Context: an optimization exercise on an open-source flow, tuned for small area. The choices shown serve that exercise and are no tape-out recipe. The RTL was checked by simulation tests, not by an equivalence proof against the original design. Some runs may be left out. An edit can pass the tests and still lose a function that they never use. Power figures rest on the tool's default switching activity, not on a simulated workload.

run_1/flops_by_reg.png
Scale: 3 px per um.
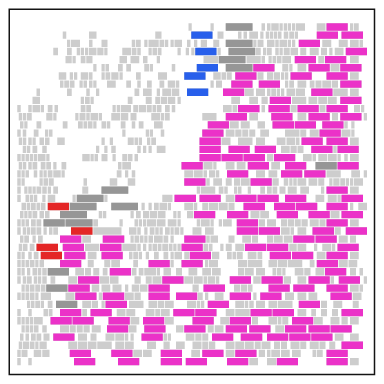
run_1/io_fan.png
Scale: 4 px per um.
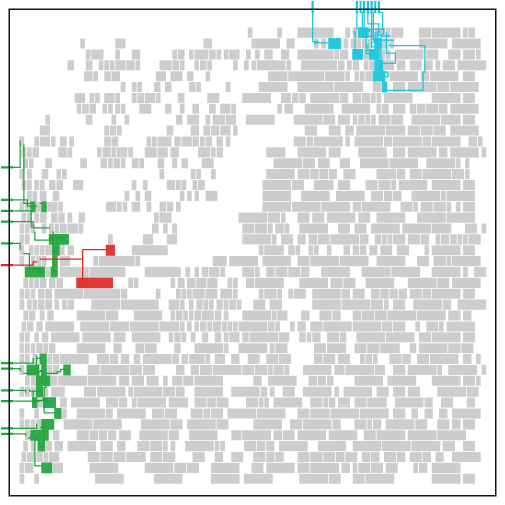
run_1/layer_met4.png
Scale: 3 px per um.
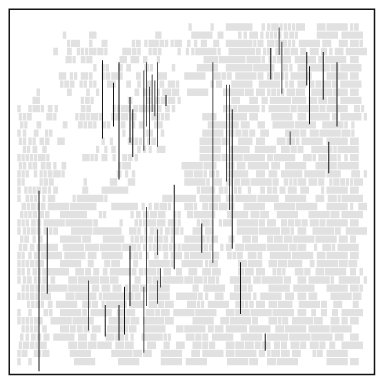
run_1/power_grid.png
Scale: 4 px per um. Pins as bars on the die edge. Tap cells in gray.
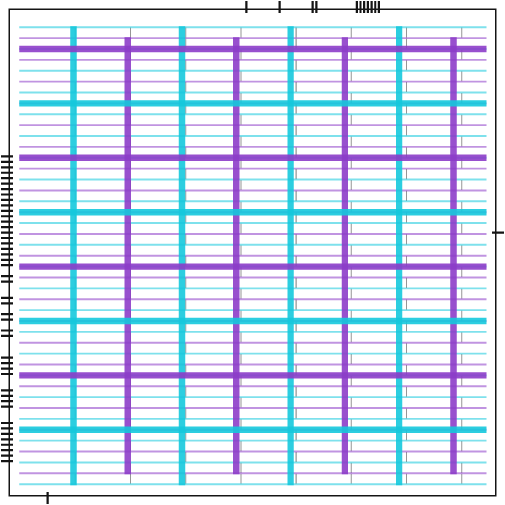
<file path="design.v">
module	square_object	(
	input	logic	clk,
	input	logic	resetN,
	input 	logic signed	[10:0] pixelX,
	input 	logic signed	[10:0] pixelY,
	input 	logic signed	[10:0] topLeftX,
	input 	logic	signed [10:0] topLeftY,
	output 	logic	[3:0] row,         
	output 	logic	[3:0] col,         
	output 	logic	[4:0] pix_code,    
	output	logic	drawingRequest     
);
parameter  int OBJECT_WIDTH_X = 512;
parameter  int OBJECT_HEIGHT_Y = 416;
wire [11:0] pXe = {pixelX[10], pixelX}, tXe = {topLeftX[10], topLeftX};
wire [11:0] pYe = {pixelY[10], pixelY}, tYe = {topLeftY[10], topLeftY};
wire [12:0] cX, cY;
wire signed [11:0] dX, dY;
assign cX[0] = 1'b1;
assign cY[0] = 1'b1;
genvar gi;
for (gi = 0; gi < 12; gi++) begin : g_sub
	assign dX[gi] = pXe[gi] ^ ~tXe[gi] ^ cX[gi];
	assign cX[gi+1] = (pXe[gi] & ~tXe[gi]) | (pXe[gi] & cX[gi]) | (~tXe[gi] & cX[gi]);
	assign dY[gi] = pYe[gi] ^ ~tYe[gi] ^ cY[gi];
	assign cY[gi+1] = (pYe[gi] & ~tYe[gi]) | (pYe[gi] & cY[gi]) | (~tYe[gi] & cY[gi]);
end
wire insideBracket = (dX >= 0) && (dX < OBJECT_WIDTH_X) && (dY >= 0) && (dY < OBJECT_HEIGHT_Y);
wire [4:0] code_now;
coin_lut lut (.a({dY[4:0], dX[4:0]}), .q(code_now));
always_ff@(posedge clk or negedge resetN)
begin
	if(!resetN)
		drawingRequest	<=	1'b0;
	else
		drawingRequest	<=	insideBracket;
end
always_ff@(posedge clk)
begin
	row      <= dY[8:5];
	col      <= dX[8:5];
	pix_code <= code_now;
end
endmodule
module coin_lut(a, q);
  input [9:0] a;
  wire [9:0] a;
  output [4:0] q;
  wire [4:0] q;
  wire _000_;
  wire _001_;
  wire _002_;
  wire _003_;
  wire _004_;
  wire _005_;
  wire _006_;
  wire _007_;
  wire _008_;
  wire _009_;
  wire _010_;
  wire _011_;
  wire _012_;
  wire _013_;
  wire _014_;
  wire _015_;
  wire _016_;
  wire _017_;
  wire _018_;
  wire _019_;
  wire _020_;
  wire _021_;
  wire _022_;
  wire _023_;
  wire _024_;
  wire _025_;
  wire _026_;
  wire _027_;
  wire _028_;
  wire _029_;
  wire _030_;
  wire _031_;
  wire _032_;
  wire _033_;
  wire _034_;
  wire _035_;
  wire _036_;
  wire _037_;
  wire _038_;
  wire _039_;
  wire _040_;
  wire _041_;
  wire _042_;
  wire _043_;
  wire _044_;
  wire _045_;
  wire _046_;
  wire _047_;
  wire _048_;
  wire _049_;
  wire _050_;
  wire _051_;
  wire _052_;
  wire _053_;
  wire _054_;
  wire _055_;
  wire _056_;
  wire _057_;
  wire _058_;
  wire _059_;
  wire _060_;
  wire _061_;
  wire _062_;
  wire _063_;
  wire _064_;
  wire _065_;
  wire _066_;
  wire _067_;
  wire _068_;
  wire _069_;
  wire _070_;
  wire _071_;
  wire _072_;
  wire _073_;
  wire _074_;
  wire _075_;
  wire _076_;
  wire _077_;
  wire _078_;
  wire _079_;
  wire _080_;
  wire _081_;
  wire _082_;
  wire _083_;
  wire _084_;
  wire _085_;
  wire _086_;
  wire _087_;
  wire _088_;
  wire _089_;
  wire _090_;
  wire _091_;
  wire _092_;
  wire _093_;
  wire _094_;
  wire _095_;
  wire _096_;
  wire _097_;
  wire _098_;
  wire _099_;
  wire _100_;
  wire _101_;
  wire _102_;
  wire _103_;
  wire _104_;
  wire _105_;
  wire _106_;
  wire _107_;
  wire _108_;
  wire _109_;
  wire _110_;
  wire _111_;
  wire _112_;
  wire _113_;
  wire _114_;
  wire _115_;
  wire _116_;
  wire _117_;
  wire _118_;
  wire _119_;
  wire _120_;
  wire _121_;
  wire _122_;
  wire _123_;
  wire _124_;
  wire _125_;
  wire _126_;
  wire _127_;
  wire _128_;
  wire _129_;
  wire _130_;
  wire _131_;
  wire _132_;
  wire _133_;
  wire _134_;
  wire _135_;
  wire _136_;
  wire _137_;
  wire _138_;
  wire _139_;
  wire _140_;
  wire _141_;
  wire _142_;
  wire _143_;
  wire _144_;
  wire _145_;
  wire _146_;
  wire _147_;
  wire _148_;
  wire _149_;
  wire _150_;
  wire _151_;
  wire _152_;
  wire _153_;
  wire _154_;
  wire _155_;
  wire _156_;
  wire _157_;
  wire _158_;
  wire _159_;
  wire _160_;
  wire _161_;
  wire _162_;
  wire _163_;
  wire _164_;
  wire _165_;
  wire _166_;
  wire _167_;
  wire _168_;
  wire _169_;
  wire _170_;
  wire _171_;
  wire _172_;
  wire _173_;
  wire _174_;
  wire _175_;
  wire _176_;
  wire _177_;
  wire _178_;
  wire _179_;
  wire _180_;
  wire _181_;
  wire _182_;
  wire _183_;
  wire _184_;
  wire _185_;
  wire _186_;
  wire _187_;
  wire _188_;
  wire _189_;
  wire _190_;
  wire _191_;
  wire _192_;
  wire _193_;
  wire _194_;
  assign _059_ = a[6] & a[5];
  assign _070_ = a[8] & ~(a[7]);
  assign _080_ = a[4] & ~(a[3]);
  assign _091_ = ~_080_;
  assign _101_ = ~a[6];
  assign _112_ = ~(a[1] & a[2]);
  assign _117_ = ~a[2];
  assign _118_ = a[1] & a[0];
  assign _119_ = _117_ & ~(_118_);
  assign _120_ = _119_ | ~(a[5]);
  assign _121_ = ~((_120_ & _112_) | _101_);
  assign _122_ = ~(_121_ | _091_);
  assign _123_ = a[6] & ~(a[1]);
  assign _124_ = ~(_123_ | _119_);
  assign _125_ = a[5] & ~(_124_);
  assign _126_ = a[3] & ~(a[4]);
  assign _127_ = ~_126_;
  assign _128_ = ~((a[1] & _101_) | a[2]);
  assign _129_ = a[0] & ~(a[6]);
  assign _130_ = ~_129_;
  assign _131_ = ~((_130_ & _128_) | _127_);
  assign _132_ = _131_ & ~(_125_);
  assign _133_ = ~a[4];
  assign _134_ = ~(a[1] | a[0]);
  assign _135_ = _134_ & ~(_133_);
  assign _136_ = ~(a[6] | a[5]);
  assign _137_ = _136_ & ~(a[2]);
  assign _138_ = ~((_137_ & _135_) | _132_);
  assign _139_ = _138_ & ~(_122_);
  assign _140_ = ~_139_;
  assign _141_ = ~a[3];
  assign _142_ = a[1] | ~(a[4]);
  assign _143_ = _117_ & ~(_142_);
  assign _144_ = _133_ & ~(_112_);
  assign _145_ = ~((_144_ | _143_) & _141_);
  assign _146_ = _145_ | _118_;
  assign _147_ = ~(_118_ & a[3]);
  assign _148_ = a[4] & ~(_147_);
  assign _149_ = _146_ & ~(_148_);
  assign _150_ = _101_ & ~(_149_);
  assign _151_ = a[3] & ~(a[2]);
  assign _152_ = ~(a[0] | a[4]);
  assign _153_ = a[5] & ~(a[1]);
  assign _154_ = _153_ & _152_;
  assign _155_ = a[1] & ~(a[0]);
  assign _156_ = ~((_153_ & a[0]) | _155_);
  assign _157_ = a[5] & ~(a[0]);
  assign _158_ = _157_ | _133_;
  assign _159_ = ~(_158_ | _156_);
  assign _160_ = ~((_159_ | _154_) & _151_);
  assign _161_ = ~_160_;
  assign _162_ = ~((_161_ & a[0]) | _150_);
  assign _163_ = _130_ & ~(_162_);
  assign _164_ = ~_163_;
  assign _165_ = a[0] & a[5];
  assign _166_ = ~_165_;
  assign _167_ = _126_ | _080_;
  assign _168_ = _142_ & ~(_167_);
  assign _169_ = ~_168_;
  assign _170_ = ~((_166_ & _101_) | _169_);
  assign _171_ = a[7] & ~(_170_);
  assign _172_ = ~(_136_ | _059_);
  assign _173_ = a[2] & ~(_147_);
  assign _174_ = _173_ & ~(_172_);
  assign _175_ = ~_174_;
  assign _176_ = ~a[7];
  assign _177_ = ~(a[3] | a[2]);
  assign _178_ = _176_ & ~(_177_);
  assign _179_ = ~((_178_ & _175_) | (_171_ & _164_));
  assign _180_ = ~_179_;
  assign _181_ = _151_ | _144_;
  assign _182_ = ~(_181_ | _167_);
  assign _183_ = ~_182_;
  assign _184_ = ~_172_;
  assign _185_ = ~((_136_ | a[0]) & a[1]);
  assign _186_ = ~((_184_ | a[1]) & _185_);
  assign _187_ = ~((_186_ & _080_) | (_183_ & _180_));
  assign _188_ = ~_187_;
  assign _189_ = a[9] & ~(a[8]);
  assign _190_ = ~((_189_ & _188_) | (_140_ & _070_));
  assign _191_ = _190_ | _059_;
  assign _192_ = a[5] | ~(a[0]);
  assign _193_ = _126_ & ~(_192_);
  assign _194_ = ~_132_;
  assign _000_ = ~a[0];
  assign _001_ = ~_145_;
  assign _002_ = ~((_001_ | a[8]) & _000_);
  assign _003_ = ~((_002_ & _176_) | (_194_ & a[8]));
  assign _004_ = a[0] ? a[6] : a[1];
  assign _005_ = _004_ & ~(a[4]);
  assign _006_ = _059_ & ~(_118_);
  assign _007_ = _006_ | _128_;
  assign _008_ = _007_ | _005_;
  assign _009_ = ~((_008_ | _145_) & a[7]);
  assign _010_ = ~((_009_ & a[1]) | _161_);
  assign _011_ = a[9] & ~(_010_);
  assign _012_ = ~((_003_ | _193_) & _011_);
  assign _013_ = _191_ & ~(_012_);
  assign _014_ = ~((_157_ | _151_) & _150_);
  assign _015_ = ~(a[0] | a[5]);
  assign _016_ = _015_ & ~(_101_);
  assign _017_ = _016_ & ~(_145_);
  assign _018_ = _014_ & ~(_017_);
  assign _019_ = ~a[9];
  assign _020_ = ~(a[8] & a[7]);
  assign _021_ = _019_ & ~(_020_);
  assign _022_ = ~_021_;
  assign _023_ = _022_ | ~(_120_);
  assign _024_ = ~((_016_ | _134_) & a[2]);
  assign _025_ = ~_024_;
  assign _026_ = _123_ | _000_;
  assign _027_ = _128_ & ~(_026_);
  assign _028_ = ~((_027_ | _025_) & (_193_ | _080_));
  assign _029_ = ~_028_;
  assign _030_ = a[8] | ~(a[7]);
  assign _031_ = ~_134_;
  assign _032_ = ~(_126_ & a[2]);
  assign _033_ = _032_ | _031_;
  assign _034_ = _080_ & ~(_117_);
  assign _035_ = ~((_034_ & _155_) | a[5]);
  assign _036_ = ~((_035_ & _033_) | _030_);
  assign _037_ = ~((_036_ & _029_) | (_161_ & _070_));
  assign _038_ = _037_ | _184_;
  assign _039_ = ~((_038_ | a[9]) & (_023_ | _018_));
  assign q[3] = _039_ | _013_;
  assign _040_ = _119_ | _091_;
  assign _041_ = ~((_031_ & a[2]) | _040_);
  assign _042_ = ~(_155_ & a[2]);
  assign _043_ = ~((_042_ | _127_) & _101_);
  assign _044_ = _043_ | _041_;
  assign _045_ = ~((_044_ & _019_) | _013_);
  assign _046_ = ~a[1];
  assign _047_ = _151_ & ~(_046_);
  assign _048_ = ~((_047_ & _152_) | (_034_ & _118_));
  assign _049_ = ~(_048_ & _059_);
  assign _050_ = _165_ & _070_;
  assign _051_ = ~((_050_ & _001_) | (_049_ & _036_));
  assign _052_ = _177_ & ~(a[0]);
  assign _053_ = ~((_052_ | _173_) & a[6]);
  assign _054_ = _159_ & ~(_053_);
  assign _055_ = _054_ | ~(_014_);
  assign _056_ = ~(_158_ & a[6]);
  assign _057_ = _056_ | _146_;
  assign _058_ = ~((_001_ | _130_) & _192_);
  assign _060_ = _057_ & ~(_058_);
  assign _061_ = ~(_034_ | a[8]);
  assign _062_ = ~((_015_ | _080_) & _061_);
  assign _063_ = a[5] & ~(a[6]);
  assign _064_ = _063_ & ~(_048_);
  assign _065_ = _028_ & ~(_064_);
  assign _066_ = ~(_142_ & a[8]);
  assign _067_ = ~((_066_ | _065_) & (_062_ | _060_));
  assign _068_ = a[9] & ~(a[7]);
  assign _069_ = ~((_068_ & _067_) | (_055_ & _021_));
  assign q[2] = ~((_051_ | _045_) & _069_);
  assign _071_ = _020_ | ~(_053_);
  assign _072_ = ~((_150_ & _138_) | _071_);
  assign _073_ = _030_ | _136_;
  assign _074_ = ~((_151_ & _120_) | _073_);
  assign _075_ = ~_144_;
  assign _076_ = _152_ | ~(_042_);
  assign _077_ = ~((_192_ | _112_) & _130_);
  assign _078_ = ~((_077_ & _075_) | (_076_ & _101_));
  assign _079_ = ~((_078_ & _074_) | _070_);
  assign _081_ = ~(_151_ & _046_);
  assign _082_ = ~((_081_ | a[6]) & _169_);
  assign _083_ = a[8] & ~(_152_);
  assign _084_ = ~((_006_ | _153_) & _083_);
  assign _085_ = ~((_084_ | _150_) & (_082_ | _079_));
  assign _086_ = ~((_085_ | _072_) & _183_);
  assign _087_ = _086_ | a[9];
  assign _088_ = _087_ & _190_;
  assign _089_ = _086_ & ~(a[9]);
  assign _090_ = ~_089_;
  assign q[1] = _090_ & ~(_088_);
  assign _092_ = _156_ | ~(_150_);
  assign _093_ = ~(_092_ & _189_);
  assign _094_ = ~((_008_ | _135_) & _074_);
  assign _095_ = ~_170_;
  assign _096_ = _014_ & ~(_170_);
  assign _097_ = _149_ | a[5];
  assign _098_ = ~((_097_ | _095_) & (_096_ | _176_));
  assign _099_ = ~((_094_ & _093_) | _098_);
  assign _100_ = a[3] & ~(a[0]);
  assign _102_ = _100_ | ~(_059_);
  assign _103_ = ~((_100_ & _123_) | (_151_ & _046_));
  assign _104_ = ~((_028_ & _136_) | a[9]);
  assign _105_ = ~((_104_ & _038_) | (_103_ & _102_));
  assign _106_ = _136_ | _019_;
  assign _107_ = _070_ & ~(_168_);
  assign _108_ = ~((_106_ | _048_) & _107_);
  assign _109_ = _004_ & ~(_097_);
  assign _110_ = _052_ | _148_;
  assign _111_ = ~((_110_ & _063_) | _022_);
  assign _113_ = ~(_111_ & _057_);
  assign _114_ = ~((_113_ | _109_) & (_108_ | _105_));
  assign q[0] = ~((_114_ | _099_) & _183_);
  assign _115_ = _176_ ? _059_ : _136_;
  assign _116_ = ~(_115_ & _148_);
  assign q[4] = ~((_116_ & _090_) | _088_);
endmodule
module random 	
 ( 
	input	logic  clk,
	input	logic  resetN, 
	input	logic	 rise,
	output logic unsigned [SIZE_BITS-1:0] dout	
  ) ;
parameter SIZE_BITS = 8;
parameter unsigned MIN_VAL = 0;   
parameter unsigned MAX_VAL = 255;
	logic unsigned  [SIZE_BITS-1:0] counter ;
	logic rise_d  ;
always_ff @(posedge clk or negedge resetN) begin
		if (!resetN) begin
			dout <= (MAX_VAL+MIN_VAL)/2;
			counter <= MIN_VAL;
			rise_d <= 1'b0;
		end
		else begin
			counter <= counter+1;
			if ( counter >= MAX_VAL )  
				counter <=  MIN_VAL ;  
			rise_d <= rise;
			if (rise && !rise_d)  
				dout <= counter;
		end
	end
endmodule
module GridMatrixBitMap (
	input  logic       clk,
	input  logic       resetN,
	input  logic [3:0] row,
	input  logic [3:0] col,
	input  logic [4:0] pix_code,
	input  logic       in_box,
	input  logic       random,
	input  logic       coin_collision,
	output logic       drawingRequest,
	output logic [7:0] RGBout,
	output logic       coin_collect
);
localparam logic [255:0] M0COIN = 256'b0000000000000000000000000000000000000000000000001111011111110101111101101111010111110001111101011111011111110111111101100011111011000110001111101100000000000000111111111011111011111110111000001111111010111110111111101011111011111110100000111111111000001111;
localparam logic [255:0] M1COIN = 256'b0000000000000000000000000000000000000000000000001111011011110111111101101111011111110000111101111111011111110111111101100011111011000111001111101100000000111110111111111011111011111111101111101111111110111110111111111011111011111111100000011111111111111111;
localparam logic [255:0] M0WALL = 256'b0000000000000000000000000000000000000000000000000000100000001010000010010000101000001110000010100000100000001000000010011100000100111001110000010011111111111111000000000100000100000001000111110000000101000001000000010100000100000001011111000000000111110000;
localparam logic [255:0] M1WALL = 256'b0000000000000000000000000000000000000000000000000000100100001000000010010000100000001111000010000000100000001000000010011100000100111000110000010011111111000001000000000100000100000000010000010000000001000001000000000100000100000000011111100000000000000000;
logic random_cs;    
logic valid;        
logic [164:0] eaten;
logic [4:0] out_code;
wire  [7:0] cidx = {row, col};
wire [12:0] rsel;
wire [15:0] csel;
genvar gi;
for (gi = 0; gi < 13; gi++) begin : g_r assign rsel[gi] = (row == gi); end
for (gi = 0; gi < 16; gi++) begin : g_c assign csel[gi] = (col == gi); end
wire [15:0] cseln = ~csel;
wire [12:0] row_eaten;
assign row_eaten[0] = ~((cseln[0] | eaten[0]) & (cseln[1] | eaten[1])) | ~((cseln[2] | eaten[2]) & (cseln[3] | eaten[3])) | ~((cseln[4] | eaten[4]) & (cseln[5] | eaten[5])) | ~((cseln[6] | eaten[6]) & (cseln[7] | eaten[7])) | ~((cseln[8] | eaten[8]) & (cseln[9] | eaten[9])) | ~((cseln[10] | eaten[10]) & (cseln[11] | eaten[11])) | ~((cseln[12] | eaten[12]) & (cseln[13] | eaten[13])) | ~((cseln[14] | eaten[14]) & (cseln[15] | eaten[15]));
assign row_eaten[1] = ~((cseln[0] | eaten[16]) & (cseln[1] | eaten[17])) | ~((cseln[7] | eaten[18]) & (cseln[8] | eaten[19])) | ~((cseln[9] | eaten[20]) & (cseln[10] | eaten[21])) | ~((cseln[11] | eaten[22]) & (cseln[12] | eaten[23])) | ~((cseln[13] | eaten[24]) & (cseln[14] | eaten[25])) | ~(cseln[15] | eaten[26]);
assign row_eaten[2] = ~((cseln[1] | eaten[27]) & (cseln[2] | eaten[28])) | ~((cseln[3] | eaten[29]) & (cseln[4] | eaten[30])) | ~((cseln[5] | eaten[31]) & (cseln[7] | eaten[32])) | ~((cseln[8] | eaten[33]) & (cseln[9] | eaten[34])) | ~((cseln[10] | eaten[35]) & (cseln[11] | eaten[36])) | ~((cseln[12] | eaten[37]) & (cseln[13] | eaten[38])) | ~((cseln[14] | eaten[39]) & (cseln[15] | eaten[40]));
assign row_eaten[3] = ~((cseln[1] | eaten[41]) & (cseln[2] | eaten[42])) | ~((cseln[3] | eaten[43]) & (cseln[4] | eaten[44])) | ~((cseln[5] | eaten[45]) & (cseln[7] | eaten[46])) | ~((cseln[8] | eaten[47]) & (cseln[9] | eaten[48])) | ~((cseln[10] | eaten[49]) & (cseln[11] | eaten[50])) | ~((cseln[12] | eaten[51]) & (cseln[13] | eaten[52])) | ~((cseln[14] | eaten[53]) & (cseln[15] | eaten[54]));
assign row_eaten[4] = ~((cseln[1] | eaten[55]) & (cseln[2] | eaten[56])) | ~((cseln[3] | eaten[57]) & (cseln[4] | eaten[58])) | ~((cseln[5] | eaten[59]) & (cseln[6] | eaten[60])) | ~((cseln[7] | eaten[61]) & (cseln[8] | eaten[62])) | ~((cseln[9] | eaten[63]) & (cseln[10] | eaten[64])) | ~((cseln[11] | eaten[65]) & (cseln[12] | eaten[66])) | ~((cseln[13] | eaten[67]) & (cseln[14] | eaten[68])) | ~(cseln[15] | eaten[69]);
assign row_eaten[5] = ~((cseln[1] | eaten[70]) & (cseln[2] | eaten[71])) | ~((cseln[3] | eaten[72]) & (cseln[4] | eaten[73])) | ~((cseln[5] | eaten[74]) & (cseln[7] | eaten[75])) | ~((cseln[8] | eaten[76]) & (cseln[9] | eaten[77])) | ~((cseln[10] | eaten[78]) & (cseln[11] | eaten[79])) | ~((cseln[12] | eaten[80]) & (cseln[13] | eaten[81])) | ~((cseln[14] | eaten[82]) & (cseln[15] | eaten[83]));
assign row_eaten[6] = ~((cseln[1] | eaten[84]) & (cseln[2] | eaten[85])) | ~((cseln[3] | eaten[86]) & (cseln[4] | eaten[87])) | ~((cseln[5] | eaten[88]) & (cseln[14] | eaten[89])) | ~(cseln[15] | eaten[90]);
assign row_eaten[7] = ~((cseln[1] | eaten[91]) & (cseln[2] | eaten[92])) | ~((cseln[3] | eaten[93]) & (cseln[4] | eaten[94])) | ~((cseln[5] | eaten[95]) & (cseln[8] | eaten[96])) | ~((cseln[9] | eaten[97]) & (cseln[10] | eaten[98])) | ~((cseln[14] | eaten[99]) & (cseln[15] | eaten[100]));
assign row_eaten[8] = ~((cseln[1] | eaten[101]) & (cseln[2] | eaten[102])) | ~((cseln[3] | eaten[103]) & (cseln[4] | eaten[104])) | ~((cseln[5] | eaten[105]) & (cseln[9] | eaten[106])) | ~((cseln[10] | eaten[107]) & (cseln[12] | eaten[108])) | ~((cseln[13] | eaten[109]) & (cseln[14] | eaten[110])) | ~(cseln[15] | eaten[111]);
assign row_eaten[9] = ~((cseln[0] | eaten[112]) & (cseln[1] | eaten[113])) | ~((cseln[2] | eaten[114]) & (cseln[4] | eaten[115])) | ~((cseln[5] | eaten[116]) & (cseln[6] | eaten[117])) | ~((cseln[7] | eaten[118]) & (cseln[8] | eaten[119])) | ~((cseln[9] | eaten[120]) & (cseln[10] | eaten[121])) | ~((cseln[12] | eaten[122]) & (cseln[13] | eaten[123])) | ~((cseln[14] | eaten[124]) & (cseln[15] | eaten[125]));
assign row_eaten[10] = ~((cseln[0] | eaten[126]) & (cseln[1] | eaten[127])) | ~((cseln[2] | eaten[128]) & (cseln[4] | eaten[129])) | ~((cseln[5] | eaten[130]) & (cseln[6] | eaten[131])) | ~((cseln[7] | eaten[132]) & (cseln[8] | eaten[133])) | ~((cseln[12] | eaten[134]) & (cseln[13] | eaten[135])) | ~((cseln[14] | eaten[136]) & (cseln[15] | eaten[137]));
assign row_eaten[11] = ~((cseln[0] | eaten[138]) & (cseln[1] | eaten[139])) | ~((cseln[2] | eaten[140]) & (cseln[4] | eaten[141])) | ~((cseln[5] | eaten[142]) & (cseln[6] | eaten[143])) | ~((cseln[7] | eaten[144]) & (cseln[9] | eaten[145])) | ~((cseln[10] | eaten[146]) & (cseln[12] | eaten[147])) | ~((cseln[13] | eaten[148]) & (cseln[14] | eaten[149])) | ~(cseln[15] | eaten[150]);
assign row_eaten[12] = ~((cseln[0] | eaten[151]) & (cseln[1] | eaten[152])) | ~((cseln[2] | eaten[153]) & (cseln[4] | eaten[154])) | ~((cseln[5] | eaten[155]) & (cseln[6] | eaten[156])) | ~((cseln[7] | eaten[157]) & (cseln[8] | eaten[158])) | ~((cseln[9] | eaten[159]) & (cseln[10] | eaten[160])) | ~((cseln[12] | eaten[161]) & (cseln[13] | eaten[162])) | ~((cseln[14] | eaten[163]) & (cseln[15] | eaten[164]));
wire eaten_sel = |(rsel & row_eaten);
wire coin_m  = random_cs ? M1COIN[cidx] : M0COIN[cidx];
wire wall_m  = random_cs ? M1WALL[cidx] : M0WALL[cidx];
wire is_coin = in_box & ~eaten_sel & coin_m;
wire is_wall = in_box & ~eaten_sel & wall_m;
wire eat     = is_coin & coin_collision;
wire clr     = ~valid | (random != random_cs);
wire [12:0] wrow = rsel & {13{eat}};
always_ff @(posedge clk) begin
	coin_collect <= eat;
	eaten[0] <= (eaten[0] | clr) & ~(wrow[0] & csel[0]);
	eaten[1] <= (eaten[1] | clr) & ~(wrow[0] & csel[1]);
	eaten[2] <= (eaten[2] | clr) & ~(wrow[0] & csel[2]);
	eaten[3] <= (eaten[3] | clr) & ~(wrow[0] & csel[3]);
	eaten[4] <= (eaten[4] | clr) & ~(wrow[0] & csel[4]);
	eaten[5] <= (eaten[5] | clr) & ~(wrow[0] & csel[5]);
	eaten[6] <= (eaten[6] | clr) & ~(wrow[0] & csel[6]);
	eaten[7] <= (eaten[7] | clr) & ~(wrow[0] & csel[7]);
	eaten[8] <= (eaten[8] | clr) & ~(wrow[0] & csel[8]);
	eaten[9] <= (eaten[9] | clr) & ~(wrow[0] & csel[9]);
	eaten[10] <= (eaten[10] | clr) & ~(wrow[0] & csel[10]);
	eaten[11] <= (eaten[11] | clr) & ~(wrow[0] & csel[11]);
	eaten[12] <= (eaten[12] | clr) & ~(wrow[0] & csel[12]);
	eaten[13] <= (eaten[13] | clr) & ~(wrow[0] & csel[13]);
	eaten[14] <= (eaten[14] | clr) & ~(wrow[0] & csel[14]);
	eaten[15] <= (eaten[15] | clr) & ~(wrow[0] & csel[15]);
	eaten[16] <= (eaten[16] | clr) & ~(wrow[1] & csel[0]);
	eaten[17] <= (eaten[17] | clr) & ~(wrow[1] & csel[1]);
	eaten[18] <= (eaten[18] | clr) & ~(wrow[1] & csel[7]);
	eaten[19] <= (eaten[19] | clr) & ~(wrow[1] & csel[8]);
	eaten[20] <= (eaten[20] | clr) & ~(wrow[1] & csel[9]);
	eaten[21] <= (eaten[21] | clr) & ~(wrow[1] & csel[10]);
	eaten[22] <= (eaten[22] | clr) & ~(wrow[1] & csel[11]);
	eaten[23] <= (eaten[23] | clr) & ~(wrow[1] & csel[12]);
	eaten[24] <= (eaten[24] | clr) & ~(wrow[1] & csel[13]);
	eaten[25] <= (eaten[25] | clr) & ~(wrow[1] & csel[14]);
	eaten[26] <= (eaten[26] | clr) & ~(wrow[1] & csel[15]);
	eaten[27] <= (eaten[27] | clr) & ~(wrow[2] & csel[1]);
	eaten[28] <= (eaten[28] | clr) & ~(wrow[2] & csel[2]);
	eaten[29] <= (eaten[29] | clr) & ~(wrow[2] & csel[3]);
	eaten[30] <= (eaten[30] | clr) & ~(wrow[2] & csel[4]);
	eaten[31] <= (eaten[31] | clr) & ~(wrow[2] & csel[5]);
	eaten[32] <= (eaten[32] | clr) & ~(wrow[2] & csel[7]);
	eaten[33] <= (eaten[33] | clr) & ~(wrow[2] & csel[8]);
	eaten[34] <= (eaten[34] | clr) & ~(wrow[2] & csel[9]);
	eaten[35] <= (eaten[35] | clr) & ~(wrow[2] & csel[10]);
	eaten[36] <= (eaten[36] | clr) & ~(wrow[2] & csel[11]);
	eaten[37] <= (eaten[37] | clr) & ~(wrow[2] & csel[12]);
	eaten[38] <= (eaten[38] | clr) & ~(wrow[2] & csel[13]);
	eaten[39] <= (eaten[39] | clr) & ~(wrow[2] & csel[14]);
	eaten[40] <= (eaten[40] | clr) & ~(wrow[2] & csel[15]);
	eaten[41] <= (eaten[41] | clr) & ~(wrow[3] & csel[1]);
	eaten[42] <= (eaten[42] | clr) & ~(wrow[3] & csel[2]);
	eaten[43] <= (eaten[43] | clr) & ~(wrow[3] & csel[3]);
	eaten[44] <= (eaten[44] | clr) & ~(wrow[3] & csel[4]);
	eaten[45] <= (eaten[45] | clr) & ~(wrow[3] & csel[5]);
	eaten[46] <= (eaten[46] | clr) & ~(wrow[3] & csel[7]);
	eaten[47] <= (eaten[47] | clr) & ~(wrow[3] & csel[8]);
	eaten[48] <= (eaten[48] | clr) & ~(wrow[3] & csel[9]);
	eaten[49] <= (eaten[49] | clr) & ~(wrow[3] & csel[10]);
	eaten[50] <= (eaten[50] | clr) & ~(wrow[3] & csel[11]);
	eaten[51] <= (eaten[51] | clr) & ~(wrow[3] & csel[12]);
	eaten[52] <= (eaten[52] | clr) & ~(wrow[3] & csel[13]);
	eaten[53] <= (eaten[53] | clr) & ~(wrow[3] & csel[14]);
	eaten[54] <= (eaten[54] | clr) & ~(wrow[3] & csel[15]);
	eaten[55] <= (eaten[55] | clr) & ~(wrow[4] & csel[1]);
	eaten[56] <= (eaten[56] | clr) & ~(wrow[4] & csel[2]);
	eaten[57] <= (eaten[57] | clr) & ~(wrow[4] & csel[3]);
	eaten[58] <= (eaten[58] | clr) & ~(wrow[4] & csel[4]);
	eaten[59] <= (eaten[59] | clr) & ~(wrow[4] & csel[5]);
	eaten[60] <= (eaten[60] | clr) & ~(wrow[4] & csel[6]);
	eaten[61] <= (eaten[61] | clr) & ~(wrow[4] & csel[7]);
	eaten[62] <= (eaten[62] | clr) & ~(wrow[4] & csel[8]);
	eaten[63] <= (eaten[63] | clr) & ~(wrow[4] & csel[9]);
	eaten[64] <= (eaten[64] | clr) & ~(wrow[4] & csel[10]);
	eaten[65] <= (eaten[65] | clr) & ~(wrow[4] & csel[11]);
	eaten[66] <= (eaten[66] | clr) & ~(wrow[4] & csel[12]);
	eaten[67] <= (eaten[67] | clr) & ~(wrow[4] & csel[13]);
	eaten[68] <= (eaten[68] | clr) & ~(wrow[4] & csel[14]);
	eaten[69] <= (eaten[69] | clr) & ~(wrow[4] & csel[15]);
	eaten[70] <= (eaten[70] | clr) & ~(wrow[5] & csel[1]);
	eaten[71] <= (eaten[71] | clr) & ~(wrow[5] & csel[2]);
	eaten[72] <= (eaten[72] | clr) & ~(wrow[5] & csel[3]);
	eaten[73] <= (eaten[73] | clr) & ~(wrow[5] & csel[4]);
	eaten[74] <= (eaten[74] | clr) & ~(wrow[5] & csel[5]);
	eaten[75] <= (eaten[75] | clr) & ~(wrow[5] & csel[7]);
	eaten[76] <= (eaten[76] | clr) & ~(wrow[5] & csel[8]);
	eaten[77] <= (eaten[77] | clr) & ~(wrow[5] & csel[9]);
	eaten[78] <= (eaten[78] | clr) & ~(wrow[5] & csel[10]);
	eaten[79] <= (eaten[79] | clr) & ~(wrow[5] & csel[11]);
	eaten[80] <= (eaten[80] | clr) & ~(wrow[5] & csel[12]);
	eaten[81] <= (eaten[81] | clr) & ~(wrow[5] & csel[13]);
	eaten[82] <= (eaten[82] | clr) & ~(wrow[5] & csel[14]);
	eaten[83] <= (eaten[83] | clr) & ~(wrow[5] & csel[15]);
	eaten[84] <= (eaten[84] | clr) & ~(wrow[6] & csel[1]);
	eaten[85] <= (eaten[85] | clr) & ~(wrow[6] & csel[2]);
	eaten[86] <= (eaten[86] | clr) & ~(wrow[6] & csel[3]);
	eaten[87] <= (eaten[87] | clr) & ~(wrow[6] & csel[4]);
	eaten[88] <= (eaten[88] | clr) & ~(wrow[6] & csel[5]);
	eaten[89] <= (eaten[89] | clr) & ~(wrow[6] & csel[14]);
	eaten[90] <= (eaten[90] | clr) & ~(wrow[6] & csel[15]);
	eaten[91] <= (eaten[91] | clr) & ~(wrow[7] & csel[1]);
	eaten[92] <= (eaten[92] | clr) & ~(wrow[7] & csel[2]);
	eaten[93] <= (eaten[93] | clr) & ~(wrow[7] & csel[3]);
	eaten[94] <= (eaten[94] | clr) & ~(wrow[7] & csel[4]);
	eaten[95] <= (eaten[95] | clr) & ~(wrow[7] & csel[5]);
	eaten[96] <= (eaten[96] | clr) & ~(wrow[7] & csel[8]);
	eaten[97] <= (eaten[97] | clr) & ~(wrow[7] & csel[9]);
	eaten[98] <= (eaten[98] | clr) & ~(wrow[7] & csel[10]);
	eaten[99] <= (eaten[99] | clr) & ~(wrow[7] & csel[14]);
	eaten[100] <= (eaten[100] | clr) & ~(wrow[7] & csel[15]);
	eaten[101] <= (eaten[101] | clr) & ~(wrow[8] & csel[1]);
	eaten[102] <= (eaten[102] | clr) & ~(wrow[8] & csel[2]);
	eaten[103] <= (eaten[103] | clr) & ~(wrow[8] & csel[3]);
	eaten[104] <= (eaten[104] | clr) & ~(wrow[8] & csel[4]);
	eaten[105] <= (eaten[105] | clr) & ~(wrow[8] & csel[5]);
	eaten[106] <= (eaten[106] | clr) & ~(wrow[8] & csel[9]);
	eaten[107] <= (eaten[107] | clr) & ~(wrow[8] & csel[10]);
	eaten[108] <= (eaten[108] | clr) & ~(wrow[8] & csel[12]);
	eaten[109] <= (eaten[109] | clr) & ~(wrow[8] & csel[13]);
	eaten[110] <= (eaten[110] | clr) & ~(wrow[8] & csel[14]);
	eaten[111] <= (eaten[111] | clr) & ~(wrow[8] & csel[15]);
	eaten[112] <= (eaten[112] | clr) & ~(wrow[9] & csel[0]);
	eaten[113] <= (eaten[113] | clr) & ~(wrow[9] & csel[1]);
	eaten[114] <= (eaten[114] | clr) & ~(wrow[9] & csel[2]);
	eaten[115] <= (eaten[115] | clr) & ~(wrow[9] & csel[4]);
	eaten[116] <= (eaten[116] | clr) & ~(wrow[9] & csel[5]);
	eaten[117] <= (eaten[117] | clr) & ~(wrow[9] & csel[6]);
	eaten[118] <= (eaten[118] | clr) & ~(wrow[9] & csel[7]);
	eaten[119] <= (eaten[119] | clr) & ~(wrow[9] & csel[8]);
	eaten[120] <= (eaten[120] | clr) & ~(wrow[9] & csel[9]);
	eaten[121] <= (eaten[121] | clr) & ~(wrow[9] & csel[10]);
	eaten[122] <= (eaten[122] | clr) & ~(wrow[9] & csel[12]);
	eaten[123] <= (eaten[123] | clr) & ~(wrow[9] & csel[13]);
	eaten[124] <= (eaten[124] | clr) & ~(wrow[9] & csel[14]);
	eaten[125] <= (eaten[125] | clr) & ~(wrow[9] & csel[15]);
	eaten[126] <= (eaten[126] | clr) & ~(wrow[10] & csel[0]);
	eaten[127] <= (eaten[127] | clr) & ~(wrow[10] & csel[1]);
	eaten[128] <= (eaten[128] | clr) & ~(wrow[10] & csel[2]);
	eaten[129] <= (eaten[129] | clr) & ~(wrow[10] & csel[4]);
	eaten[130] <= (eaten[130] | clr) & ~(wrow[10] & csel[5]);
	eaten[131] <= (eaten[131] | clr) & ~(wrow[10] & csel[6]);
	eaten[132] <= (eaten[132] | clr) & ~(wrow[10] & csel[7]);
	eaten[133] <= (eaten[133] | clr) & ~(wrow[10] & csel[8]);
	eaten[134] <= (eaten[134] | clr) & ~(wrow[10] & csel[12]);
	eaten[135] <= (eaten[135] | clr) & ~(wrow[10] & csel[13]);
	eaten[136] <= (eaten[136] | clr) & ~(wrow[10] & csel[14]);
	eaten[137] <= (eaten[137] | clr) & ~(wrow[10] & csel[15]);
	eaten[138] <= (eaten[138] | clr) & ~(wrow[11] & csel[0]);
	eaten[139] <= (eaten[139] | clr) & ~(wrow[11] & csel[1]);
	eaten[140] <= (eaten[140] | clr) & ~(wrow[11] & csel[2]);
	eaten[141] <= (eaten[141] | clr) & ~(wrow[11] & csel[4]);
	eaten[142] <= (eaten[142] | clr) & ~(wrow[11] & csel[5]);
	eaten[143] <= (eaten[143] | clr) & ~(wrow[11] & csel[6]);
	eaten[144] <= (eaten[144] | clr) & ~(wrow[11] & csel[7]);
	eaten[145] <= (eaten[145] | clr) & ~(wrow[11] & csel[9]);
	eaten[146] <= (eaten[146] | clr) & ~(wrow[11] & csel[10]);
	eaten[147] <= (eaten[147] | clr) & ~(wrow[11] & csel[12]);
	eaten[148] <= (eaten[148] | clr) & ~(wrow[11] & csel[13]);
	eaten[149] <= (eaten[149] | clr) & ~(wrow[11] & csel[14]);
	eaten[150] <= (eaten[150] | clr) & ~(wrow[11] & csel[15]);
	eaten[151] <= (eaten[151] | clr) & ~(wrow[12] & csel[0]);
	eaten[152] <= (eaten[152] | clr) & ~(wrow[12] & csel[1]);
	eaten[153] <= (eaten[153] | clr) & ~(wrow[12] & csel[2]);
	eaten[154] <= (eaten[154] | clr) & ~(wrow[12] & csel[4]);
	eaten[155] <= (eaten[155] | clr) & ~(wrow[12] & csel[5]);
	eaten[156] <= (eaten[156] | clr) & ~(wrow[12] & csel[6]);
	eaten[157] <= (eaten[157] | clr) & ~(wrow[12] & csel[7]);
	eaten[158] <= (eaten[158] | clr) & ~(wrow[12] & csel[8]);
	eaten[159] <= (eaten[159] | clr) & ~(wrow[12] & csel[9]);
	eaten[160] <= (eaten[160] | clr) & ~(wrow[12] & csel[10]);
	eaten[161] <= (eaten[161] | clr) & ~(wrow[12] & csel[12]);
	eaten[162] <= (eaten[162] | clr) & ~(wrow[12] & csel[13]);
	eaten[163] <= (eaten[163] | clr) & ~(wrow[12] & csel[14]);
	eaten[164] <= (eaten[164] | clr) & ~(wrow[12] & csel[15]);
end
always_ff @(posedge clk or negedge resetN) begin
	if (!resetN) begin
		out_code  <= 5'd0;    
		random_cs <= 1'b0;
		valid     <= 1'b0;
	end else begin
		valid     <= 1'b1;
		random_cs <= random;
		if (is_wall)
			out_code <= 5'd20;    
		else if (is_coin)
			out_code <= pix_code;
		else
			out_code <= 5'd1;    
	end
end
always_comb begin
	case (out_code)
		5'd0: RGBout = 8'h00;
		5'd1: RGBout = 8'hff;
		5'd2: RGBout = 8'hf0;
		5'd3: RGBout = 8'hf5;
		5'd4: RGBout = 8'h20;
		5'd5: RGBout = 8'h64;
		5'd6: RGBout = 8'hf4;
		5'd7: RGBout = 8'hd1;
		5'd8: RGBout = 8'hf1;
		5'd9: RGBout = 8'h6d;
		5'd10: RGBout = 8'h24;
		5'd11: RGBout = 8'had;
		5'd12: RGBout = 8'hda;
		5'd13: RGBout = 8'hac;
		5'd14: RGBout = 8'hdf;
		5'd15: RGBout = 8'hb6;
		5'd16: RGBout = 8'h84;
		5'd17: RGBout = 8'hb1;
		5'd18: RGBout = 8'h8d;
		5'd19: RGBout = 8'hdb;
		5'd20: RGBout = 8'h03;
		default: RGBout = 8'hff;
	endcase
end
assign drawingRequest = (out_code != 5'd1);
endmodule
module	HART_DISPLAY	(
					input	logic	clk,
					input	logic	resetN,
					input	logic	[10:0] pixelX,
					input	logic	[10:0] pixelY,
					input	logic	[10:0] topLeftX,
					input	logic	[10:0] topLeftY,
					input	logic	coin_collision,
					input	logic	star,
					output	logic	[7:0] hartRGB,
					output	logic	HartDrawingRequest,
					output	logic	coin_collect
);
logic	[3:0] row;
logic	[3:0] col;
logic	[4:0] pix_code;
logic	boxHartDrawingRequest;
logic	rand_bit;
square_object #(
	.OBJECT_WIDTH_X(512),
	.OBJECT_HEIGHT_Y(416)
) inst11 (
	.clk(clk),
	.resetN(resetN),
	.pixelX(pixelX),
	.pixelY(pixelY),
	.topLeftX(topLeftX),
	.topLeftY(topLeftY),
	.row(row),
	.col(col),
	.pix_code(pix_code),
	.drawingRequest(boxHartDrawingRequest)
);
random #(
	.SIZE_BITS(1),
	.MIN_VAL(0),
	.MAX_VAL(1)
) inst1 (
	.clk(clk),
	.resetN(resetN),
	.rise(star),
	.dout(rand_bit)
);
GridMatrixBitMap inst (
	.clk(clk),
	.resetN(resetN),
	.row(row),
	.col(col),
	.pix_code(pix_code),
	.in_box(boxHartDrawingRequest),
	.random(rand_bit),
	.coin_collision(coin_collision),
	.drawingRequest(HartDrawingRequest),
	.RGBout(hartRGB),
	.coin_collect(coin_collect)
);
endmodule
</file>
<file path="flow/run.sh">
#!/bin/bash
# Layout flow: the standard ORFS flow, except that
#  - synthesis maps the logic with an area-oriented abc script (flow/abc_area.script)
#    instead of ORFS's delay-oriented one, and no adder cells (ADDER_MAP_FILE=);
#    everything else in synthesis (the
#    registers, their names and cells) is the standard synthesis;
#  - port buffers are buf_1 cells;
#  - clock tree synthesis uses clkbuf_8 and adds no dummy loads.
# Each step's output goes to a log file here (and ORFS's own logs under orfs/logs).
set -euo pipefail
W=$(pwd)
ABC_SCRIPT=$W/flow/abc_area.script

# synthesis script: synth_recipe.tcl, sourcing a copy of ORFS's synth.tcl whose
# abc call uses our script (abc_args starts with "-script <ORFS script>")
sed 's|log_cmd abc {\*}$abc_args|log_cmd abc -script '"$ABC_SCRIPT"' {*}[lrange $abc_args 2 end]|' \
  "$FLOW_HOME/scripts/synth.tcl" > "$W/synth_area.tcl"
grep -q "abc -script $ABC_SCRIPT" "$W/synth_area.tcl"
sed 's|\$::env(SCRIPTS_DIR)/synth.tcl|'"$W"'/synth_area.tcl|' synth_recipe.tcl > "$W/flow_synth.tcl"
grep -q "$W/synth_area.tcl" "$W/flow_synth.tcl"

bash standard.sh SYNTH_SCRIPT="$W/flow_synth.tcl" ADDER_MAP_FILE= synth > "$W/synth.log" 2>&1
bash standard.sh BUFFER_PORTS_ARGS="-buffer_cell sky130_fd_sc_hd__buf_1" \
  CTS_ARGS="-sink_clustering_enable -repair_clock_nets -buf_list sky130_fd_sc_hd__clkbuf_8 -dont_use_dummy_load" \
  finish > "$W/layout.log" 2>&1
</file>
<file path="flow/abc_area.script">
strash
&get -n
&deepsyn -T 120
&put
dch
amap
topo
</file>
<file path="standard.sh">
#!/bin/bash
# synth_recipe.tcl (not shown) runs the flow's synth.tcl, then flattens the netlist and writes it again
# the make line also repeats each setting of config.mk as NAME=value (left out here)
make -C /OpenROAD-flow-scripts/flow DESIGN_CONFIG=/design/flow/config.mk WORK_HOME=/design/flow/orfs CLKGATE_MAP_FILE= SYNTH_SCRIPT=/design/flow/synth_recipe.tcl "${@:-finish}"
</file>
<file path="config.mk">
export PLATFORM = sky130hd
export DESIGN_NAME = HART_DISPLAY
export DESIGN_NICKNAME = HART_DISPLAY
export VERILOG_FILES = /design/flow/design.v
export SDC_FILE = /design/flow/constraint.sdc
export NUM_CORES = 4
export LEC_CHECK = 0
export CAP_MARGIN = 20
export CORE_MARGIN = 2
export CORE_UTILIZATION = 60
export SLEW_MARGIN = 20
</file>
<file path="constraint.sdc">
create_clock -name core_clock -period 10.0 [get_ports {clk}]
set_input_delay 2.0000 -clock core_clock [delete_from_list [all_inputs] [get_ports {clk}]]
set_output_delay 2.0000 -clock core_clock [all_outputs]
set_load 0.01 [all_outputs]
</file>
==> summary.txt, run 1 <==
Critical path
  – Crit path capture: inst.eaten[0]
  – RR Startpoint: inst11.col[0]
  – Cell Chain, Critical Path: clkinv_1 -> nand3_1 -> buf_4 -> o221ai_1 -> or4_1 -> nor3_1 -> o2111ai_1 -> a31oi_1 -> a31oi_1 -> or3b_1 -> a31o_1 -> or2_0 -> nor2b_1 -> nand3_1 -> or3_1 -> o22a_1
  – Worst Setup SP: inst11.col[0]
  – Reg2Reg Depth: 16
  – Crit-path max FO: 16
  – CP Class: reg -> reg

Power
  – Leak: 2.75 nW
  – P_seq: 790 uW
  – Max VDD drop: slightly above 0.0001 V

Run status
  – Status: timing/DRC/antenna clean

Die
  – DIE AREA: 0.0147 mm^2
  – IO Pins: 58
  – Core area: 0.0133 mm^2
  – Starting density of the core: between 60% and 70%
  – Die width: 121 um
  – Rows: 42

Finish
  – Top cell category: multi-input gates
  – Fraction of area in multi-input gates: between 40% and 50%
  – Clock buf count: 17
  – Non-Filler Instances: between 1000 and 1500
  – Signal buf overhead: 3.89%
  – Filler instances: 1067
  – Area growth from synthesis to layout: 9.99%
  – Layout cells sized above 1: 3.49%
  – Leading cell types in the layout, fill and taps excluded: dfxtp_1, o22a_1, nor2_1, clkinv_1, o21ai_0

Global route
  – First-pass GRT wire length: 37.8 mm
  – GR Util met2: between 50% and 60%

STA
  – Final setup TNS: 0 ns
  – Final hold vios: 0
  – F_max: 170 MHz
  – Worst slew pin tran: 0.962 ns
  – # setup viols final: 0

Clock network
  – Clock Path Buffers: 2
  – CTS tree: built
  – CTS Root Cell: clkbuf_8
  – Cts hold-fix bufs: 0
  – Post-cts resize count: 0

Logic synthesis
  – Area share of the largest cell type after synthesis: 43.4%
  – Yosys warnings: 3
  – Post-synthesis mux area share: 0%
  – Synth Area in Compound Gates: between 30% and 40%
  – Cells after Synth: 940
  – Largest family of logic cells by synthesized area: compound AO/OA/AOI/OAI gates
  – Avg Cell Area, Syn: around 9 um^2
  – Area contributors post-synth: dfxtp_1, o22a_1, nor2_1

Routing
  – WL per Instance: 19.7 um
  – Via count: around 8100
  – Residual DRC count: 0

Min path
  – Hold path cells: 1

Place
  – DP Cell Count: 1191
Notes on flops_by_reg.png above:
- inst11.col: red (flops 4)
- inst11.pix_code: blue (flops 5; where top middle)
- inst.eaten: magenta (flops 165; where widely spread)
- not colored: 16

Notes on io_fan.png above:
- hartRGB: cyan (bits 8; direction output; edge top; end cells 8; buffers 8; wire 159 um)
- pixelY: green (bits 11; direction input; edge left; end cells 29; buffers 11; wire 192 um)
- star: red (bits 1; direction input; edge left; end cells 2; buffers 1; wire 31.8 um)

Notes on layer_met4.png above:
- nets with wire on the layer: 31
- wire length on this layer: 826 um

Notes on power_grid.png above:
- VDD: purple
- VSS: cyan
- met4 straps: 8
- tap cells: 176
- met5 straps: 8

==> run 1: cells in the mapped netlist (all sizes together), types with 3 or more instances <==
cell type and count:
nor2 144, dfrtp 11, o32ai 3, a21oi 38, nor4 17, a31oi 10
nand3 15, o2111ai 3, nor3 26, o21ai 62, a31o 3, clkinv 70
nor2b 6, or3 9, o211ai 5, or2 5, a221oi 4, or4 3
o22a 167, nand4 4, o21a 6, o41ai 4, dfxtp 179, nand2 53
a211oi 9, o221ai 7, o22ai 56
==> run 1: sequential cells by signal, indices dropped and copies added (netlist names), 4 cells and up <==
signal           count
inst11.pix_code      5
inst11.col           4
inst.eaten         165
inst.out_code        5
inst11.row           4
==> run 1: worst min-delay path by stage <==
stage	startpoint	end
floorplan	inst1.dout	inst.random_cs
global placement	inst11.pix_code[1]	inst.out_code[1]
detailed placement	inst11.pix_code[1]	inst.out_code[1]
CTS	inst11.pix_code[1]	inst.out_code[1]
global route	inst11.pix_code[1]	inst.out_code[1]
finish	inst11.pix_code[1]	inst.out_code[1]
run_1/clocks.png
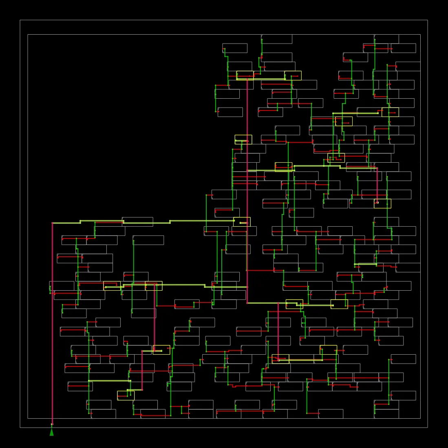

==> inputs of run 2 (changes only) <==
--- a/config.mk
+++ b/config.mk
@@ -8,4 +8,4 @@
 export CAP_MARGIN = 20
 export CORE_MARGIN = 2
-export CORE_UTILIZATION = 60
+export CORE_UTILIZATION = 75
 export SLEW_MARGIN = 20
run_2/clocks.png
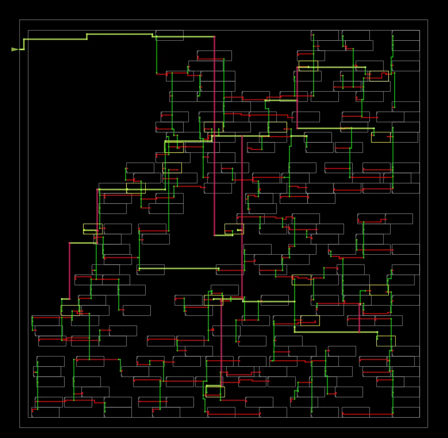
sequential cells: 190
CTS Buf Count: 17

run_2/chip.png
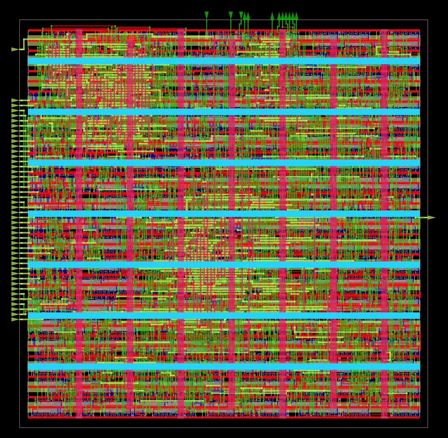
Rows: 38
DIE AREA: 0.0119 mm^2
Post-Route WL: 23.1 mm
IO Pins: 58
die width: 109 um

==> run 2 against run 1 <==
  * Critical path depth is the same
  * Hold slack gained 0.0020 ns
  * Combinational power is essentially flat
  * Design area shrank 0.57%
  * Utilization grew 16 points
  * Critical path type unchanged
==> summary.txt, run 2 <==
STA
  – Worst slew pin tran: 1.18 ns (+0.222 ns)
  – Final hold vios: 0 (unchanged)
  – F_max: 161 MHz (-5.2%)
  – Final setup TNS: 0 ns (unchanged)
  – # setup viols final: 0 (unchanged)

Finish
  – Max reg flops: 165 (unchanged)
  – Non-Filler Instances: 1169 (-3.2%)
  – Reg with most FFs: inst.eaten
  – Layout cells sized above 1: 3.21% (-0.28 points)
  – Filler instances: 673 (-37%)
  – Largest regs: inst.eaten (165), inst.out_code (5), inst11.pix_code (5)
  – Leading cell types in the layout, fill and taps excluded: dfxtp_1, o22a_1, nor2_1, clkinv_1, o21ai_0

Clock network
  – Cts hold-fix bufs: 0 (unchanged)
  – Post-cts resize count: 0 (unchanged)
  – CTS Root Cell: clkbuf_8

Critical path
  – Crit-path max FO: 16 (unchanged)
  – Worst Setup SP: inst11.col[0]
  – Reg2Reg Depth: 16 (unchanged)
  – CP Class: reg -> reg
  – Crit path capture: inst.eaten[13]
  – Cell Chain, Critical Path: clkinv_1 -> nand3_1 -> buf_4 -> nor2_1 -> or4_1 -> nor3_1 -> o2111ai_1 -> a31oi_1 -> a31oi_1 -> or3b_1 -> a31o_1 -> or2_0 -> nor2b_1 -> nand3_1 -> or3_1 -> o22a_1

Routing
  – Residual DRC count: 0 (unchanged)
  – WL per Instance: 19.7 um (+0.20%)
  – Via count: 8444 (+3.8%)

Die
  – Core area: 0.0108 mm^2 (-19%)
  – Starting density of the core: 76.4% (+15 points)

Logic synthesis
  – Cells after Synth: 940 (unchanged)
  – Area contributors post-synth: dfxtp_1, o22a_1, nor2_1
  – Area share of the largest cell type after synthesis: 43.4% (unchanged)
  – Number of distinct library cells after synthesis: 43
  – Synth cell count leaders: dfxtp_1, o22a_1, nor2_1, clkinv_1, o21ai_0
  – Avg Cell Area, Syn: 8.78 um^2 (unchanged)
  – Number of synthesized flops with an enable pin: 0
  – Top-count cell post-synth: dfxtp_1

Min path
  – Hold path cells: 1 (unchanged)
  – Hold_sp: inst11.pix_code[3]

Power
  – Max VDD drop: 0.000132 V (+28%)
  – Leak: 2.75 nW (-0.30%)

Global route
  – First-pass GRT wire length: 35.4 mm (-6.3%)
  – GR Util met2: 60.9% (+7.7 points)

Run status
  – Status: timing/DRC/antenna clean
run_2/layer_met4.png
Scale: 3 px per um.
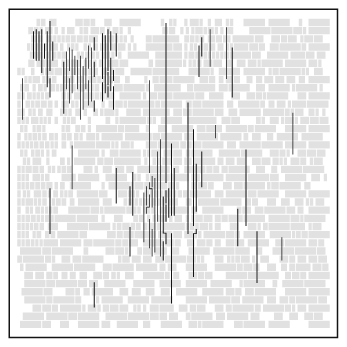
- wire length on this layer: 1040 um
- main direction: vertical

## run 2: worst reg2reg max path, stage by stage (launching register included)
cell and delay, ns:
dfxtp_1 0.50, clkinv_1 0.43, nand3_1 0.73, buf_4 0.32, nor2_1 0.06, or4_1 0.53, nor3_1 0.22, o2111ai_1 0.16
a31oi_1 0.21, a31oi_1 0.08, or3b_1 0.44, a31o_1 0.24, or2_0 0.26, nor2b_1 0.74, nand3_1 0.25, or3_1 0.61
o22a_1 0.31
## run 2: power by group
part / internal (mW) / leakage (nW) / switching (mW) / total [mW]
registers: 0.769 / 1.59 / 0.0167 / 0.786
clock network: 0.150 / 0.122 / 0.229 / 0.379
logic: 0.0825 / 1.04 / 0.205 / 0.287
## run 2: kinds of logic (layout without fill, tap and decap cells)
family | count (synthesis) | count (layout) | synth area share (%)
other cells | 1 | 1 | 0.0455
buf+inv | 70 | 159 | 3.18
compound gates | 393 | 393 | 34.8
simple gates | 286 | 286 | 15.2
flops | 190 | 190 | 46.8
## run 2: cell type report
class	instances	share of cell area [%]
clock buffer	17	2.59
inverter	70	2.91
multi-input combinational	680	46.0
sequential	190	42.8
tap	140	1.94
timing repair buffer	72	3.84
run_2/flops_by_reg.png
Scale: 3 px per um.
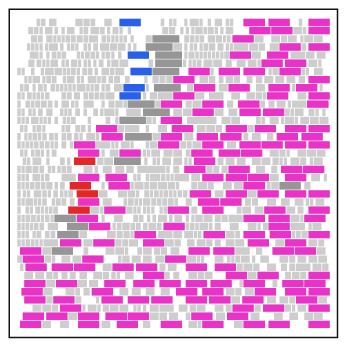

==> inputs of run 3 (changes only) <==
--- a/config.mk
+++ b/config.mk
@@ -8,4 +8,5 @@
 export CAP_MARGIN = 20
 export CORE_MARGIN = 2
-export CORE_UTILIZATION = 75
+export CORE_UTILIZATION = 40
+export CTS_BUF_LIST = sky130_fd_sc_hd__clkbuf_8
 export SLEW_MARGIN = 20
run_3/flops_by_reg.png
Scale: 2 px per um.
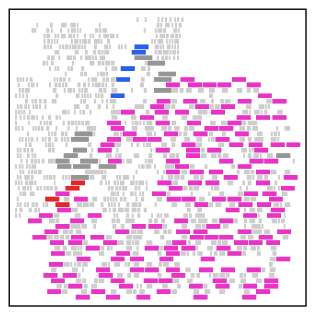
- inst.eaten: magenta (flops 165)
- inst11.col: red (flops 4)
- inst11.pix_code: blue (flops 5; where top middle)

run_3/layer_met4.png
Scale: 2 px per um.
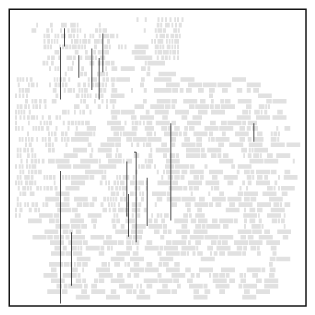
- share of all routed wire: 1.6%
- wire length on this layer: 373 um
- main direction: vertical
- nets with wire on the layer: 13
- longest straight run: 66.0 um

run_3/chip.png
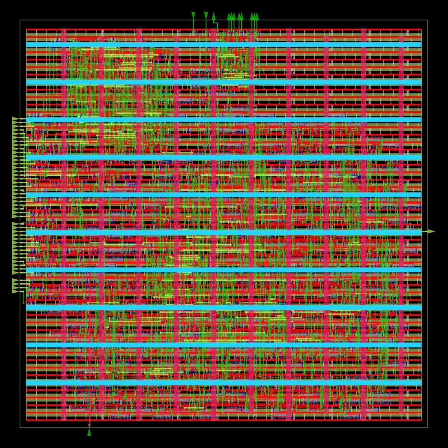
DIE AREA: 0.0218 mm^2
Non-Filler Instances: 1301
die width: 148 um
Rows: 52
Post-Route WL: 22.8 mm

==> run 3 against run 2 <==
  * Largest power group unchanged
  * Worst setup slack improved by 0.34 ns
  * Register-to-register slack better by 0.34 ns
  * Still clean
  * Highest routed layer unchanged
  * Routed wire length fell by 1.3%
  * Die area rose by 84%
  * Total power is 0.63% lower
  * Critical path type unchanged
==> summary.txt, run 3 <==
Finish
  – Non-CTS inverters: 70 (unchanged)
  – ClkCell Share: 2.55% (-0.045 points)
  – Layout cells sized above 1: 3.39% (+0.19 points)
  – # diodes: 0
  – Clock buf count: 17 (unchanged)
  – Leading cell types in the layout, fill and taps excluded: dfxtp_1, o22a_1, nor2_1, clkinv_1, o21ai_0
  – Top cell category: multi-input gates
  – Max reg flops: 165 (unchanged)
  – Number of non-clock buffers in the layout: 74 (+2.8%)
  – Reg with most FFs: inst.eaten
  – Multi-input gate count: 680 (unchanged)
  – Sequential cells: 190 (unchanged)
  – Filler instances: 2046 (+200%)
  – Largest regs: inst.eaten (165), inst.out_code (5), inst11.pix_code (5)

Logic synthesis
  – Number of synthesized flops with an enable pin: 0 (unchanged)
  – Area share of the largest cell type after synthesis: 43.4% (unchanged)
  – Post-Synth Simple-Gate Area: 15.2% (unchanged)
  – Synth cell count leaders: dfxtp_1, o22a_1, nor2_1, clkinv_1, o21ai_0
  – Avg Cell Area, Syn: 8.78 um^2 (unchanged)
  – Area contributors post-synth: dfxtp_1, o22a_1, nor2_1
  – Post-synthesis mux area share: 0% (unchanged)
  – Synth Area in Compound Gates: 34.8% (unchanged)
  – Synth Area in Adders: 0% (unchanged)
  – Post-Synth XOR/XNOR Area: 0% (unchanged)
  – Cells after Synth: 940 (unchanged)
  – Top-count cell post-synth: dfxtp_1
  – Largest family of logic cells by synthesized area: compound AO/OA/AOI/OAI gates
  – Number of distinct library cells after synthesis: 43 (unchanged)

Clock network
  – CTS Root Cell: clkbuf_8
  – Cts hold-fix bufs: 0 (unchanged)
  – H-tree levels: 4
  – Clock latency (worst-skew pair): roughly 0.46 ns
  – Post-cts resize count: 0 (unchanged)
  – CTS Buf Count: 17 (unchanged)

Routing
  – Residual DRC count: 0 (unchanged)
  – WL per Instance: 17.5 um (-11%)

STA
  – Final setup TNS: 0 ns (unchanged)
  – # setup viols final: 0 (unchanged)
  – Worst slew pin tran: 1.05 ns (-0.133 ns)
  – Final hold vios: 0 (unchanged)
  – F_max: 171 MHz (+5.9%)

Die
  – TAP cells: 270 (+93%)
  – Starting density of the core: 40.8% (-36 points)
  – Core area: 0.0202 mm^2 (+87%)

Global route
  – Global router's overall resource usage: a little over a fifth

Critical path
  – Cell Chain, Critical Path: clkinv_1 -> nand3_1 -> buf_4 -> o221ai_1 -> or4_1 -> nor3_1 -> o2111ai_1 -> a31oi_1 -> a31oi_1 -> or3b_1 -> a31o_1 -> or2_0 -> nor2b_1 -> nand3_1 -> or3_1 -> o22a_1
  – CP Class: reg -> reg
  – Crit-path max FO: 16 (unchanged)

Run status
  – Status: timing/DRC/antenna clean
==> run 3: changes by cell type in the layout (fill, tap and decap cells not counted) <==
cell    before  now
buf_16       1    0
buf_4       14   17
==> run 3: power by group <==
part / internal (mW) / switching (mW) / leakage, nW / total, mW
sequential: 0.769 / 0.0194 / 1.59 / 0.789
clock: 0.151 / 0.227 / 0.122 / 0.378
combinational: 0.0813 / 0.195 / 1.04 / 0.277
==> run 3: path summary, 6_finish.rpt <==
path | slack [ns] | startpoint | depth (start not counted) | end
setup reg to reg | 4.14 | inst11.col[0] | 16 | inst.eaten[81]
hold / removal | 0.45 | inst11.pix_code[4] | 2 | inst.out_code[4]
max in group asynchronous | 8.01 | resetN | 1 | inst.random_cs
hold reg to reg | 0.45 | inst11.pix_code[4] | 2 | inst.out_code[4]
min in group asynchronous | 1.55 | resetN | 1 | inst.valid
setup / recovery | 4.14 | inst11.col[0] | 16 | inst.eaten[81]
==> run 3: per-layer routing <==
layer | global-route usage [%] | vias to the layer above | share of wire, %
met1 | 31.1 | 3535 | 49
met5 | 0 | - | 0
li1 | - | 3791 | -
met4 | 5.24 | 0 | 1.6
met2 | 32.5 | 273 | 43
met3 | 4.07 | 32 | 6.2
run_3/clocks.png
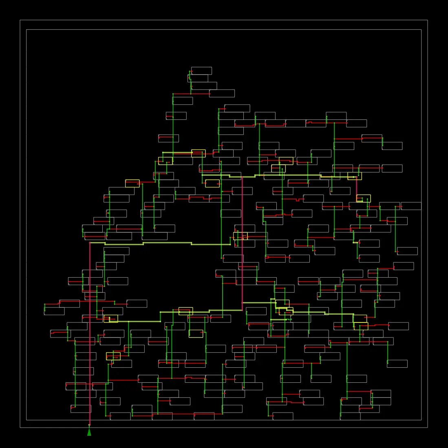

==> inputs of run 4 (changes only) <==
==> flow/adders_fa_only.v (new file) <==
// Adder map for synthesis: full adders become sky130 fa_1 cells; half adders
// (an input held at 0) are left as plain gates for abc.
(* techmap_celltype = "$fa" *)
module _tech_fa (A, B, C, X, Y);
  parameter WIDTH = 1;
  (* force_downto *)
    input [WIDTH-1 : 0] A, B, C;
  (* force_downto *)
    output [WIDTH-1 : 0] X, Y;

  parameter _TECHMAP_CONSTVAL_A_ = WIDTH'bx;
  parameter _TECHMAP_CONSTVAL_B_ = WIDTH'bx;
  parameter _TECHMAP_CONSTVAL_C_ = WIDTH'bx;

  genvar i;
  generate for (i = 0; i < WIDTH; i = i + 1) begin
      if (_TECHMAP_CONSTVAL_A_[i] === 1'b0 || _TECHMAP_CONSTVAL_B_[i] === 1'b0 || _TECHMAP_CONSTVAL_C_[i] === 1'b0) begin
        assign Y[i] = A[i] ^ B[i] ^ C[i];
        assign X[i] = (A[i] & B[i]) | (A[i] & C[i]) | (B[i] & C[i]);
      end
      else begin
        sky130_fd_sc_hd__fa_1 fulladder (
            .A(A[i]), .B(B[i]), .CIN(C[i]), .COUT(X[i]), .SUM(Y[i])
          );
      end
    end endgenerate

endmodule
--- a/config.mk
+++ b/config.mk
@@ -9,4 +9,4 @@
 export CORE_MARGIN = 2
 export CORE_UTILIZATION = 40
-export CTS_BUF_LIST = sky130_fd_sc_hd__clkbuf_8
+export GPL_TIMING_DRIVEN = 0
 export SLEW_MARGIN = 20
run_4/clocks.png
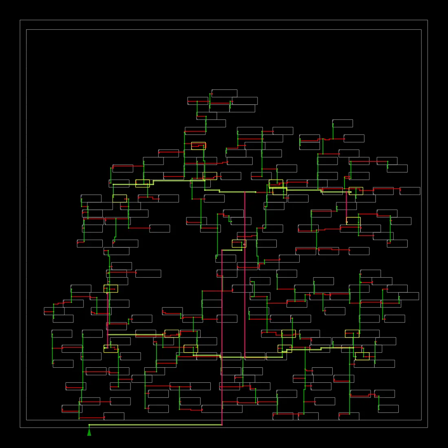
CTS sink count: 190
clock skew: 0.0493 ns
clock latency (worst-skew pair): 0.47 ns

run_4/layer_met4.png
Scale: 2 px per um.
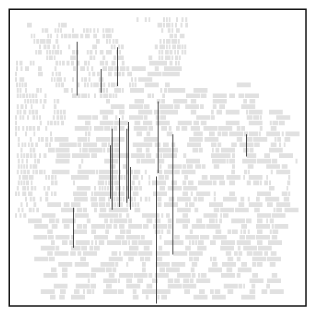
- share of all routed wire: 2.0%
- nets with wire on the layer: 12
- wire length on this layer: 453 um
- main direction: vertical

run_4/flops_by_reg.png
Scale: 2 px per um.
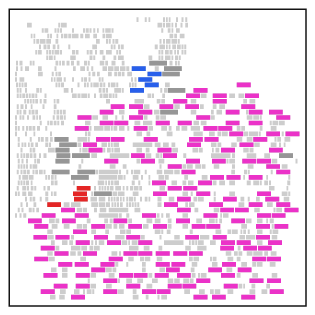
- inst.eaten: magenta (flops 165)
- inst11.col: red (flops 4)
- inst11.pix_code: blue (flops 5; where top middle)

==> run 4 against run 3 <==
  * Highest routed layer unchanged
  * Still clean
  * Via count grew 0.41%
  * Sequential cell count is the same
  * Sequential power is essentially flat
  * Combinational power grew 5%
  * Register-to-register slack lost 0.17 ns
  * Synthesized cell count is the same
  * Non-clock buffer count shrank 9
==> summary.txt, run 4 <==
Finish
  – Leading cell types in the layout, fill and taps excluded: dfxtp_1, o22a_1, nor2_1, clkinv_1, o21ai_0
  – Fin util: 45.9%
  – Filler instances: 2017 (-1.4%)
  – Reg with most FFs: inst.eaten
  – Max reg flops: 165 (unchanged)
  – Largest regs: inst.eaten (165), inst.out_code (5), inst11.pix_code (5)
  – Layout cells sized above 1: 3.33% (-0.068 points)
  – # diodes: 0 (unchanged)

Clock network
  – CTS Root Cell: clkbuf_8
  – CTS Buf Count: 17 (unchanged)
  – Cts hold-fix bufs: 0 (unchanged)
  – Post-cts resize count: 0 (unchanged)
  – H-tree levels: 4 (unchanged)

Critical path
  – Reg2Reg Depth: 16 (unchanged)
  – CP Class: in -> reg
  – Cell Chain, Critical Path: buf_1 -> clkinv_1 -> o21ai_0 -> clkinv_1 -> nor2_1 -> clkinv_1 -> o22ai_1 -> o21ai_0 -> o21ai_0 -> o32a_1 -> nor2_1 -> a211oi_1 -> a21oi_1 -> or2_0 -> a31o_1 -> o211ai_1 -> a21oi_1 -> o32ai_1
  – Worst Setup SP: pixelY[0]
  – Crit path capture: inst11.pix_code[2]
  – FF-to-FF End: inst.eaten[8]
  – Crit-path max FO: 8 (-8)
  – Crit path depth: 18 (+2)
  – Worst reg2reg setup slack: 3.97 ns (-0.17 ns)

Die
  – DIE AREA: 0.0218 mm^2 (unchanged)
  – Core area: 0.0202 mm^2 (unchanged)
  – Die width: 148 um (unchanged)
  – Starting density of the core: 40.8% (unchanged)
  – Rows: 52 (unchanged)

STA
  – # setup viols final: 0 (unchanged)
  – Final hold vios: 0 (unchanged)
  – Final setup TNS: 0 ns (unchanged)
  – Worst slew pin tran: 1.01 ns (-0.0427 ns)
  – F_max: 163 MHz (-4.6%)

Logic synthesis
  – Cells after Synth: 940 (unchanged)
  – Number of synthesized flops with an enable pin: 0 (unchanged)
  – Synth cell count leaders: dfxtp_1, o22a_1, nor2_1, clkinv_1, o21ai_0
  – Top-count cell post-synth: dfxtp_1
  – Avg Cell Area, Syn: 8.78 um^2 (unchanged)
  – Area contributors post-synth: dfxtp_1, o22a_1, nor2_1
  – Area share of the largest cell type after synthesis: 43.4% (unchanged)

Min path
  – Hold_sp: inst11.pix_code[3]
  – Hold endpoint: inst.out_code[3]
  – Hold path cells: 1 (-1)

Power
  – Switching Fraction: 30.6% (-0.042 points)
  – Int Power: 1.01 mW (+1.1%)
  – Sequential power share: 54.1% (-0.5 points)
  – Comb power frac: 20.0% (+0.8 points)
  – Switching pwr: 446 uW (+0.87%)

Routing
  – WL per Instance: 17.4 um (-0.65%)
  – Post-Route WL: 22.5 mm (-1.3%)
  – Residual DRC count: 0 (unchanged)

Run status
  – Status: timing/DRC/antenna clean

Global route
  – Grt ovf: 0
  – Global router's overall resource usage: 21.2% (-0.063 points)
run 4: power groups by stage:
stage | Sequential [mW] | Combinational (mW) | Clock (mW)
global route | 0.791 | 0.322 | 0.417
CTS | 0.788 | 0.288 | 0.389
floorplan | 0.797 | 0.182 | 0
finish | 0.789 | 0.291 | 0.377
global placement | 0.805 | 0.272 | 0
detailed placement | 0.806 | 0.286 | 0
run 4: per-layer routing:
metal	global-route usage, %	wire, um	up-vias
met5	0	0	-
met4	6.83	452	0
met3	3.92	1360	32
met2	30.7	9390	262
met1	31.9	11300	3581
li1	-	-	3787
run 4: layout make-up:
| class | count | area, um^2 | share of cell area, % |
|---|---|---|---|
| Multi-Input combinational cell | 680 | 4180 | 45.0 |
| Clock buffer | 17 | 234 | 2.52 |
| Timing Repair Buffer | 65 | 414 | 4.46 |
| Sequential cell | 190 | 3860 | 41.5 |
| Tap cell | 270 | 338 | 3.64 |
| Inverter | 70 | 263 | 2.83 |
run 4: cells by family after synthesis:
kind of cell	synth area share [%]
compound gates	34.8
buf+inv	3.18
flops	46.8
other cells	0.0455
simple gates	15.2
run_4/io_fan.png
Scale: 4 px per um.
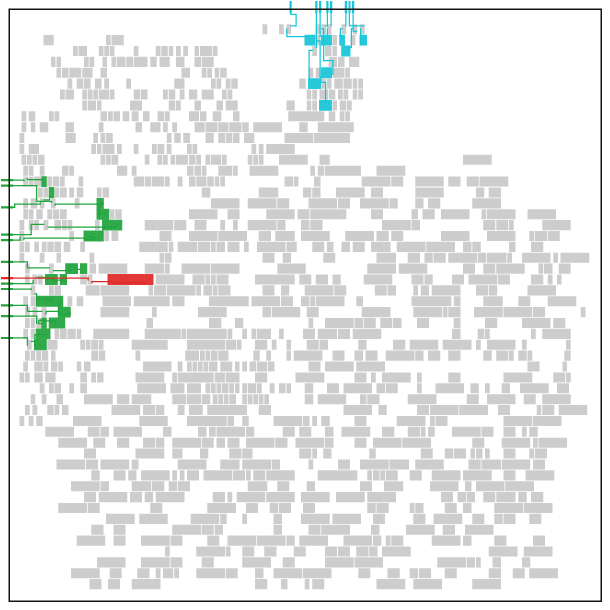

==> inputs of run 5 (changes only) <==
--- a/design.v
+++ b/design.v
@@ -231,216 +231,192 @@
   wire _181_;
   wire _182_;
-  wire _183_;
-  wire _184_;
-  wire _185_;
-  wire _186_;
-  wire _187_;
-  wire _188_;
-  wire _189_;
-  wire _190_;
-  wire _191_;
-  wire _192_;
-  wire _193_;
-  wire _194_;
-  assign _059_ = a[6] & a[5];
-  assign _070_ = a[8] & ~(a[7]);
-  assign _080_ = a[4] & ~(a[3]);
-  assign _091_ = ~_080_;
-  assign _101_ = ~a[6];
-  assign _112_ = ~(a[1] & a[2]);
-  assign _117_ = ~a[2];
-  assign _118_ = a[1] & a[0];
-  assign _119_ = _117_ & ~(_118_);
-  assign _120_ = _119_ | ~(a[5]);
-  assign _121_ = ~((_120_ & _112_) | _101_);
-  assign _122_ = ~(_121_ | _091_);
-  assign _123_ = a[6] & ~(a[1]);
-  assign _124_ = ~(_123_ | _119_);
-  assign _125_ = a[5] & ~(_124_);
-  assign _126_ = a[3] & ~(a[4]);
-  assign _127_ = ~_126_;
-  assign _128_ = ~((a[1] & _101_) | a[2]);
-  assign _129_ = a[0] & ~(a[6]);
-  assign _130_ = ~_129_;
-  assign _131_ = ~((_130_ & _128_) | _127_);
-  assign _132_ = _131_ & ~(_125_);
-  assign _133_ = ~a[4];
-  assign _134_ = ~(a[1] | a[0]);
-  assign _135_ = _134_ & ~(_133_);
-  assign _136_ = ~(a[6] | a[5]);
-  assign _137_ = _136_ & ~(a[2]);
-  assign _138_ = ~((_137_ & _135_) | _132_);
-  assign _139_ = _138_ & ~(_122_);
-  assign _140_ = ~_139_;
-  assign _141_ = ~a[3];
-  assign _142_ = a[1] | ~(a[4]);
-  assign _143_ = _117_ & ~(_142_);
-  assign _144_ = _133_ & ~(_112_);
-  assign _145_ = ~((_144_ | _143_) & _141_);
-  assign _146_ = _145_ | _118_;
-  assign _147_ = ~(_118_ & a[3]);
-  assign _148_ = a[4] & ~(_147_);
-  assign _149_ = _146_ & ~(_148_);
-  assign _150_ = _101_ & ~(_149_);
-  assign _151_ = a[3] & ~(a[2]);
-  assign _152_ = ~(a[0] | a[4]);
-  assign _153_ = a[5] & ~(a[1]);
-  assign _154_ = _153_ & _152_;
-  assign _155_ = a[1] & ~(a[0]);
-  assign _156_ = ~((_153_ & a[0]) | _155_);
-  assign _157_ = a[5] & ~(a[0]);
-  assign _158_ = _157_ | _133_;
-  assign _159_ = ~(_158_ | _156_);
-  assign _160_ = ~((_159_ | _154_) & _151_);
-  assign _161_ = ~_160_;
-  assign _162_ = ~((_161_ & a[0]) | _150_);
-  assign _163_ = _130_ & ~(_162_);
-  assign _164_ = ~_163_;
-  assign _165_ = a[0] & a[5];
-  assign _166_ = ~_165_;
-  assign _167_ = _126_ | _080_;
-  assign _168_ = _142_ & ~(_167_);
-  assign _169_ = ~_168_;
-  assign _170_ = ~((_166_ & _101_) | _169_);
-  assign _171_ = a[7] & ~(_170_);
-  assign _172_ = ~(_136_ | _059_);
-  assign _173_ = a[2] & ~(_147_);
-  assign _174_ = _173_ & ~(_172_);
-  assign _175_ = ~_174_;
-  assign _176_ = ~a[7];
-  assign _177_ = ~(a[3] | a[2]);
-  assign _178_ = _176_ & ~(_177_);
-  assign _179_ = ~((_178_ & _175_) | (_171_ & _164_));
-  assign _180_ = ~_179_;
-  assign _181_ = _151_ | _144_;
-  assign _182_ = ~(_181_ | _167_);
-  assign _183_ = ~_182_;
-  assign _184_ = ~_172_;
-  assign _185_ = ~((_136_ | a[0]) & a[1]);
-  assign _186_ = ~((_184_ | a[1]) & _185_);
-  assign _187_ = ~((_186_ & _080_) | (_183_ & _180_));
-  assign _188_ = ~_187_;
-  assign _189_ = a[9] & ~(a[8]);
-  assign _190_ = ~((_189_ & _188_) | (_140_ & _070_));
-  assign _191_ = _190_ | _059_;
-  assign _192_ = a[5] | ~(a[0]);
-  assign _193_ = _126_ & ~(_192_);
-  assign _194_ = ~_132_;
-  assign _000_ = ~a[0];
-  assign _001_ = ~_145_;
-  assign _002_ = ~((_001_ | a[8]) & _000_);
-  assign _003_ = ~((_002_ & _176_) | (_194_ & a[8]));
-  assign _004_ = a[0] ? a[6] : a[1];
-  assign _005_ = _004_ & ~(a[4]);
-  assign _006_ = _059_ & ~(_118_);
-  assign _007_ = _006_ | _128_;
-  assign _008_ = _007_ | _005_;
-  assign _009_ = ~((_008_ | _145_) & a[7]);
-  assign _010_ = ~((_009_ & a[1]) | _161_);
-  assign _011_ = a[9] & ~(_010_);
-  assign _012_ = ~((_003_ | _193_) & _011_);
-  assign _013_ = _191_ & ~(_012_);
-  assign _014_ = ~((_157_ | _151_) & _150_);
-  assign _015_ = ~(a[0] | a[5]);
-  assign _016_ = _015_ & ~(_101_);
-  assign _017_ = _016_ & ~(_145_);
-  assign _018_ = _014_ & ~(_017_);
-  assign _019_ = ~a[9];
-  assign _020_ = ~(a[8] & a[7]);
-  assign _021_ = _019_ & ~(_020_);
-  assign _022_ = ~_021_;
-  assign _023_ = _022_ | ~(_120_);
-  assign _024_ = ~((_016_ | _134_) & a[2]);
-  assign _025_ = ~_024_;
-  assign _026_ = _123_ | _000_;
-  assign _027_ = _128_ & ~(_026_);
-  assign _028_ = ~((_027_ | _025_) & (_193_ | _080_));
-  assign _029_ = ~_028_;
-  assign _030_ = a[8] | ~(a[7]);
-  assign _031_ = ~_134_;
-  assign _032_ = ~(_126_ & a[2]);
-  assign _033_ = _032_ | _031_;
-  assign _034_ = _080_ & ~(_117_);
-  assign _035_ = ~((_034_ & _155_) | a[5]);
-  assign _036_ = ~((_035_ & _033_) | _030_);
-  assign _037_ = ~((_036_ & _029_) | (_161_ & _070_));
-  assign _038_ = _037_ | _184_;
-  assign _039_ = ~((_038_ | a[9]) & (_023_ | _018_));
-  assign q[3] = _039_ | _013_;
-  assign _040_ = _119_ | _091_;
-  assign _041_ = ~((_031_ & a[2]) | _040_);
-  assign _042_ = ~(_155_ & a[2]);
-  assign _043_ = ~((_042_ | _127_) & _101_);
-  assign _044_ = _043_ | _041_;
-  assign _045_ = ~((_044_ & _019_) | _013_);
-  assign _046_ = ~a[1];
-  assign _047_ = _151_ & ~(_046_);
-  assign _048_ = ~((_047_ & _152_) | (_034_ & _118_));
-  assign _049_ = ~(_048_ & _059_);
-  assign _050_ = _165_ & _070_;
-  assign _051_ = ~((_050_ & _001_) | (_049_ & _036_));
-  assign _052_ = _177_ & ~(a[0]);
-  assign _053_ = ~((_052_ | _173_) & a[6]);
-  assign _054_ = _159_ & ~(_053_);
-  assign _055_ = _054_ | ~(_014_);
-  assign _056_ = ~(_158_ & a[6]);
-  assign _057_ = _056_ | _146_;
-  assign _058_ = ~((_001_ | _130_) & _192_);
-  assign _060_ = _057_ & ~(_058_);
-  assign _061_ = ~(_034_ | a[8]);
-  assign _062_ = ~((_015_ | _080_) & _061_);
-  assign _063_ = a[5] & ~(a[6]);
-  assign _064_ = _063_ & ~(_048_);
-  assign _065_ = _028_ & ~(_064_);
-  assign _066_ = ~(_142_ & a[8]);
-  assign _067_ = ~((_066_ | _065_) & (_062_ | _060_));
-  assign _068_ = a[9] & ~(a[7]);
-  assign _069_ = ~((_068_ & _067_) | (_055_ & _021_));
-  assign q[2] = ~((_051_ | _045_) & _069_);
-  assign _071_ = _020_ | ~(_053_);
-  assign _072_ = ~((_150_ & _138_) | _071_);
-  assign _073_ = _030_ | _136_;
-  assign _074_ = ~((_151_ & _120_) | _073_);
-  assign _075_ = ~_144_;
-  assign _076_ = _152_ | ~(_042_);
-  assign _077_ = ~((_192_ | _112_) & _130_);
-  assign _078_ = ~((_077_ & _075_) | (_076_ & _101_));
-  assign _079_ = ~((_078_ & _074_) | _070_);
-  assign _081_ = ~(_151_ & _046_);
-  assign _082_ = ~((_081_ | a[6]) & _169_);
-  assign _083_ = a[8] & ~(_152_);
-  assign _084_ = ~((_006_ | _153_) & _083_);
-  assign _085_ = ~((_084_ | _150_) & (_082_ | _079_));
-  assign _086_ = ~((_085_ | _072_) & _183_);
-  assign _087_ = _086_ | a[9];
-  assign _088_ = _087_ & _190_;
-  assign _089_ = _086_ & ~(a[9]);
-  assign _090_ = ~_089_;
-  assign q[1] = _090_ & ~(_088_);
-  assign _092_ = _156_ | ~(_150_);
-  assign _093_ = ~(_092_ & _189_);
-  assign _094_ = ~((_008_ | _135_) & _074_);
-  assign _095_ = ~_170_;
-  assign _096_ = _014_ & ~(_170_);
-  assign _097_ = _149_ | a[5];
-  assign _098_ = ~((_097_ | _095_) & (_096_ | _176_));
-  assign _099_ = ~((_094_ & _093_) | _098_);
-  assign _100_ = a[3] & ~(a[0]);
-  assign _102_ = _100_ | ~(_059_);
-  assign _103_ = ~((_100_ & _123_) | (_151_ & _046_));
-  assign _104_ = ~((_028_ & _136_) | a[9]);
-  assign _105_ = ~((_104_ & _038_) | (_103_ & _102_));
-  assign _106_ = _136_ | _019_;
-  assign _107_ = _070_ & ~(_168_);
-  assign _108_ = ~((_106_ | _048_) & _107_);
-  assign _109_ = _004_ & ~(_097_);
-  assign _110_ = _052_ | _148_;
-  assign _111_ = ~((_110_ & _063_) | _022_);
-  assign _113_ = ~(_111_ & _057_);
-  assign _114_ = ~((_113_ | _109_) & (_108_ | _105_));
-  assign q[0] = ~((_114_ | _099_) & _183_);
-  assign _115_ = _176_ ? _059_ : _136_;
-  assign _116_ = ~(_115_ & _148_);
-  assign q[4] = ~((_116_ & _090_) | _088_);
+  assign _059_ = ~a[9];
+  assign _070_ = a[6] & a[5];
+  assign _081_ = a[8] & ~(a[7]);
+  assign _092_ = a[4] & ~(a[3]);
+  assign _100_ = a[3] & ~(a[4]);
+  assign _104_ = ~(_100_ | _092_);
+  assign _105_ = ~_104_;
+  assign _106_ = a[3] & ~(a[2]);
+  assign _107_ = _106_ & ~(a[1]);
+  assign _108_ = ~((_107_ | _105_) & _081_);
+  assign _109_ = ~a[2];
+  assign _110_ = a[4] & ~(a[0]);
+  assign _111_ = a[4] | ~(a[0]);
+  assign _112_ = _111_ & ~(_110_);
+  assign _113_ = _112_ & ~(a[1]);
+  assign _114_ = ~a[1];
+  assign _115_ = a[0] & a[5];
+  assign _116_ = _115_ & ~(_114_);
+  assign _117_ = a[5] & ~(_116_);
+  assign _118_ = ~((_117_ | _113_) & _109_);
+  assign _119_ = ~a[6];
+  assign _120_ = a[1] & a[2];
+  assign _121_ = ~_120_;
+  assign _122_ = a[3] ? a[2] : _121_;
+  assign _123_ = ~(a[3] | a[2]);
+  assign _124_ = ~((_123_ | _114_) & a[5]);
+  assign _125_ = ~((_124_ & _122_) | _119_);
+  assign _126_ = _125_ | ~(_118_);
+  assign _127_ = ~_123_;
+  assign _128_ = ~(a[0] ^ a[2]);
+  assign _129_ = ~(a[6] | a[5]);
+  assign _130_ = _128_ & ~(_129_);
+  assign _131_ = a[1] & ~(_130_);
+  assign _132_ = ~a[0];
+  assign _133_ = _120_ & ~(_132_);
+  assign _134_ = ~((_133_ & a[3]) | a[7]);
+  assign _135_ = ~((_131_ | _127_) & _134_);
+  assign _136_ = _126_ & ~(_135_);
+  assign _137_ = a[1] & a[4];
+  assign _138_ = ~_137_;
+  assign _139_ = ~a[3];
+  assign _140_ = _123_ & a[4];
+  assign _141_ = ~((_120_ & _139_) | _140_);
+  assign _142_ = _138_ & ~(_141_);
+  assign _143_ = a[0] | a[6];
+  assign _144_ = _143_ | ~(_142_);
+  assign _145_ = ~_115_;
+  assign _146_ = a[1] & a[6];
+  assign _147_ = ~_146_;
+  assign _148_ = ~((_147_ & _145_) | _105_);
+  assign _149_ = a[7] & ~(_148_);
+  assign _150_ = a[1] & ~(_100_);
+  assign _151_ = _129_ | _070_;
+  assign _152_ = ~((_151_ | _150_) & _135_);
+  assign _153_ = ~((_149_ & _144_) | _152_);
+  assign _154_ = a[9] & ~(a[8]);
+  assign _155_ = ~_154_;
+  assign _156_ = _122_ & ~(_105_);
+  assign _157_ = _156_ | _155_;
+  assign _158_ = ~((_157_ | _153_) & (_136_ | _108_));
+  assign _159_ = _070_ | ~(_158_);
+  assign _160_ = a[8] | ~(a[7]);
+  assign _161_ = a[0] & ~(a[6]);
+  assign _162_ = a[1] ? a[4] : _112_;
+  assign _163_ = ~_106_;
+  assign _164_ = a[5] ? _114_ : _110_;
+  assign _165_ = _164_ & ~(_163_);
+  assign _166_ = _165_ & _162_;
+  assign _167_ = ~((_161_ & _142_) | _166_);
+  assign _168_ = ~a[5];
+  assign _169_ = a[0] & a[3];
+  assign _170_ = a[8] | ~(a[3]);
+  assign _171_ = a[0] | ~(a[2]);
+  assign _172_ = ~((a[8] & _139_) | _171_);
+  assign _173_ = ~((_172_ & _170_) | (_169_ & _168_));
+  assign _174_ = a[4] | ~(a[1]);
+  assign _175_ = _174_ | a[7];
+  assign _176_ = ~((_175_ | _173_) & (_167_ | _160_));
+  assign _177_ = ~((_176_ & _159_) | _059_);
+  assign _178_ = a[1] ^ a[6];
+  assign _179_ = ~(a[0] | a[3]);
+  assign _180_ = _179_ & ~(_114_);
+  assign _181_ = ~(a[1] | a[0]);
+  assign _182_ = _181_ & ~(_139_);
+  assign _000_ = _168_ & ~(_182_);
+  assign _001_ = ~_000_;
+  assign _002_ = ~((_117_ | _109_) & a[6]);
+  assign _003_ = a[2] & ~(_110_);
+  assign _004_ = _161_ | a[4];
+  assign _005_ = ~((_004_ | _181_) & (_003_ | a[1]));
+  assign _006_ = _002_ & ~(_005_);
+  assign _007_ = ~((_174_ | _163_) & a[6]);
+  assign _008_ = ~((_007_ | _006_) & (_001_ | _180_));
+  assign _009_ = ~(_008_ | _160_);
+  assign _010_ = _092_ & ~(_128_);
+  assign _011_ = ~((_010_ & _009_) | (_166_ & _081_));
+  assign _012_ = ~((_011_ | _178_) & _059_);
+  assign _013_ = ~_142_;
+  assign _014_ = _169_ & _137_;
+  assign _015_ = ~_014_;
+  assign _016_ = ~((_015_ & _013_) | _133_);
+  assign _017_ = ~(a[8] & a[7]);
+  assign _018_ = _123_ & ~(_168_);
+  assign _019_ = _018_ & ~(_143_);
+  assign _020_ = _119_ ? a[3] : _132_;
+  assign _021_ = ~((_020_ & _168_) | _019_);
+  assign _022_ = ~(_021_ | _017_);
+  assign _023_ = ~(_022_ & _016_);
+  assign _024_ = _012_ | ~(_023_);
+  assign q[3] = _024_ & ~(_177_);
+  assign _025_ = ~_070_;
+  assign _026_ = ~_122_;
+  assign _027_ = ~_131_;
+  assign _028_ = a[0] | ~(a[3]);
+  assign _029_ = _028_ | _182_;
+  assign _030_ = a[6] & ~(_000_);
+  assign _031_ = ~((_030_ & _029_) | (_027_ & _026_));
+  assign _032_ = ~(_031_ | _181_);
+  assign _033_ = ~(_160_ | _129_);
+  assign _034_ = ~((_116_ | _163_) & _033_);
+  assign _035_ = ~((_032_ & _025_) | _034_);
+  assign _036_ = ~_035_;
+  assign _037_ = ~((_036_ | _104_) & _108_);
+  assign _038_ = _133_ | a[8];
+  assign _039_ = ~((_179_ & _121_) | _038_);
+  assign _040_ = ~((_039_ | _107_) & _119_);
+  assign _041_ = ~_133_;
+  assign _042_ = a[0] | a[5];
+  assign _043_ = ~((_042_ | _127_) & (_041_ | _139_));
+  assign _044_ = _119_ & ~(_043_);
+  assign _045_ = ~(_044_ & _016_);
+  assign _046_ = a[0] | ~(a[6]);
+  assign _047_ = ~((a[0] | a[4]) & a[5]);
+  assign _048_ = ~((_046_ & a[1]) | _047_);
+  assign _049_ = ~((_048_ | a[7]) & a[8]);
+  assign _050_ = ~((_043_ & a[6]) | _049_);
+  assign _051_ = ~((_050_ & _045_) | (_040_ & _037_));
+  assign _052_ = _017_ | a[9];
+  assign _053_ = ~((_138_ & _168_) | _052_);
+  assign _054_ = ~((_027_ & a[6]) | _104_);
+  assign _055_ = ~((_032_ | a[6]) & _054_);
+  assign _056_ = ~(_055_ & a[8]);
+  assign _057_ = a[9] & ~(a[7]);
+  assign _058_ = ~((_057_ & _056_) | (_053_ & _051_));
+  assign _060_ = ~_032_;
+  assign _061_ = _137_ | ~(_115_);
+  assign _062_ = ~(a[3] & a[2]);
+  assign _063_ = a[8] & ~(_070_);
+  assign _064_ = ~((_063_ & _062_) | (_140_ & a[0]));
+  assign _065_ = _061_ & ~(_064_);
+  assign _066_ = _142_ & _125_;
+  assign _067_ = ~((_066_ | _065_) & (_060_ | a[8]));
+  assign _068_ = ~((_051_ & _111_) | _012_);
+  assign _069_ = ~(_068_ | _031_);
+  assign _071_ = _112_ & ~(a[5]);
+  assign _072_ = ~((_146_ | _139_) & _071_);
+  assign _073_ = ~((_072_ & _026_) | _105_);
+  assign _074_ = ~(_142_ & _112_);
+  assign _075_ = ~(_074_ | _008_);
+  assign _076_ = ~((_075_ | _155_) & (_036_ | _006_));
+  assign _077_ = _016_ | _148_;
+  assign _078_ = ~((_019_ | a[1]) & a[7]);
+  assign _079_ = _077_ & ~(_078_);
+  assign _080_ = ~_079_;
+  assign _082_ = _042_ & ~(_115_);
+  assign _083_ = _119_ ? _148_ : _082_;
+  assign _084_ = _083_ & _016_;
+  assign _085_ = ~_084_;
+  assign _086_ = ~(_052_ | _019_);
+  assign _087_ = ~((_086_ & _085_) | (_080_ & _076_));
+  assign _088_ = ~((_087_ | _073_) & (_069_ | _108_));
+  assign _089_ = ~(a[9] | a[6]);
+  assign _090_ = _065_ | ~(_089_);
+  assign _091_ = ~((_088_ & _132_) | _090_);
+  assign _093_ = ~_141_;
+  assign _094_ = ~_169_;
+  assign _095_ = _081_ & ~(_061_);
+  assign _096_ = ~((_095_ & _093_) | (_009_ & _094_));
+  assign _097_ = _096_ | _177_;
+  assign q[2] = ~((_097_ | _091_) & (_067_ | _058_));
+  assign _098_ = ~(_051_ | _156_);
+  assign q[1] = a[9] ? _158_ : _098_;
+  assign q[0] = ~_088_;
+  assign _099_ = ~((_098_ & _059_) | _158_);
+  assign _101_ = _098_ | a[9];
+  assign _102_ = ~((a[7] & a[6]) | _015_);
+  assign _103_ = ~((_070_ | a[7]) & _102_);
+  assign q[4] = ~((_103_ & _101_) | _099_);
 endmodule
 module random 	
--- a/config.mk
+++ b/config.mk
@@ -9,4 +9,4 @@
 export CORE_MARGIN = 2
 export CORE_UTILIZATION = 40
-export GPL_TIMING_DRIVEN = 0
+export CTS_BUF_LIST = sky130_fd_sc_hd__clkbuf_8
 export SLEW_MARGIN = 20
removed: flow/adders_fa_only.v
run_5/io_fan.png
Scale: 4 px per um.
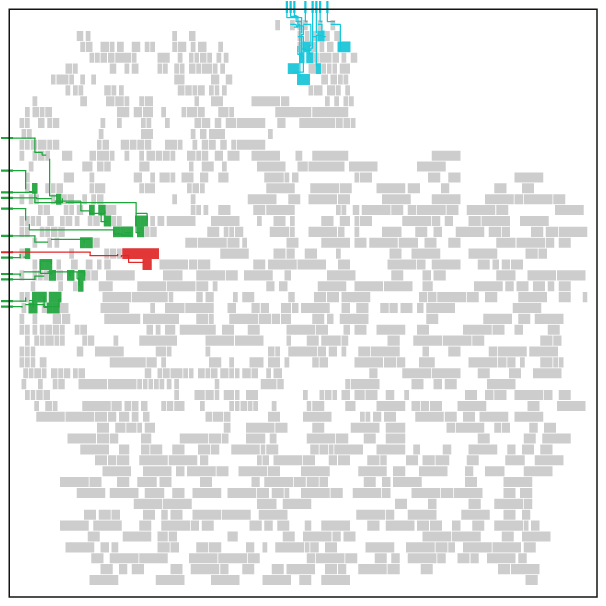
- hartRGB: cyan (bits 8; direction output; edge top; end cells 8; buffers 8; wire 123 um)
- star: red (bits 1; direction input; edge left; end cells 2; buffers 1; wire 35.2 um)
- pixelY: green (bits 11; direction input; edge left; end cells 26; buffers 11; wire 234 um)

run_5/chip.png
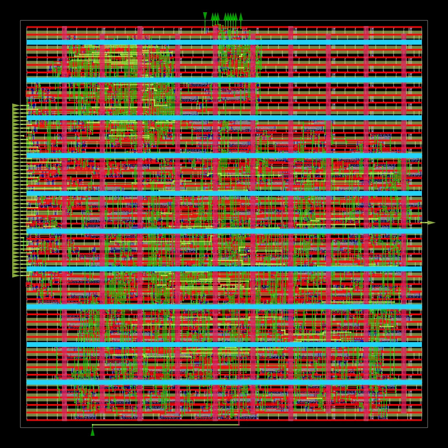
Post-Route WL: 22.8 mm
die width: 147 um
Non-Filler Instances: 1271
post-route cell area: 0.00908 mm^2
fin util: 45.2%

run_5/power_grid.png
Scale: 3 px per um. Pins as bars on the die edge. Tap cells in gray.
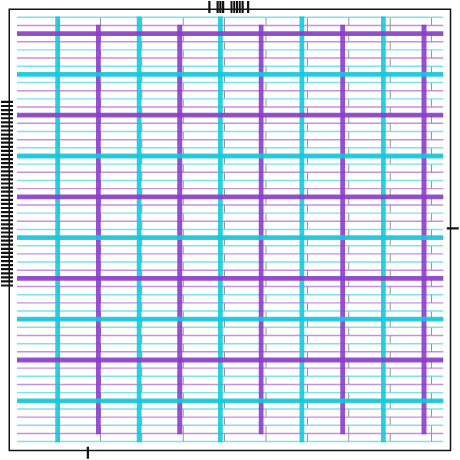
- VDD: purple
- VSS: cyan
- rows: 52
- met4 straps: 10
- tap cells: 270
- signal pins: 58
- met5 straps: 10

==> run 5 against run 4 <==
  * Still clean on timing, DRC and antenna
  * Worst setup slack got worse by 0.049 ns
  * Global-route usage shrank 0.15 points
  * Clock-buffer cell count stayed put
  * Design area is 2.3% lower
  * Clock skew is 0.023 ns lower
  * Hold slack worse by 0.0030 ns
  * Combinational power decreased by 4%
  * Sequential cell count unchanged
  * Critical endpoint unchanged
==> summary.txt, run 5 <==
Finish
  – Filler instances: 1988 (-1.4%)
  – Storage cell area: 0.00386 mm^2 (unchanged)
  – Reg with most FFs: inst.eaten
  – # diodes: 0 (unchanged)
  – Multi-input logic area: 0.00404 mm^2 (-3.4%)
  – Top cell category: multi-input gates
  – Clock buf count: 17 (unchanged)
  – Sequential cell area share: 42.5% (+0.98 points)
  – Layout cells sized above 1: 3.70% (+0.37 points)
  – Multi-input gate count: 652 (-4.1%)

Critical path
  – Reg2Reg Depth: 14 (-2)
  – FF-to-FF End: inst.eaten[56]
  – Crit path capture: inst11.pix_code[2]

Routing
  – Top Metal Used: met4

Power
  – Comb power frac: 19.3% (-0.7 points)
  – Int Power: 1.00 mW (-1.0%)
  – Switching Fraction: 30.6% (about the same)
  – Pwr top: registers

Global route
  – GR Util met2: 31.7% (+1.1 points)

STA
  – Clock skew: 0.0264 ns (-0.0229 ns)
  – Worst slew pin tran: 0.966 ns (-0.0430 ns)
  – # setup viols final: 0 (unchanged)

Die
  – TAP cells: 270 (unchanged)
  – DIE AREA: 0.0215 mm^2 (-1.4%)

Run status
  – Status: timing/DRC/antenna clean

Logic synthesis
  – Area contributors post-synth: dfxtp_1, o22a_1, o22ai_1
  – Post-Synth XOR/XNOR Area: 0% (unchanged)

Min path
  – Hold endpoint: inst.out_code[1]
  – Hold_sp: inst11.pix_code[1]

Clock network
  – Post-cts resize count: 0 (unchanged)
-- run 5: cell types whose count changed after synthesis, moves of 3 or more --
cell	previous run	this run
o22a_1	167	170
a211oi_1	9	4
o22ai_1	56	71
nor3_1	26	23
a2111oi_0	1	4
clkinv_1	70	66
nand3_1	15	23
nor2_1	144	110
-- run 5: per-stage QoR --
step / area, um^2 / hold WS, ns / total power, mW
final: 9080 / 0.443 / 1.44
after global routing: 9080 / 0.464 / 1.51
after CTS: 9080 / 0.446 / 1.45
after detailed placement: 8840 / 0.433 / 1.08
after global placement: 8840 / 0.428 / 1.08
after floorplan: 8130 / 0.382 / 0.979
-- run 5: critical path, cell delays in order --
cell and delay, ns:
buf_1 0.07, clkinv_1 0.08, o21ai_0 0.36, o22ai_1 0.14, o21ai_0 0.71, clkinv_1 0.46
o22ai_1 0.32, a21oi_1 0.18, o32ai_1 0.35, o21ai_0 0.24, clkinv_1 0.11, nand3_1 0.07
a31oi_1 0.24, nand3_1 0.12, o22a_1 0.19, o21ai_0 0.20, a21oi_1 0.07, nor2_1 0.09
nor2_1 0.04, a21oi_1 0.18, o2111a_1 0.21, o32ai_1 0.08
run_5/layer_met4.png
Scale: 2 px per um.
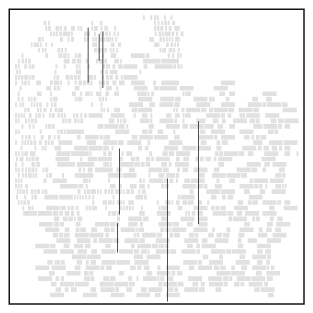

==> inputs of run 6 (changes only) <==
--- a/design.v
+++ b/design.v
@@ -461,8 +461,6 @@
 	output logic       coin_collect
 );
-localparam logic [255:0] M0COIN = 256'b0000000000000000000000000000000000000000000000001111011111110101111101101111010111110001111101011111011111110111111101100011111011000110001111101100000000000000111111111011111011111110111000001111111010111110111111101011111011111110100000111111111000001111;
-localparam logic [255:0] M1COIN = 256'b0000000000000000000000000000000000000000000000001111011011110111111101101111011111110000111101111111011111110111111101100011111011000111001111101100000000111110111111111011111011111111101111101111111110111110111111111011111011111111100000011111111111111111;
-localparam logic [255:0] M0WALL = 256'b0000000000000000000000000000000000000000000000000000100000001010000010010000101000001110000010100000100000001000000010011100000100111001110000010011111111111111000000000100000100000001000111110000000101000001000000010100000100000001011111000000000111110000;
-localparam logic [255:0] M1WALL = 256'b0000000000000000000000000000000000000000000000000000100100001000000010010000100000001111000010000000100000001000000010011100000100111000110000010011111111000001000000000100000100000000010000010000000001000001000000000100000100000000011111100000000000000000;
+localparam logic [255:0] M0COIN = 256'b1111011111110101111101111111010111110111111101011111011111110101111101101111010111110001111101011111011111110111111101100011111011000110001111101100000000000000111111111011111011111110111000001111111010111110111111101011111011111110100000111111111000001111;
+localparam logic [255:0] M1COIN = 256'b1111011011110111111101101111011111110110111101111111011011110111111101101111011111110000111101111111011111110111111101100011111011000111001111101100000000111110111111111011111011111111101111101111111110111110111111111011111011111111100000011111111111111111;
 logic random_cs;    
 logic valid;        
@@ -473,5 +471,6 @@
 wire [15:0] csel;
 genvar gi;
-for (gi = 0; gi < 13; gi++) begin : g_r assign rsel[gi] = (row == gi); end
+for (gi = 0; gi < 12; gi++) begin : g_r0 assign rsel[gi] = (row == gi); end
+assign rsel[12] = (row[3:2] == 2'b11);
 for (gi = 0; gi < 16; gi++) begin : g_c assign csel[gi] = (col == gi); end
 wire [15:0] cseln = ~csel;
@@ -492,5 +491,5 @@
 wire eaten_sel = |(rsel & row_eaten);
 wire coin_m  = random_cs ? M1COIN[cidx] : M0COIN[cidx];
-wire wall_m  = random_cs ? M1WALL[cidx] : M0WALL[cidx];
+wire wall_m  = ~coin_m;
 wire is_coin = in_box & ~eaten_sel & coin_m;
 wire is_wall = in_box & ~eaten_sel & wall_m;
run_6/layer_met4.png
Scale: 2 px per um.
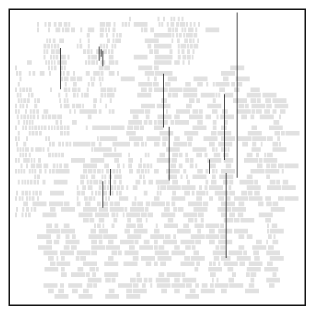
- nets with wire on the layer: 8
- longest straight run: 82.3 um
- main direction: vertical
- share of all routed wire: 1.2%
- wire length on this layer: 281 um

run_6/chip.png
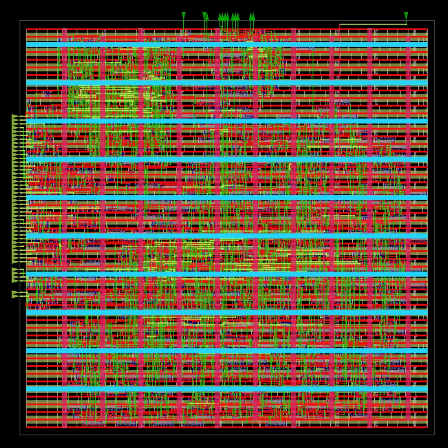
DIE HEIGHT: 147 um
DIE AREA: 0.0217 mm^2

==> run 6 against run 5 <==
  * Sequential power hardly changed
  * Still clean on timing, DRC and antenna
  * Register-to-register slack improved by 0.26 ns
  * Sequential cell count is the same
  * Highest routed layer unchanged
  * Utilization up 0.29 points
  * Die area is 0.97% higher
  * Routed wire length grew 0.54%
==> summary.txt, run 6 <==
Power
  – P per Cell Area: between 150 and 200 mW/mm^2
  – Comb power frac: 20.7% (+1.4 points)
  – Pwr top: registers
  – Switching Fraction: 31.6% (+0.96 points)

Critical path
  – Critical Path Max Stage Delay: 0.81 ns (+0.10 ns)
  – Crit path depth: 22 (unchanged)
  – Buf/Inv on CP: 4 (unchanged)
  – FF-to-FF End: inst.eaten[116]
  – RR Startpoint: inst11.col[3]
  – Crit path capture: inst11.pix_code[2]
  – Slowest cell on crit path: o21ai_0
  – Arr. time, crit path: roughly 6.3 ns
  – Crit path max-delay family: compound AO/OA/AOI/OAI gates
  – Cell Chain, Critical Path: buf_1 -> clkinv_1 -> a21oi_1 -> a21oi_1 -> nand2_1 -> o21ai_0 -> nand2_1 -> o21ai_0 -> o21ai_0 -> clkinv_1 -> nor2_1 -> nor2_1 -> a21oi_1 -> clkinv_1 -> nand2_1 -> nor2_1 -> o41ai_1 -> nor2_1 -> o22a_1 -> o32ai_1 -> o2111ai_1 -> o21ai_0
  – Reg2Reg Depth: 15 (+1)

Finish
  – Storage cell area: 0.00386 mm^2 (unchanged)
  – Filler instances: 2063 (+3.8%)
  – Post-route cell area: 0.00917 mm^2 (+0.98%)
  – # diodes: 0 (unchanged)
  – Largest regs: inst.eaten (165), inst.out_code (5), inst11.pix_code (5)
  – Nets: 1062
  – Reg with most FFs: inst.eaten
  – Top cell category: multi-input gates
  – Multi-input logic area: 0.00409 mm^2 (+1.3%)
  – Multi-input gate count: 654 (+0.31%)
  – Layout cells sized above 1: 3.75% (+0.059 points)

Die
  – Core area: 0.0202 mm^2
  – Die width: 147 um (+0.48%)
  – TAP cells: 270 (unchanged)

Global route
  – Initial antenna violation count: 0
  – Largest net degree at the start of global routing: 99
  – GR Util met2: 33.5% (+1.8 points)

Place
  – Dpl cell area: 0.00893 mm^2 (+1.0%)

Logic synthesis
  – Asr flop ratio synth: 5.79%
  – Number of synthesized flops with an enable pin: 0
  – Area contributors post-synth: dfxtp_1, o22a_1, nor2_1

Routing
  – Starting DRC count in detailed routing: roughly 660
  – DRT Pass-1 Iters: 5
  – Post-Route WL: 22.9 mm (+0.54%)

Clock network
  – Post-cts resize count: 0 (unchanged)
  – H-tree levels: 4

Min path
  – Hold endpoint: inst.out_code[3]
  – Hold_sp: inst11.pix_code[3]
  – Worst hold path class: reg -> reg

Run status
  – Status: timing/DRC/antenna clean

STA
  – Worst slew pin tran: 1.04 ns (+0.0701 ns)
  – Clock skew: 0.0516 ns (+0.0251 ns)
  – Slew Limit Fails: 0
  – # setup viols final: 0 (unchanged)
run_6/clocks.png
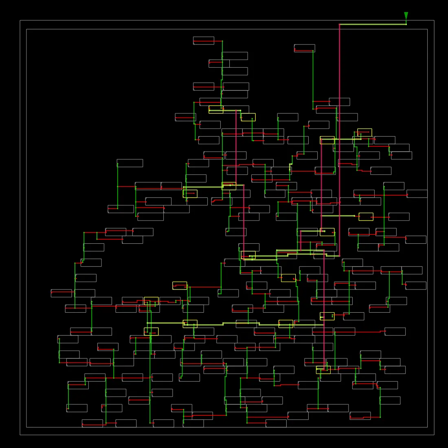
clock buf count: 17
clk pwr: 386 uW

[run 6: cell families after synthesis]
logic type / count (synthesis) / share of synthesized area [%]
AOI/OAI and AO/OA: 392 / 35.1
and+or+nand+nor: 261 / 14.5
DFF: 190 / 47.0
buffers and inverters: 74 / 3.38
other: 1 / 0.0457
[run 6: metrics by stage]
| step | total power, mW | hold slack, ns | util [%] | setup WS [ns] | instances |
|---|---|---|---|---|---|
| floorplan | 0.994 | 0.382 | - | 2.72 | 918 |
| global placement | 1.11 | 0.428 | 44.3 | 3.81 | 1265 |
| detailed placement | 1.10 | 0.432 | 44.3 | 3.73 | 1265 |
| CTS | 1.48 | 0.447 | 45.4 | 4.16 | 1282 |
| global route | 1.54 | 0.462 | 45.4 | 3.51 | 1282 |
| finish | 1.48 | 0.443 | 45.4 | 4.07 | 1282 |
[run 6: layer usage]
layer,vias to the layer above,share of wire [%]
li1,3737,-
met1,3560,48
met2,239,45
met3,27,5.5
met4,0,1.2
met5,-,0
[run 6: worst register-to-register path: cells and delay by family (launching register included)]
family             cells  cell delay [ns]
and+or+nand+nor       10             3.56
DFF                    1             0.48
AOI/OAI and AO/OA      5             1.08
==> inputs of run 7 (changes only) <==
==> flow/run.sh (replaced) <==
#!/bin/bash
# Layout flow: the standard ORFS flow, except that
#  - synthesis maps the logic with area-oriented abc scripts (flow/abc_*.script,
#    keeping the smallest result; flow/abc_portfolio.tcl) instead of ORFS's
#    delay-oriented one, and with no adder cells (ADDER_MAP_FILE=); everything
#    else in synthesis (the registers, their names and cells) is the standard flow's
#    standard synthesis;
#  - port buffers are buf_1 cells;
#  - clock tree synthesis uses clkbuf_8 and adds no dummy loads.
# Each step's output goes to a log file here (and ORFS's own logs under orfs/logs).
set -euo pipefail
W=$(pwd)

# synthesis script: synth_recipe.tcl, sourcing a copy of ORFS's synth.tcl whose
# abc call is replaced by flow/abc_portfolio.tcl
sed 's|log_cmd abc {\*}$abc_args|source '"$W"'/flow/abc_portfolio.tcl|' \
  "$FLOW_HOME/scripts/synth.tcl" > "$W/synth_area.tcl"
grep -q "source $W/flow/abc_portfolio.tcl" "$W/synth_area.tcl"
sed 's|\$::env(SCRIPTS_DIR)/synth.tcl|'"$W"'/synth_area.tcl|' synth_recipe.tcl > "$W/flow_synth.tcl"
grep -q "$W/synth_area.tcl" "$W/flow_synth.tcl"

bash standard.sh SYNTH_SCRIPT="$W/flow_synth.tcl" ADDER_MAP_FILE= synth > "$W/synth.log" 2>&1
bash standard.sh BUFFER_PORTS_ARGS="-buffer_cell sky130_fd_sc_hd__buf_1" \
  CTS_ARGS="-sink_clustering_enable -repair_clock_nets -buf_list sky130_fd_sc_hd__clkbuf_8 -dont_use_dummy_load" \
  finish > "$W/layout.log" 2>&1
==> flow/abc_1.script (new file) <==
strash
&get -n
&deepsyn -T 120
&put
dch
amap
topo
==> flow/abc_2.script (new file) <==
strash
&get -n
&deepsyn -T 60
&put
dch
amap
strash
&get -n
&deepsyn -T 60
&put
dch
amap
topo
==> flow/abc_3.script (new file) <==
strash
&get -n
&deepsyn -T 120
&put
dch -f
amap
topo
==> flow/abc_4.script (new file) <==
strash
dch -f
amap
strash
dch -f
amap
topo
==> flow/abc_portfolio.tcl (new file) <==
# Sourced by the flow's copy of ORFS synth.tcl in place of its single abc call:
# maps the logic with each abc script flow/abc_*.script and keeps the netlist
# with the smallest cell area. abc_args is synth_preamble's argument list
# (it starts with "-script <ORFS script>", which is dropped here).
set portfolio_dir [file dirname [info script]]
set portfolio_best_area ""
set portfolio_best ""
design -save portfolio_pre_abc
foreach portfolio_script [lsort [glob $portfolio_dir/abc_*.script]] {
  design -load portfolio_pre_abc
  log_cmd abc -script $portfolio_script {*}[lrange $abc_args 2 end]
  set portfolio_stat [tee -q -s result.string stat {*}$lib_args]
  if { ![regexp {Chip area for module '[^']*': ([0-9.]+)} $portfolio_stat -> portfolio_area] } {
    error "abc portfolio: no area for $portfolio_script"
  }
  puts "abc portfolio: [file tail $portfolio_script] area $portfolio_area"
  if { $portfolio_best_area eq "" || $portfolio_area < $portfolio_best_area } {
    set portfolio_best_area $portfolio_area
    set portfolio_best $portfolio_script
    design -save portfolio_best
  }
}
design -load portfolio_best
puts "abc portfolio: kept [file tail $portfolio_best] area $portfolio_best_area"
removed: flow/abc_area.script
run_7/flops_by_reg.png
Scale: 2 px per um.
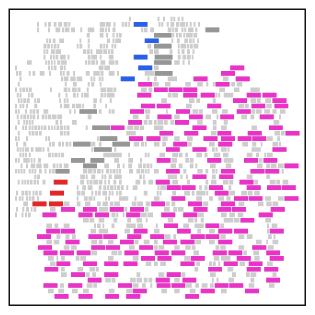
- inst11.col: red (flops 4)
- inst11.pix_code: blue (flops 5; where top middle)
- inst.eaten: magenta (flops 165)
- not colored: 16

run_7/io_fan.png
Scale: 4 px per um.
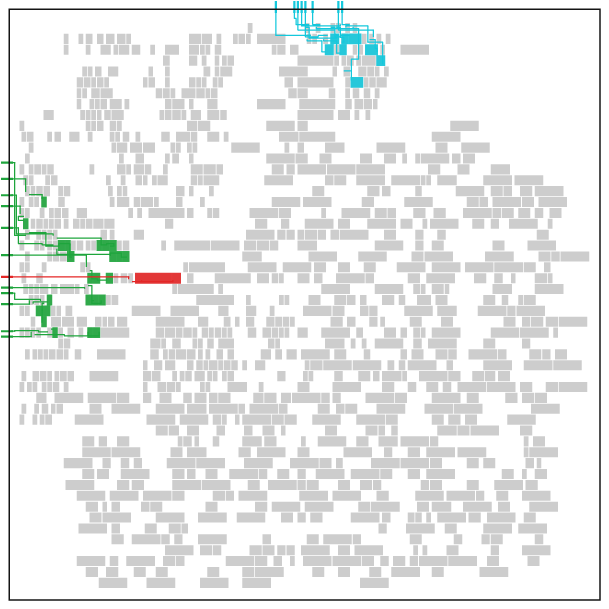
- star: red (bits 1; direction input; edge left; end cells 2; buffers 1; wire 40.5 um)
- hartRGB: cyan (bits 8; direction output; edge top; end cells 8; buffers 8; wire 180 um)
- pixelY: green (bits 11; direction input; edge left; end cells 23; buffers 11; wire 245 um)

==> run 7 against run 6 <==
  * First-iteration DRC count unchanged
  * Hold slack unchanged
  * Total power did not move
  * Synthesized cell count is the same
  * Utilization unchanged
  * Combinational power hardly changed
  * Sequential power hardly changed
  * Clock skew did not move
  * Die area did not move
  * Still clean
  * Routed wire length did not move
  * Via count unchanged
  * Sequential share of layout area did not move
==> summary.txt, run 7 <==
Finish
  – Multi-input logic area: 0.00409 mm^2 (unchanged)
  – Storage cell area: 0.00386 mm^2 (unchanged)
  – Reg with most FFs: inst.eaten
  – Clock buf count: 17 (unchanged)
  – Non-Filler Instances: 1282 (unchanged)
  – Largest regs: inst.eaten (165), inst.out_code (5), inst11.pix_code (5)
  – Multi-input gate count: 654 (unchanged)

Run status
  – Status: timing/DRC/antenna clean

STA
  – Clock skew: 0.0516 ns (unchanged)
  – Final Worst Setup Slack: 4.07 ns (unchanged)
  – Hold slack final: 0.443 ns (unchanged)

Routing
  – Top Metal Used: met4
  – Post-route met1 wirelength: 11.1 mm (unchanged)
  – Starting DRC count in detailed routing: 659 (unchanged)
  – Post-Route WL: 22.9 mm (unchanged)

Critical path
  – Buf/Inv on CP: 4 (unchanged)
  – Slowest cell on crit path: o21ai_0
  – Cell Chain, Critical Path: buf_1 -> clkinv_1 -> a21oi_1 -> a21oi_1 -> nand2_1 -> o21ai_0 -> nand2_1 -> o21ai_0 -> o21ai_0 -> clkinv_1 -> nor2_1 -> nor2_1 -> a21oi_1 -> clkinv_1 -> nand2_1 -> nor2_1 -> o41ai_1 -> nor2_1 -> o22a_1 -> o32ai_1 -> o2111ai_1 -> o21ai_0
  – Crit path max-delay family: compound AO/OA/AOI/OAI gates

Place
  – Worst slack, placed: 3.73 ns (unchanged)
  – Dpl cell area: 0.00893 mm^2 (unchanged)

Die
  – Die width: 147 um (unchanged)
  – Core area: 0.0202 mm^2 (unchanged)
  – DIE AREA: 0.0217 mm^2 (unchanged)

Logic synthesis
  – Area contributors post-synth: dfxtp_1, o22a_1, nor2_1

Clock network
  – H-tree levels: 4 (unchanged)
  – Post-cts resize count: 0 (unchanged)

Global route
  – Initial antenna violation count: 0 (unchanged)
  – Largest net degree at the start of global routing: 99 (unchanged)

Min path
  – Worst hold path class: reg -> reg

Power
  – Comb power frac: 20.7% (about the same)
run_7/power_grid.png
Scale: 3 px per um. Pins as bars on the die edge. Tap cells in gray.
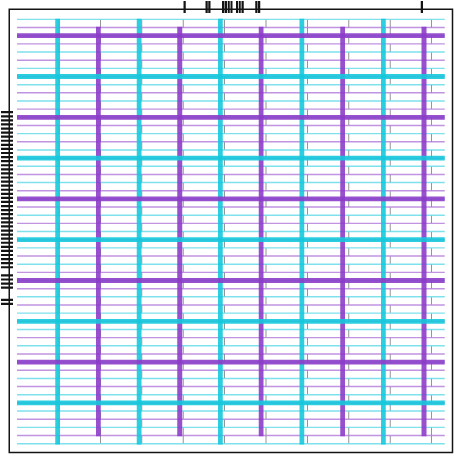
- VDD: purple
- VSS: cyan
- met1 rails: 53
- tap cells: 270
- met5 straps: 10
- met4 straps: 10
- rows: 52

## run 7: cell counts after synthesis
Identical to the previous run, type by type.
## run 7: logic make-up after synthesis
logic type	count (synthesis)	synth area share, %
simple gates	261	14.5
buf+inv	74	3.38
compound gates	392	35.1
flops	190	47.0
other cells	1	0.0457
## run 7: power groups by stage
stage          logic (mW)  registers, mW  clock network (mW)
4_1_cts             0.303          0.785               0.394
2_1_floorplan       0.198          0.796                   0
6_report            0.307          0.786               0.386
5_1_grt             0.337          0.788               0.418
3_3_place_gp        0.308          0.803                   0
3_5_place_dp        0.301          0.803                   0
## run 7: final timing paths
path / slack, ns / cells past startpoint / end / from
max: 4.07 / 22 / inst11.pix_code[2] / pixelX[1]
min: 0.44 / 1 / inst.out_code[3] / inst11.pix_code[3]
max reg2reg: 4.76 / 15 / inst.eaten[116] / inst11.col[3]
min reg2reg: 0.44 / 1 / inst.out_code[3] / inst11.pix_code[3]
max in group asynchronous: 8.02 / 1 / inst1.counter / resetN
min in group asynchronous: 1.55 / 1 / inst.out_code[1] / resetN
## run 7: worst register-to-register path: cells and delay by family, from the launching register on
family / cells / cell delay, ns
compound gates: 5 / 1.08
simple gates: 10 / 3.56
flops: 1 / 0.48
==> inputs of run 8 (changes only) <==
--- a/design.v
+++ b/design.v
@@ -461,6 +461,8 @@
 	output logic       coin_collect
 );
-localparam logic [255:0] M0COIN = 256'b1111011111110101111101111111010111110111111101011111011111110101111101101111010111110001111101011111011111110111111101100011111011000110001111101100000000000000111111111011111011111110111000001111111010111110111111101011111011111110100000111111111000001111;
-localparam logic [255:0] M1COIN = 256'b1111011011110111111101101111011111110110111101111111011011110111111101101111011111110000111101111111011111110111111101100011111011000111001111101100000000111110111111111011111011111111101111101111111110111110111111111011111011111111100000011111111111111111;
+localparam logic [255:0] M0COIN = 256'b0000000000000000000000000000000000000000000000001111011111110101111101101111010111110001111101011111011111110111111101100011111011000110001111101100000000000000111111111011111011111110111000001111111010111110111111101011111011111110100000111111111000001111;
+localparam logic [255:0] M1COIN = 256'b0000000000000000000000000000000000000000000000001111011011110111111101101111011111110000111101111111011111110111111101100011111011000111001111101100000000111110111111111011111011111111101111101111111110111110111111111011111011111111100000011111111111111111;
+localparam logic [255:0] M0WALL = 256'b0000000000000000000000000000000000000000000000000000100000001010000010010000101000001110000010100000100000001000000010011100000100111001110000010011111111111111000000000100000100000001000111110000000101000001000000010100000100000001011111000000000111110000;
+localparam logic [255:0] M1WALL = 256'b0000000000000000000000000000000000000000000000000000100100001000000010010000100000001111000010000000100000001000000010011100000100111000110000010011111111000001000000000100000100000000010000010000000001000001000000000100000100000000011111100000000000000000;
 logic random_cs;    
 logic valid;        
@@ -471,6 +473,5 @@
 wire [15:0] csel;
 genvar gi;
-for (gi = 0; gi < 12; gi++) begin : g_r0 assign rsel[gi] = (row == gi); end
-assign rsel[12] = (row[3:2] == 2'b11);
+for (gi = 0; gi < 13; gi++) begin : g_r assign rsel[gi] = (row == gi); end
 for (gi = 0; gi < 16; gi++) begin : g_c assign csel[gi] = (col == gi); end
 wire [15:0] cseln = ~csel;
@@ -491,5 +492,5 @@
 wire eaten_sel = |(rsel & row_eaten);
 wire coin_m  = random_cs ? M1COIN[cidx] : M0COIN[cidx];
-wire wall_m  = ~coin_m;
+wire wall_m  = random_cs ? M1WALL[cidx] : M0WALL[cidx];
 wire is_coin = in_box & ~eaten_sel & coin_m;
 wire is_wall = in_box & ~eaten_sel & wall_m;
run_8/clocks.png
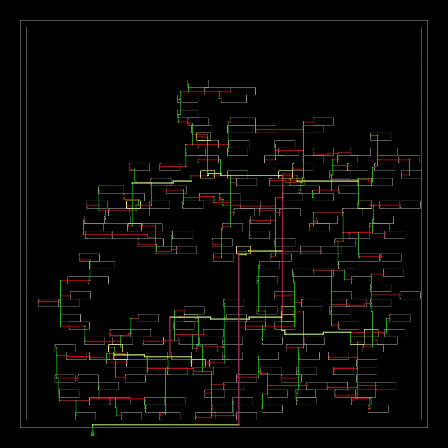
clock skew: 0.0264 ns
clk pwr: 377 uW
clock latency (worst-skew pair): 0.46 ns

run_8/flops_by_reg.png
Scale: 2 px per um.
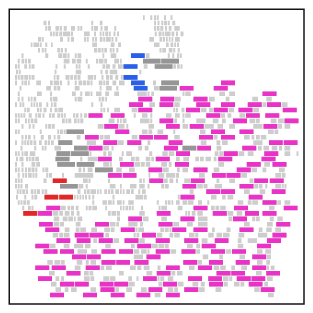
- inst11.pix_code: blue (flops 5; where top middle)
- inst.eaten: magenta (flops 165)
- inst11.col: red (flops 4)

==> run 8 against run 7 <==
  * Synthesized cell count decreased by 1.1%
  * Combinational power decreased by 9.4%
  * Routed wire length shrank 0.54%
  * Area after synthesis decreased by 0.99%
  * Critical path depth unchanged
  * Sequential share of layout area up 0.41 points
  * Global-route usage fell by 0.14 points
  * Maximum frequency fell by 4.2%
  * Non-clock buffer count is 1 lower
  * Worst setup slack worse by 0.26 ns
  * Sequential power barely moved
  * Total power fell by 2.4%
  * Largest power group unchanged
==> summary.txt, run 8 <==
Routing
  – Post-route met1 wirelength: 11.4 mm (+2.6%)
  – Top Metal Used: met4
  – Residual DRC count: 0
  – Starting DRC count in detailed routing: 739 (+12%)
  – Post-Route WL: 22.8 mm (-0.54%)
  – Via count: 7510

Die
  – Core area: 0.0201 mm^2 (-0.32%)
  – Die width: 147 um (-0.48%)
  – DIE AREA: 0.0215 mm^2 (-0.96%)

Critical path
  – Cell Chain, Critical Path: buf_1 -> clkinv_1 -> o21ai_0 -> o22ai_1 -> o21ai_0 -> clkinv_1 -> o22ai_1 -> a21oi_1 -> o32ai_1 -> o21ai_0 -> clkinv_1 -> nand3_1 -> a31oi_1 -> nand3_1 -> o22a_1 -> o21ai_0 -> a21oi_1 -> nor2_1 -> nor2_1 -> a21oi_1 -> o2111a_1 -> o32ai_1
  – Slowest cell on crit path: o21ai_0

Finish
  – Storage cell area: 0.00386 mm^2 (unchanged)
  – Largest regs: inst.eaten (165), inst.out_code (5), inst11.pix_code (5)
  – Multi-input gate count: 652 (-0.31%)
  – Non-Filler Instances: 1271 (-0.86%)
  – Multi-input logic area: 0.00404 mm^2 (-1.3%)
  – Fin util: between 40% and 50%
  – Clock buf count: 17 (unchanged)
  – Reg with most FFs: inst.eaten

Min path
  – Worst hold path class: reg -> reg

Logic synthesis
  – Synth Area in Adders: 0% (unchanged)
  – Post-Synth Simple-Gate Area: 13.6% (-0.90 points)
  – Synth Area in Compound Gates: 35.8% (+0.77 points)
  – Number of distinct library cells after synthesis: 41
  – Yosys warnings: 3
  – Largest family of logic cells by synthesized area: compound AO/OA/AOI/OAI gates
  – Area contributors post-synth: dfxtp_1, o22a_1, o22ai_1
  – Post-Synth XOR/XNOR Area: 0% (unchanged)
  – Post-synthesis mux area share: 0% (unchanged)

Power
  – Pwr top: registers
  – Max VDD drop: 0.0000692 V
  – P per Cell Area: 159 mW/mm^2
  – P_seq: 788 uW (about the same)
  – P_comb: 278 uW (-9.4%)

Clock network
  – Post-cts resize count: 0 (unchanged)
  – H-tree levels: 4 (unchanged)
  – Cts hold-fix bufs: 0

STA
  – F_max: 162 MHz
  – Final setup TNS: 0 ns
  – Final Worst Setup Slack: 3.81 ns (-0.262 ns)

Place
  – Worst slack, placed: 3.42 ns (-0.310 ns)

Global route
  – Largest net degree at the start of global routing: 86 (-13%)
  – Vias in the first global route: 6802
  – Layer with the highest usage: met2
  – Met3 global-route usage: 4.16%
  – Initial antenna violation count: 0 (unchanged)
  – First-pass GRT wire length: 36.3 mm

Run status
  – Status: timing/DRC/antenna clean
-- run 8: cell count changes after synthesis, moves of 6 or more --
cell,change
nand2_1,+13
nand3_1,+11
or3_1,-10
a31oi_1,+8
clkinv_1,-8
nor2_1,-7
nor3_1,-7
o22ai_1,+7
nor4_1,-6
-- run 8: worst max-delay path, delay by kind of cell --
kind / cells / cell delay, ns
buf+inv: 4 / 0.72
compound gates: 14 / 3.47
simple gates: 4 / 0.32
-- run 8: through the flow --
step           cell area, um^2  hold slack [ns]
2_1_floorplan             8130            0.382
3_3_place_gp              8840            0.428
3_5_place_dp              8840            0.433
4_1_cts                   9080            0.446
5_1_grt                   9080            0.464
6_report                  9080            0.443
-- run 8: final timing paths --
check / startpoint / end / slack (ns) / cells past startpoint
min in group asynchronous: resetN / inst.out_code[1] / 1.57 / 1
hold / removal: inst11.pix_code[1] / inst.out_code[1] / 0.44 / 1
hold reg to reg: inst11.pix_code[1] / inst.out_code[1] / 0.44 / 1
setup / recovery: topLeftX[1] / inst11.pix_code[2] / 3.81 / 22
setup reg to reg: inst11.col[0] / inst.eaten[56] / 4.50 / 14
max in group asynchronous: resetN / inst1.counter / 7.95 / 1
==> inputs of run 9 (changes only) <==
--- a/flow/run.sh
+++ b/flow/run.sh
@@ -7,4 +7,6 @@
 #    standard synthesis;
 #  - port buffers are buf_1 cells;
+#  - the buffers that timing-driven global placement adds are resized to buf_2
+#    (flow/post_gpl.tcl); the resize step's repair_design fixes what that leaves;
 #  - clock tree synthesis uses clkbuf_8 and adds no dummy loads.
 # Each step's output goes to a log file here (and ORFS's own logs under orfs/logs).
@@ -23,3 +25,4 @@
 bash standard.sh BUFFER_PORTS_ARGS="-buffer_cell sky130_fd_sc_hd__buf_1" \
   CTS_ARGS="-sink_clustering_enable -repair_clock_nets -buf_list sky130_fd_sc_hd__clkbuf_8 -dont_use_dummy_load" \
+  POST_GLOBAL_PLACE_TCL="$W/flow/post_gpl.tcl" \
   finish > "$W/layout.log" 2>&1
==> flow/post_gpl.tcl (new file) <==
# After global placement: the buffers that timing-driven placement added
# (named place*) are resized down to buf_2; the resize step's repair_design
# then fixes any slew or capacitance violation this leaves.
set n 0
foreach inst [get_cells place*] {
  set master [get_property [get_lib_cells -of_objects $inst] name]
  if { [string match "sky130_fd_sc_hd__buf_*" $master] } {
    replace_cell $inst sky130_fd_sc_hd__buf_2
    incr n
  }
}
puts "post_gpl: resized $n placement buffers to buf_2"
run_9/layer_met4.png
Scale: 2 px per um.
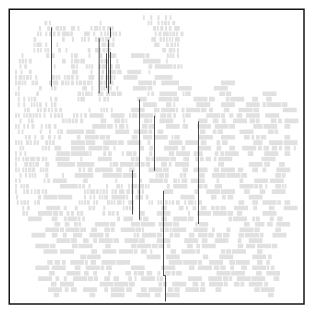
- wire length on this layer: 336 um
- main direction: vertical
- longest straight run: 59.8 um
- nets with wire on the layer: 9
- share of all routed wire: 1.5%

run_9/clocks.png
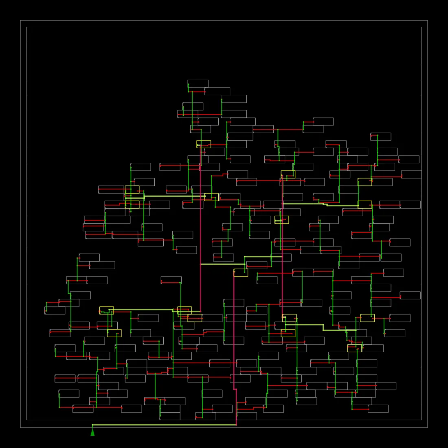
clock skew: 0.0448 ns
clk pwr: 379 uW

run_9/flops_by_reg.png
Scale: 2 px per um.
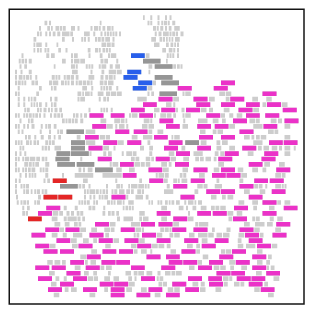
- inst.eaten: magenta (flops 165)
- inst11.col: red (flops 4)
- inst11.pix_code: blue (flops 5; where top middle)
- not colored: 16

==> run 9 against run 8 <==
  * Hold slack about the same
  * Largest power group unchanged
  * First-iteration DRC count down 14%
  * Area after synthesis unchanged
==> summary.txt, run 9 <==
Global route
  – Layer with the highest usage: met2
  – GR Util met1: 30.8%
  – Initial antenna violation count: 0 (unchanged)
  – First-pass GRT wire length: 36.4 mm (+0.42%)
  – Vias in the first global route: 6836 (+0.50%)
  – Met3 global-route usage: 4.06% (-0.094 points)

Routing
  – Top Metal Used: met4
  – Starting DRC count in detailed routing: 638 (-14%)
  – Residual DRC count: 0 (unchanged)
  – Post-route met1 wirelength: 11.3 mm (-0.87%)
  – Post-Route WL: 22.7 mm (-0.37%)
  – Via count: 7528 (+0.24%)

Place
  – Dpl cell area: 0.00883 mm^2 (-0.17%)
  – # port buffers: 57
  – Worst slack, placed: 3.33 ns (-0.0916 ns)

Critical path
  – FF-to-FF End: inst.eaten[5]
  – Worst reg2reg setup slack: 4.45 ns (-0.05 ns)
  – RR Startpoint: inst11.col[0]
  – Crit path capture: inst11.pix_code[2]
  – Reg2Reg Depth: 14 (unchanged)
  – Worst Setup SP: topLeftX[1]

Run status
  – Status: timing/DRC/antenna clean

Finish
  – Largest regs: inst.eaten (165), inst.out_code (5), inst11.pix_code (5)
  – Area growth from synthesis to layout: 11.4%
  – Fin util: 45.1% (-0.075 points)
  – Leading cell types in the layout, fill and taps excluded: dfxtp_1, o22a_1, nor2_1, o22ai_1, clkinv_1
  – Post-route cell area: 0.00906 mm^2 (-0.17%)
  – Reg with most FFs: inst.eaten

Clock network
  – Post-cts resize count: 0 (unchanged)
  – H-tree levels: 4 (unchanged)
  – Cts hold-fix bufs: 0 (unchanged)
  – Clock latency (worst-skew pair): 0.46 ns (about the same)

Power
  – Int Power: 1.00 mW
  – Leak: 2.74 nW
  – Pwr top: registers
  – Max VDD drop: 0.0000707 V (+2.2%)
  – P_comb: 277 uW (about the same)
  – P per Cell Area: 159 mW/mm^2 (+0.26%)

STA
  – Final Worst Setup Slack: 3.68 ns (-0.124 ns)
  – F_max: 158 MHz (-2.0%)
  – Worst slew margin: 32.8%
  – Hold slack final: 0.443 ns (-0.000306 ns)
  – # setup viols final: 0

Min path
  – Hold path cells: 1 (unchanged)
  – Worst hold path class: reg -> reg
  – Hold endpoint: inst.out_code[1]

Logic synthesis
  – Number of distinct library cells after synthesis: 41 (unchanged)
  – Area contributors post-synth: dfxtp_1, o22a_1, o22ai_1
  – Yosys warnings: 3 (unchanged)

Die
  – DIE AREA: 0.0215 mm^2 (unchanged)
  – Core area: 0.0201 mm^2 (unchanged)
## run 9: cell counts after synthesis
Identical to the previous run, type by type.
## run 9: layout make-up
type | instances | area, um^2
fillers | 2013 | 11000
multi-input cells | 652 | 4040
flip-flops and latches | 190 | 3860
repair buffers | 77 | 342
well taps | 270 | 338
inverters | 66 | 248
clock buffers | 17 | 234
## run 9: critical path: stages
cell      delay (ns)
buf_1           0.07
clkinv_1        0.08
o21ai_0         0.36
o22ai_1         0.15
o21ai_0         0.74
clkinv_1        0.48
o22ai_1         0.36
a21oi_1         0.19
o32ai_1         0.36
o21ai_0         0.25
clkinv_1        0.11
nand3_1         0.08
a31oi_1         0.25
nand3_1         0.12
o22a_1          0.19
o21ai_0         0.20
a21oi_1         0.07
nor2_1          0.09
nor2_1          0.04
a21oi_1         0.18
o2111a_1        0.20
o32ai_1         0.08
## run 9: cell families after synthesis
group | Yosys count | share of synthesized area, %
AOI/OAI and AO/OA | 400 | 35.8
and+or+nand+nor | 251 | 13.6
DFF | 190 | 47.5
buffers and inverters | 66 | 3.05
other | 1 | 0.0461

[port drivers added, routing unchanged]
In the flow no input, the clock included, has a driving cell. The finished layouts below were timed again as built, in two steps.
Step 1: set_driving_cell puts a clkbuf_16 on clk and a buf_2 on each other input, an assumption about the parent block.
Step 2, shift: input delay + t, output delay - t, t = (earliest + latest rising clock arrival at the registers) / 2. This alone moves slack from input paths to output paths.
a / b / c = ideal ports / drivers / drivers and shift; a / b = the first two.
run	shift t [ns]	setup WS [ns]	slew at the worst register clock pin (ns)	worst slew at a driven data input, ns
run 1	0.486	4.123 / 4.123 / 3.816	0.09 / 0.09	0.03
run 2	0.493	3.798 / 3.798 / 3.603	0.10 / 0.10	0.04
run 3	0.472	4.142 / 4.142 / 3.790	0.10 / 0.10	0.05
run 4	0.483	3.857 / 3.873 / 3.390	0.11 / 0.11	0.04
run 5	0.479	3.809 / 3.823 / 3.344	0.10 / 0.10	0.04
run 6	0.498	4.070 / 4.087 / 3.589	0.12 / 0.12	0.04
run 7	0.498	4.070 / 4.087 / 3.589	0.12 / 0.12	0.04
run 8	0.479	3.809 / 3.823 / 3.344	0.10 / 0.10	0.04
run 9	0.475	3.685 / 3.698 / 3.223	0.10 / 0.10	0.04
After both steps setup and hold are still met in every run listed.
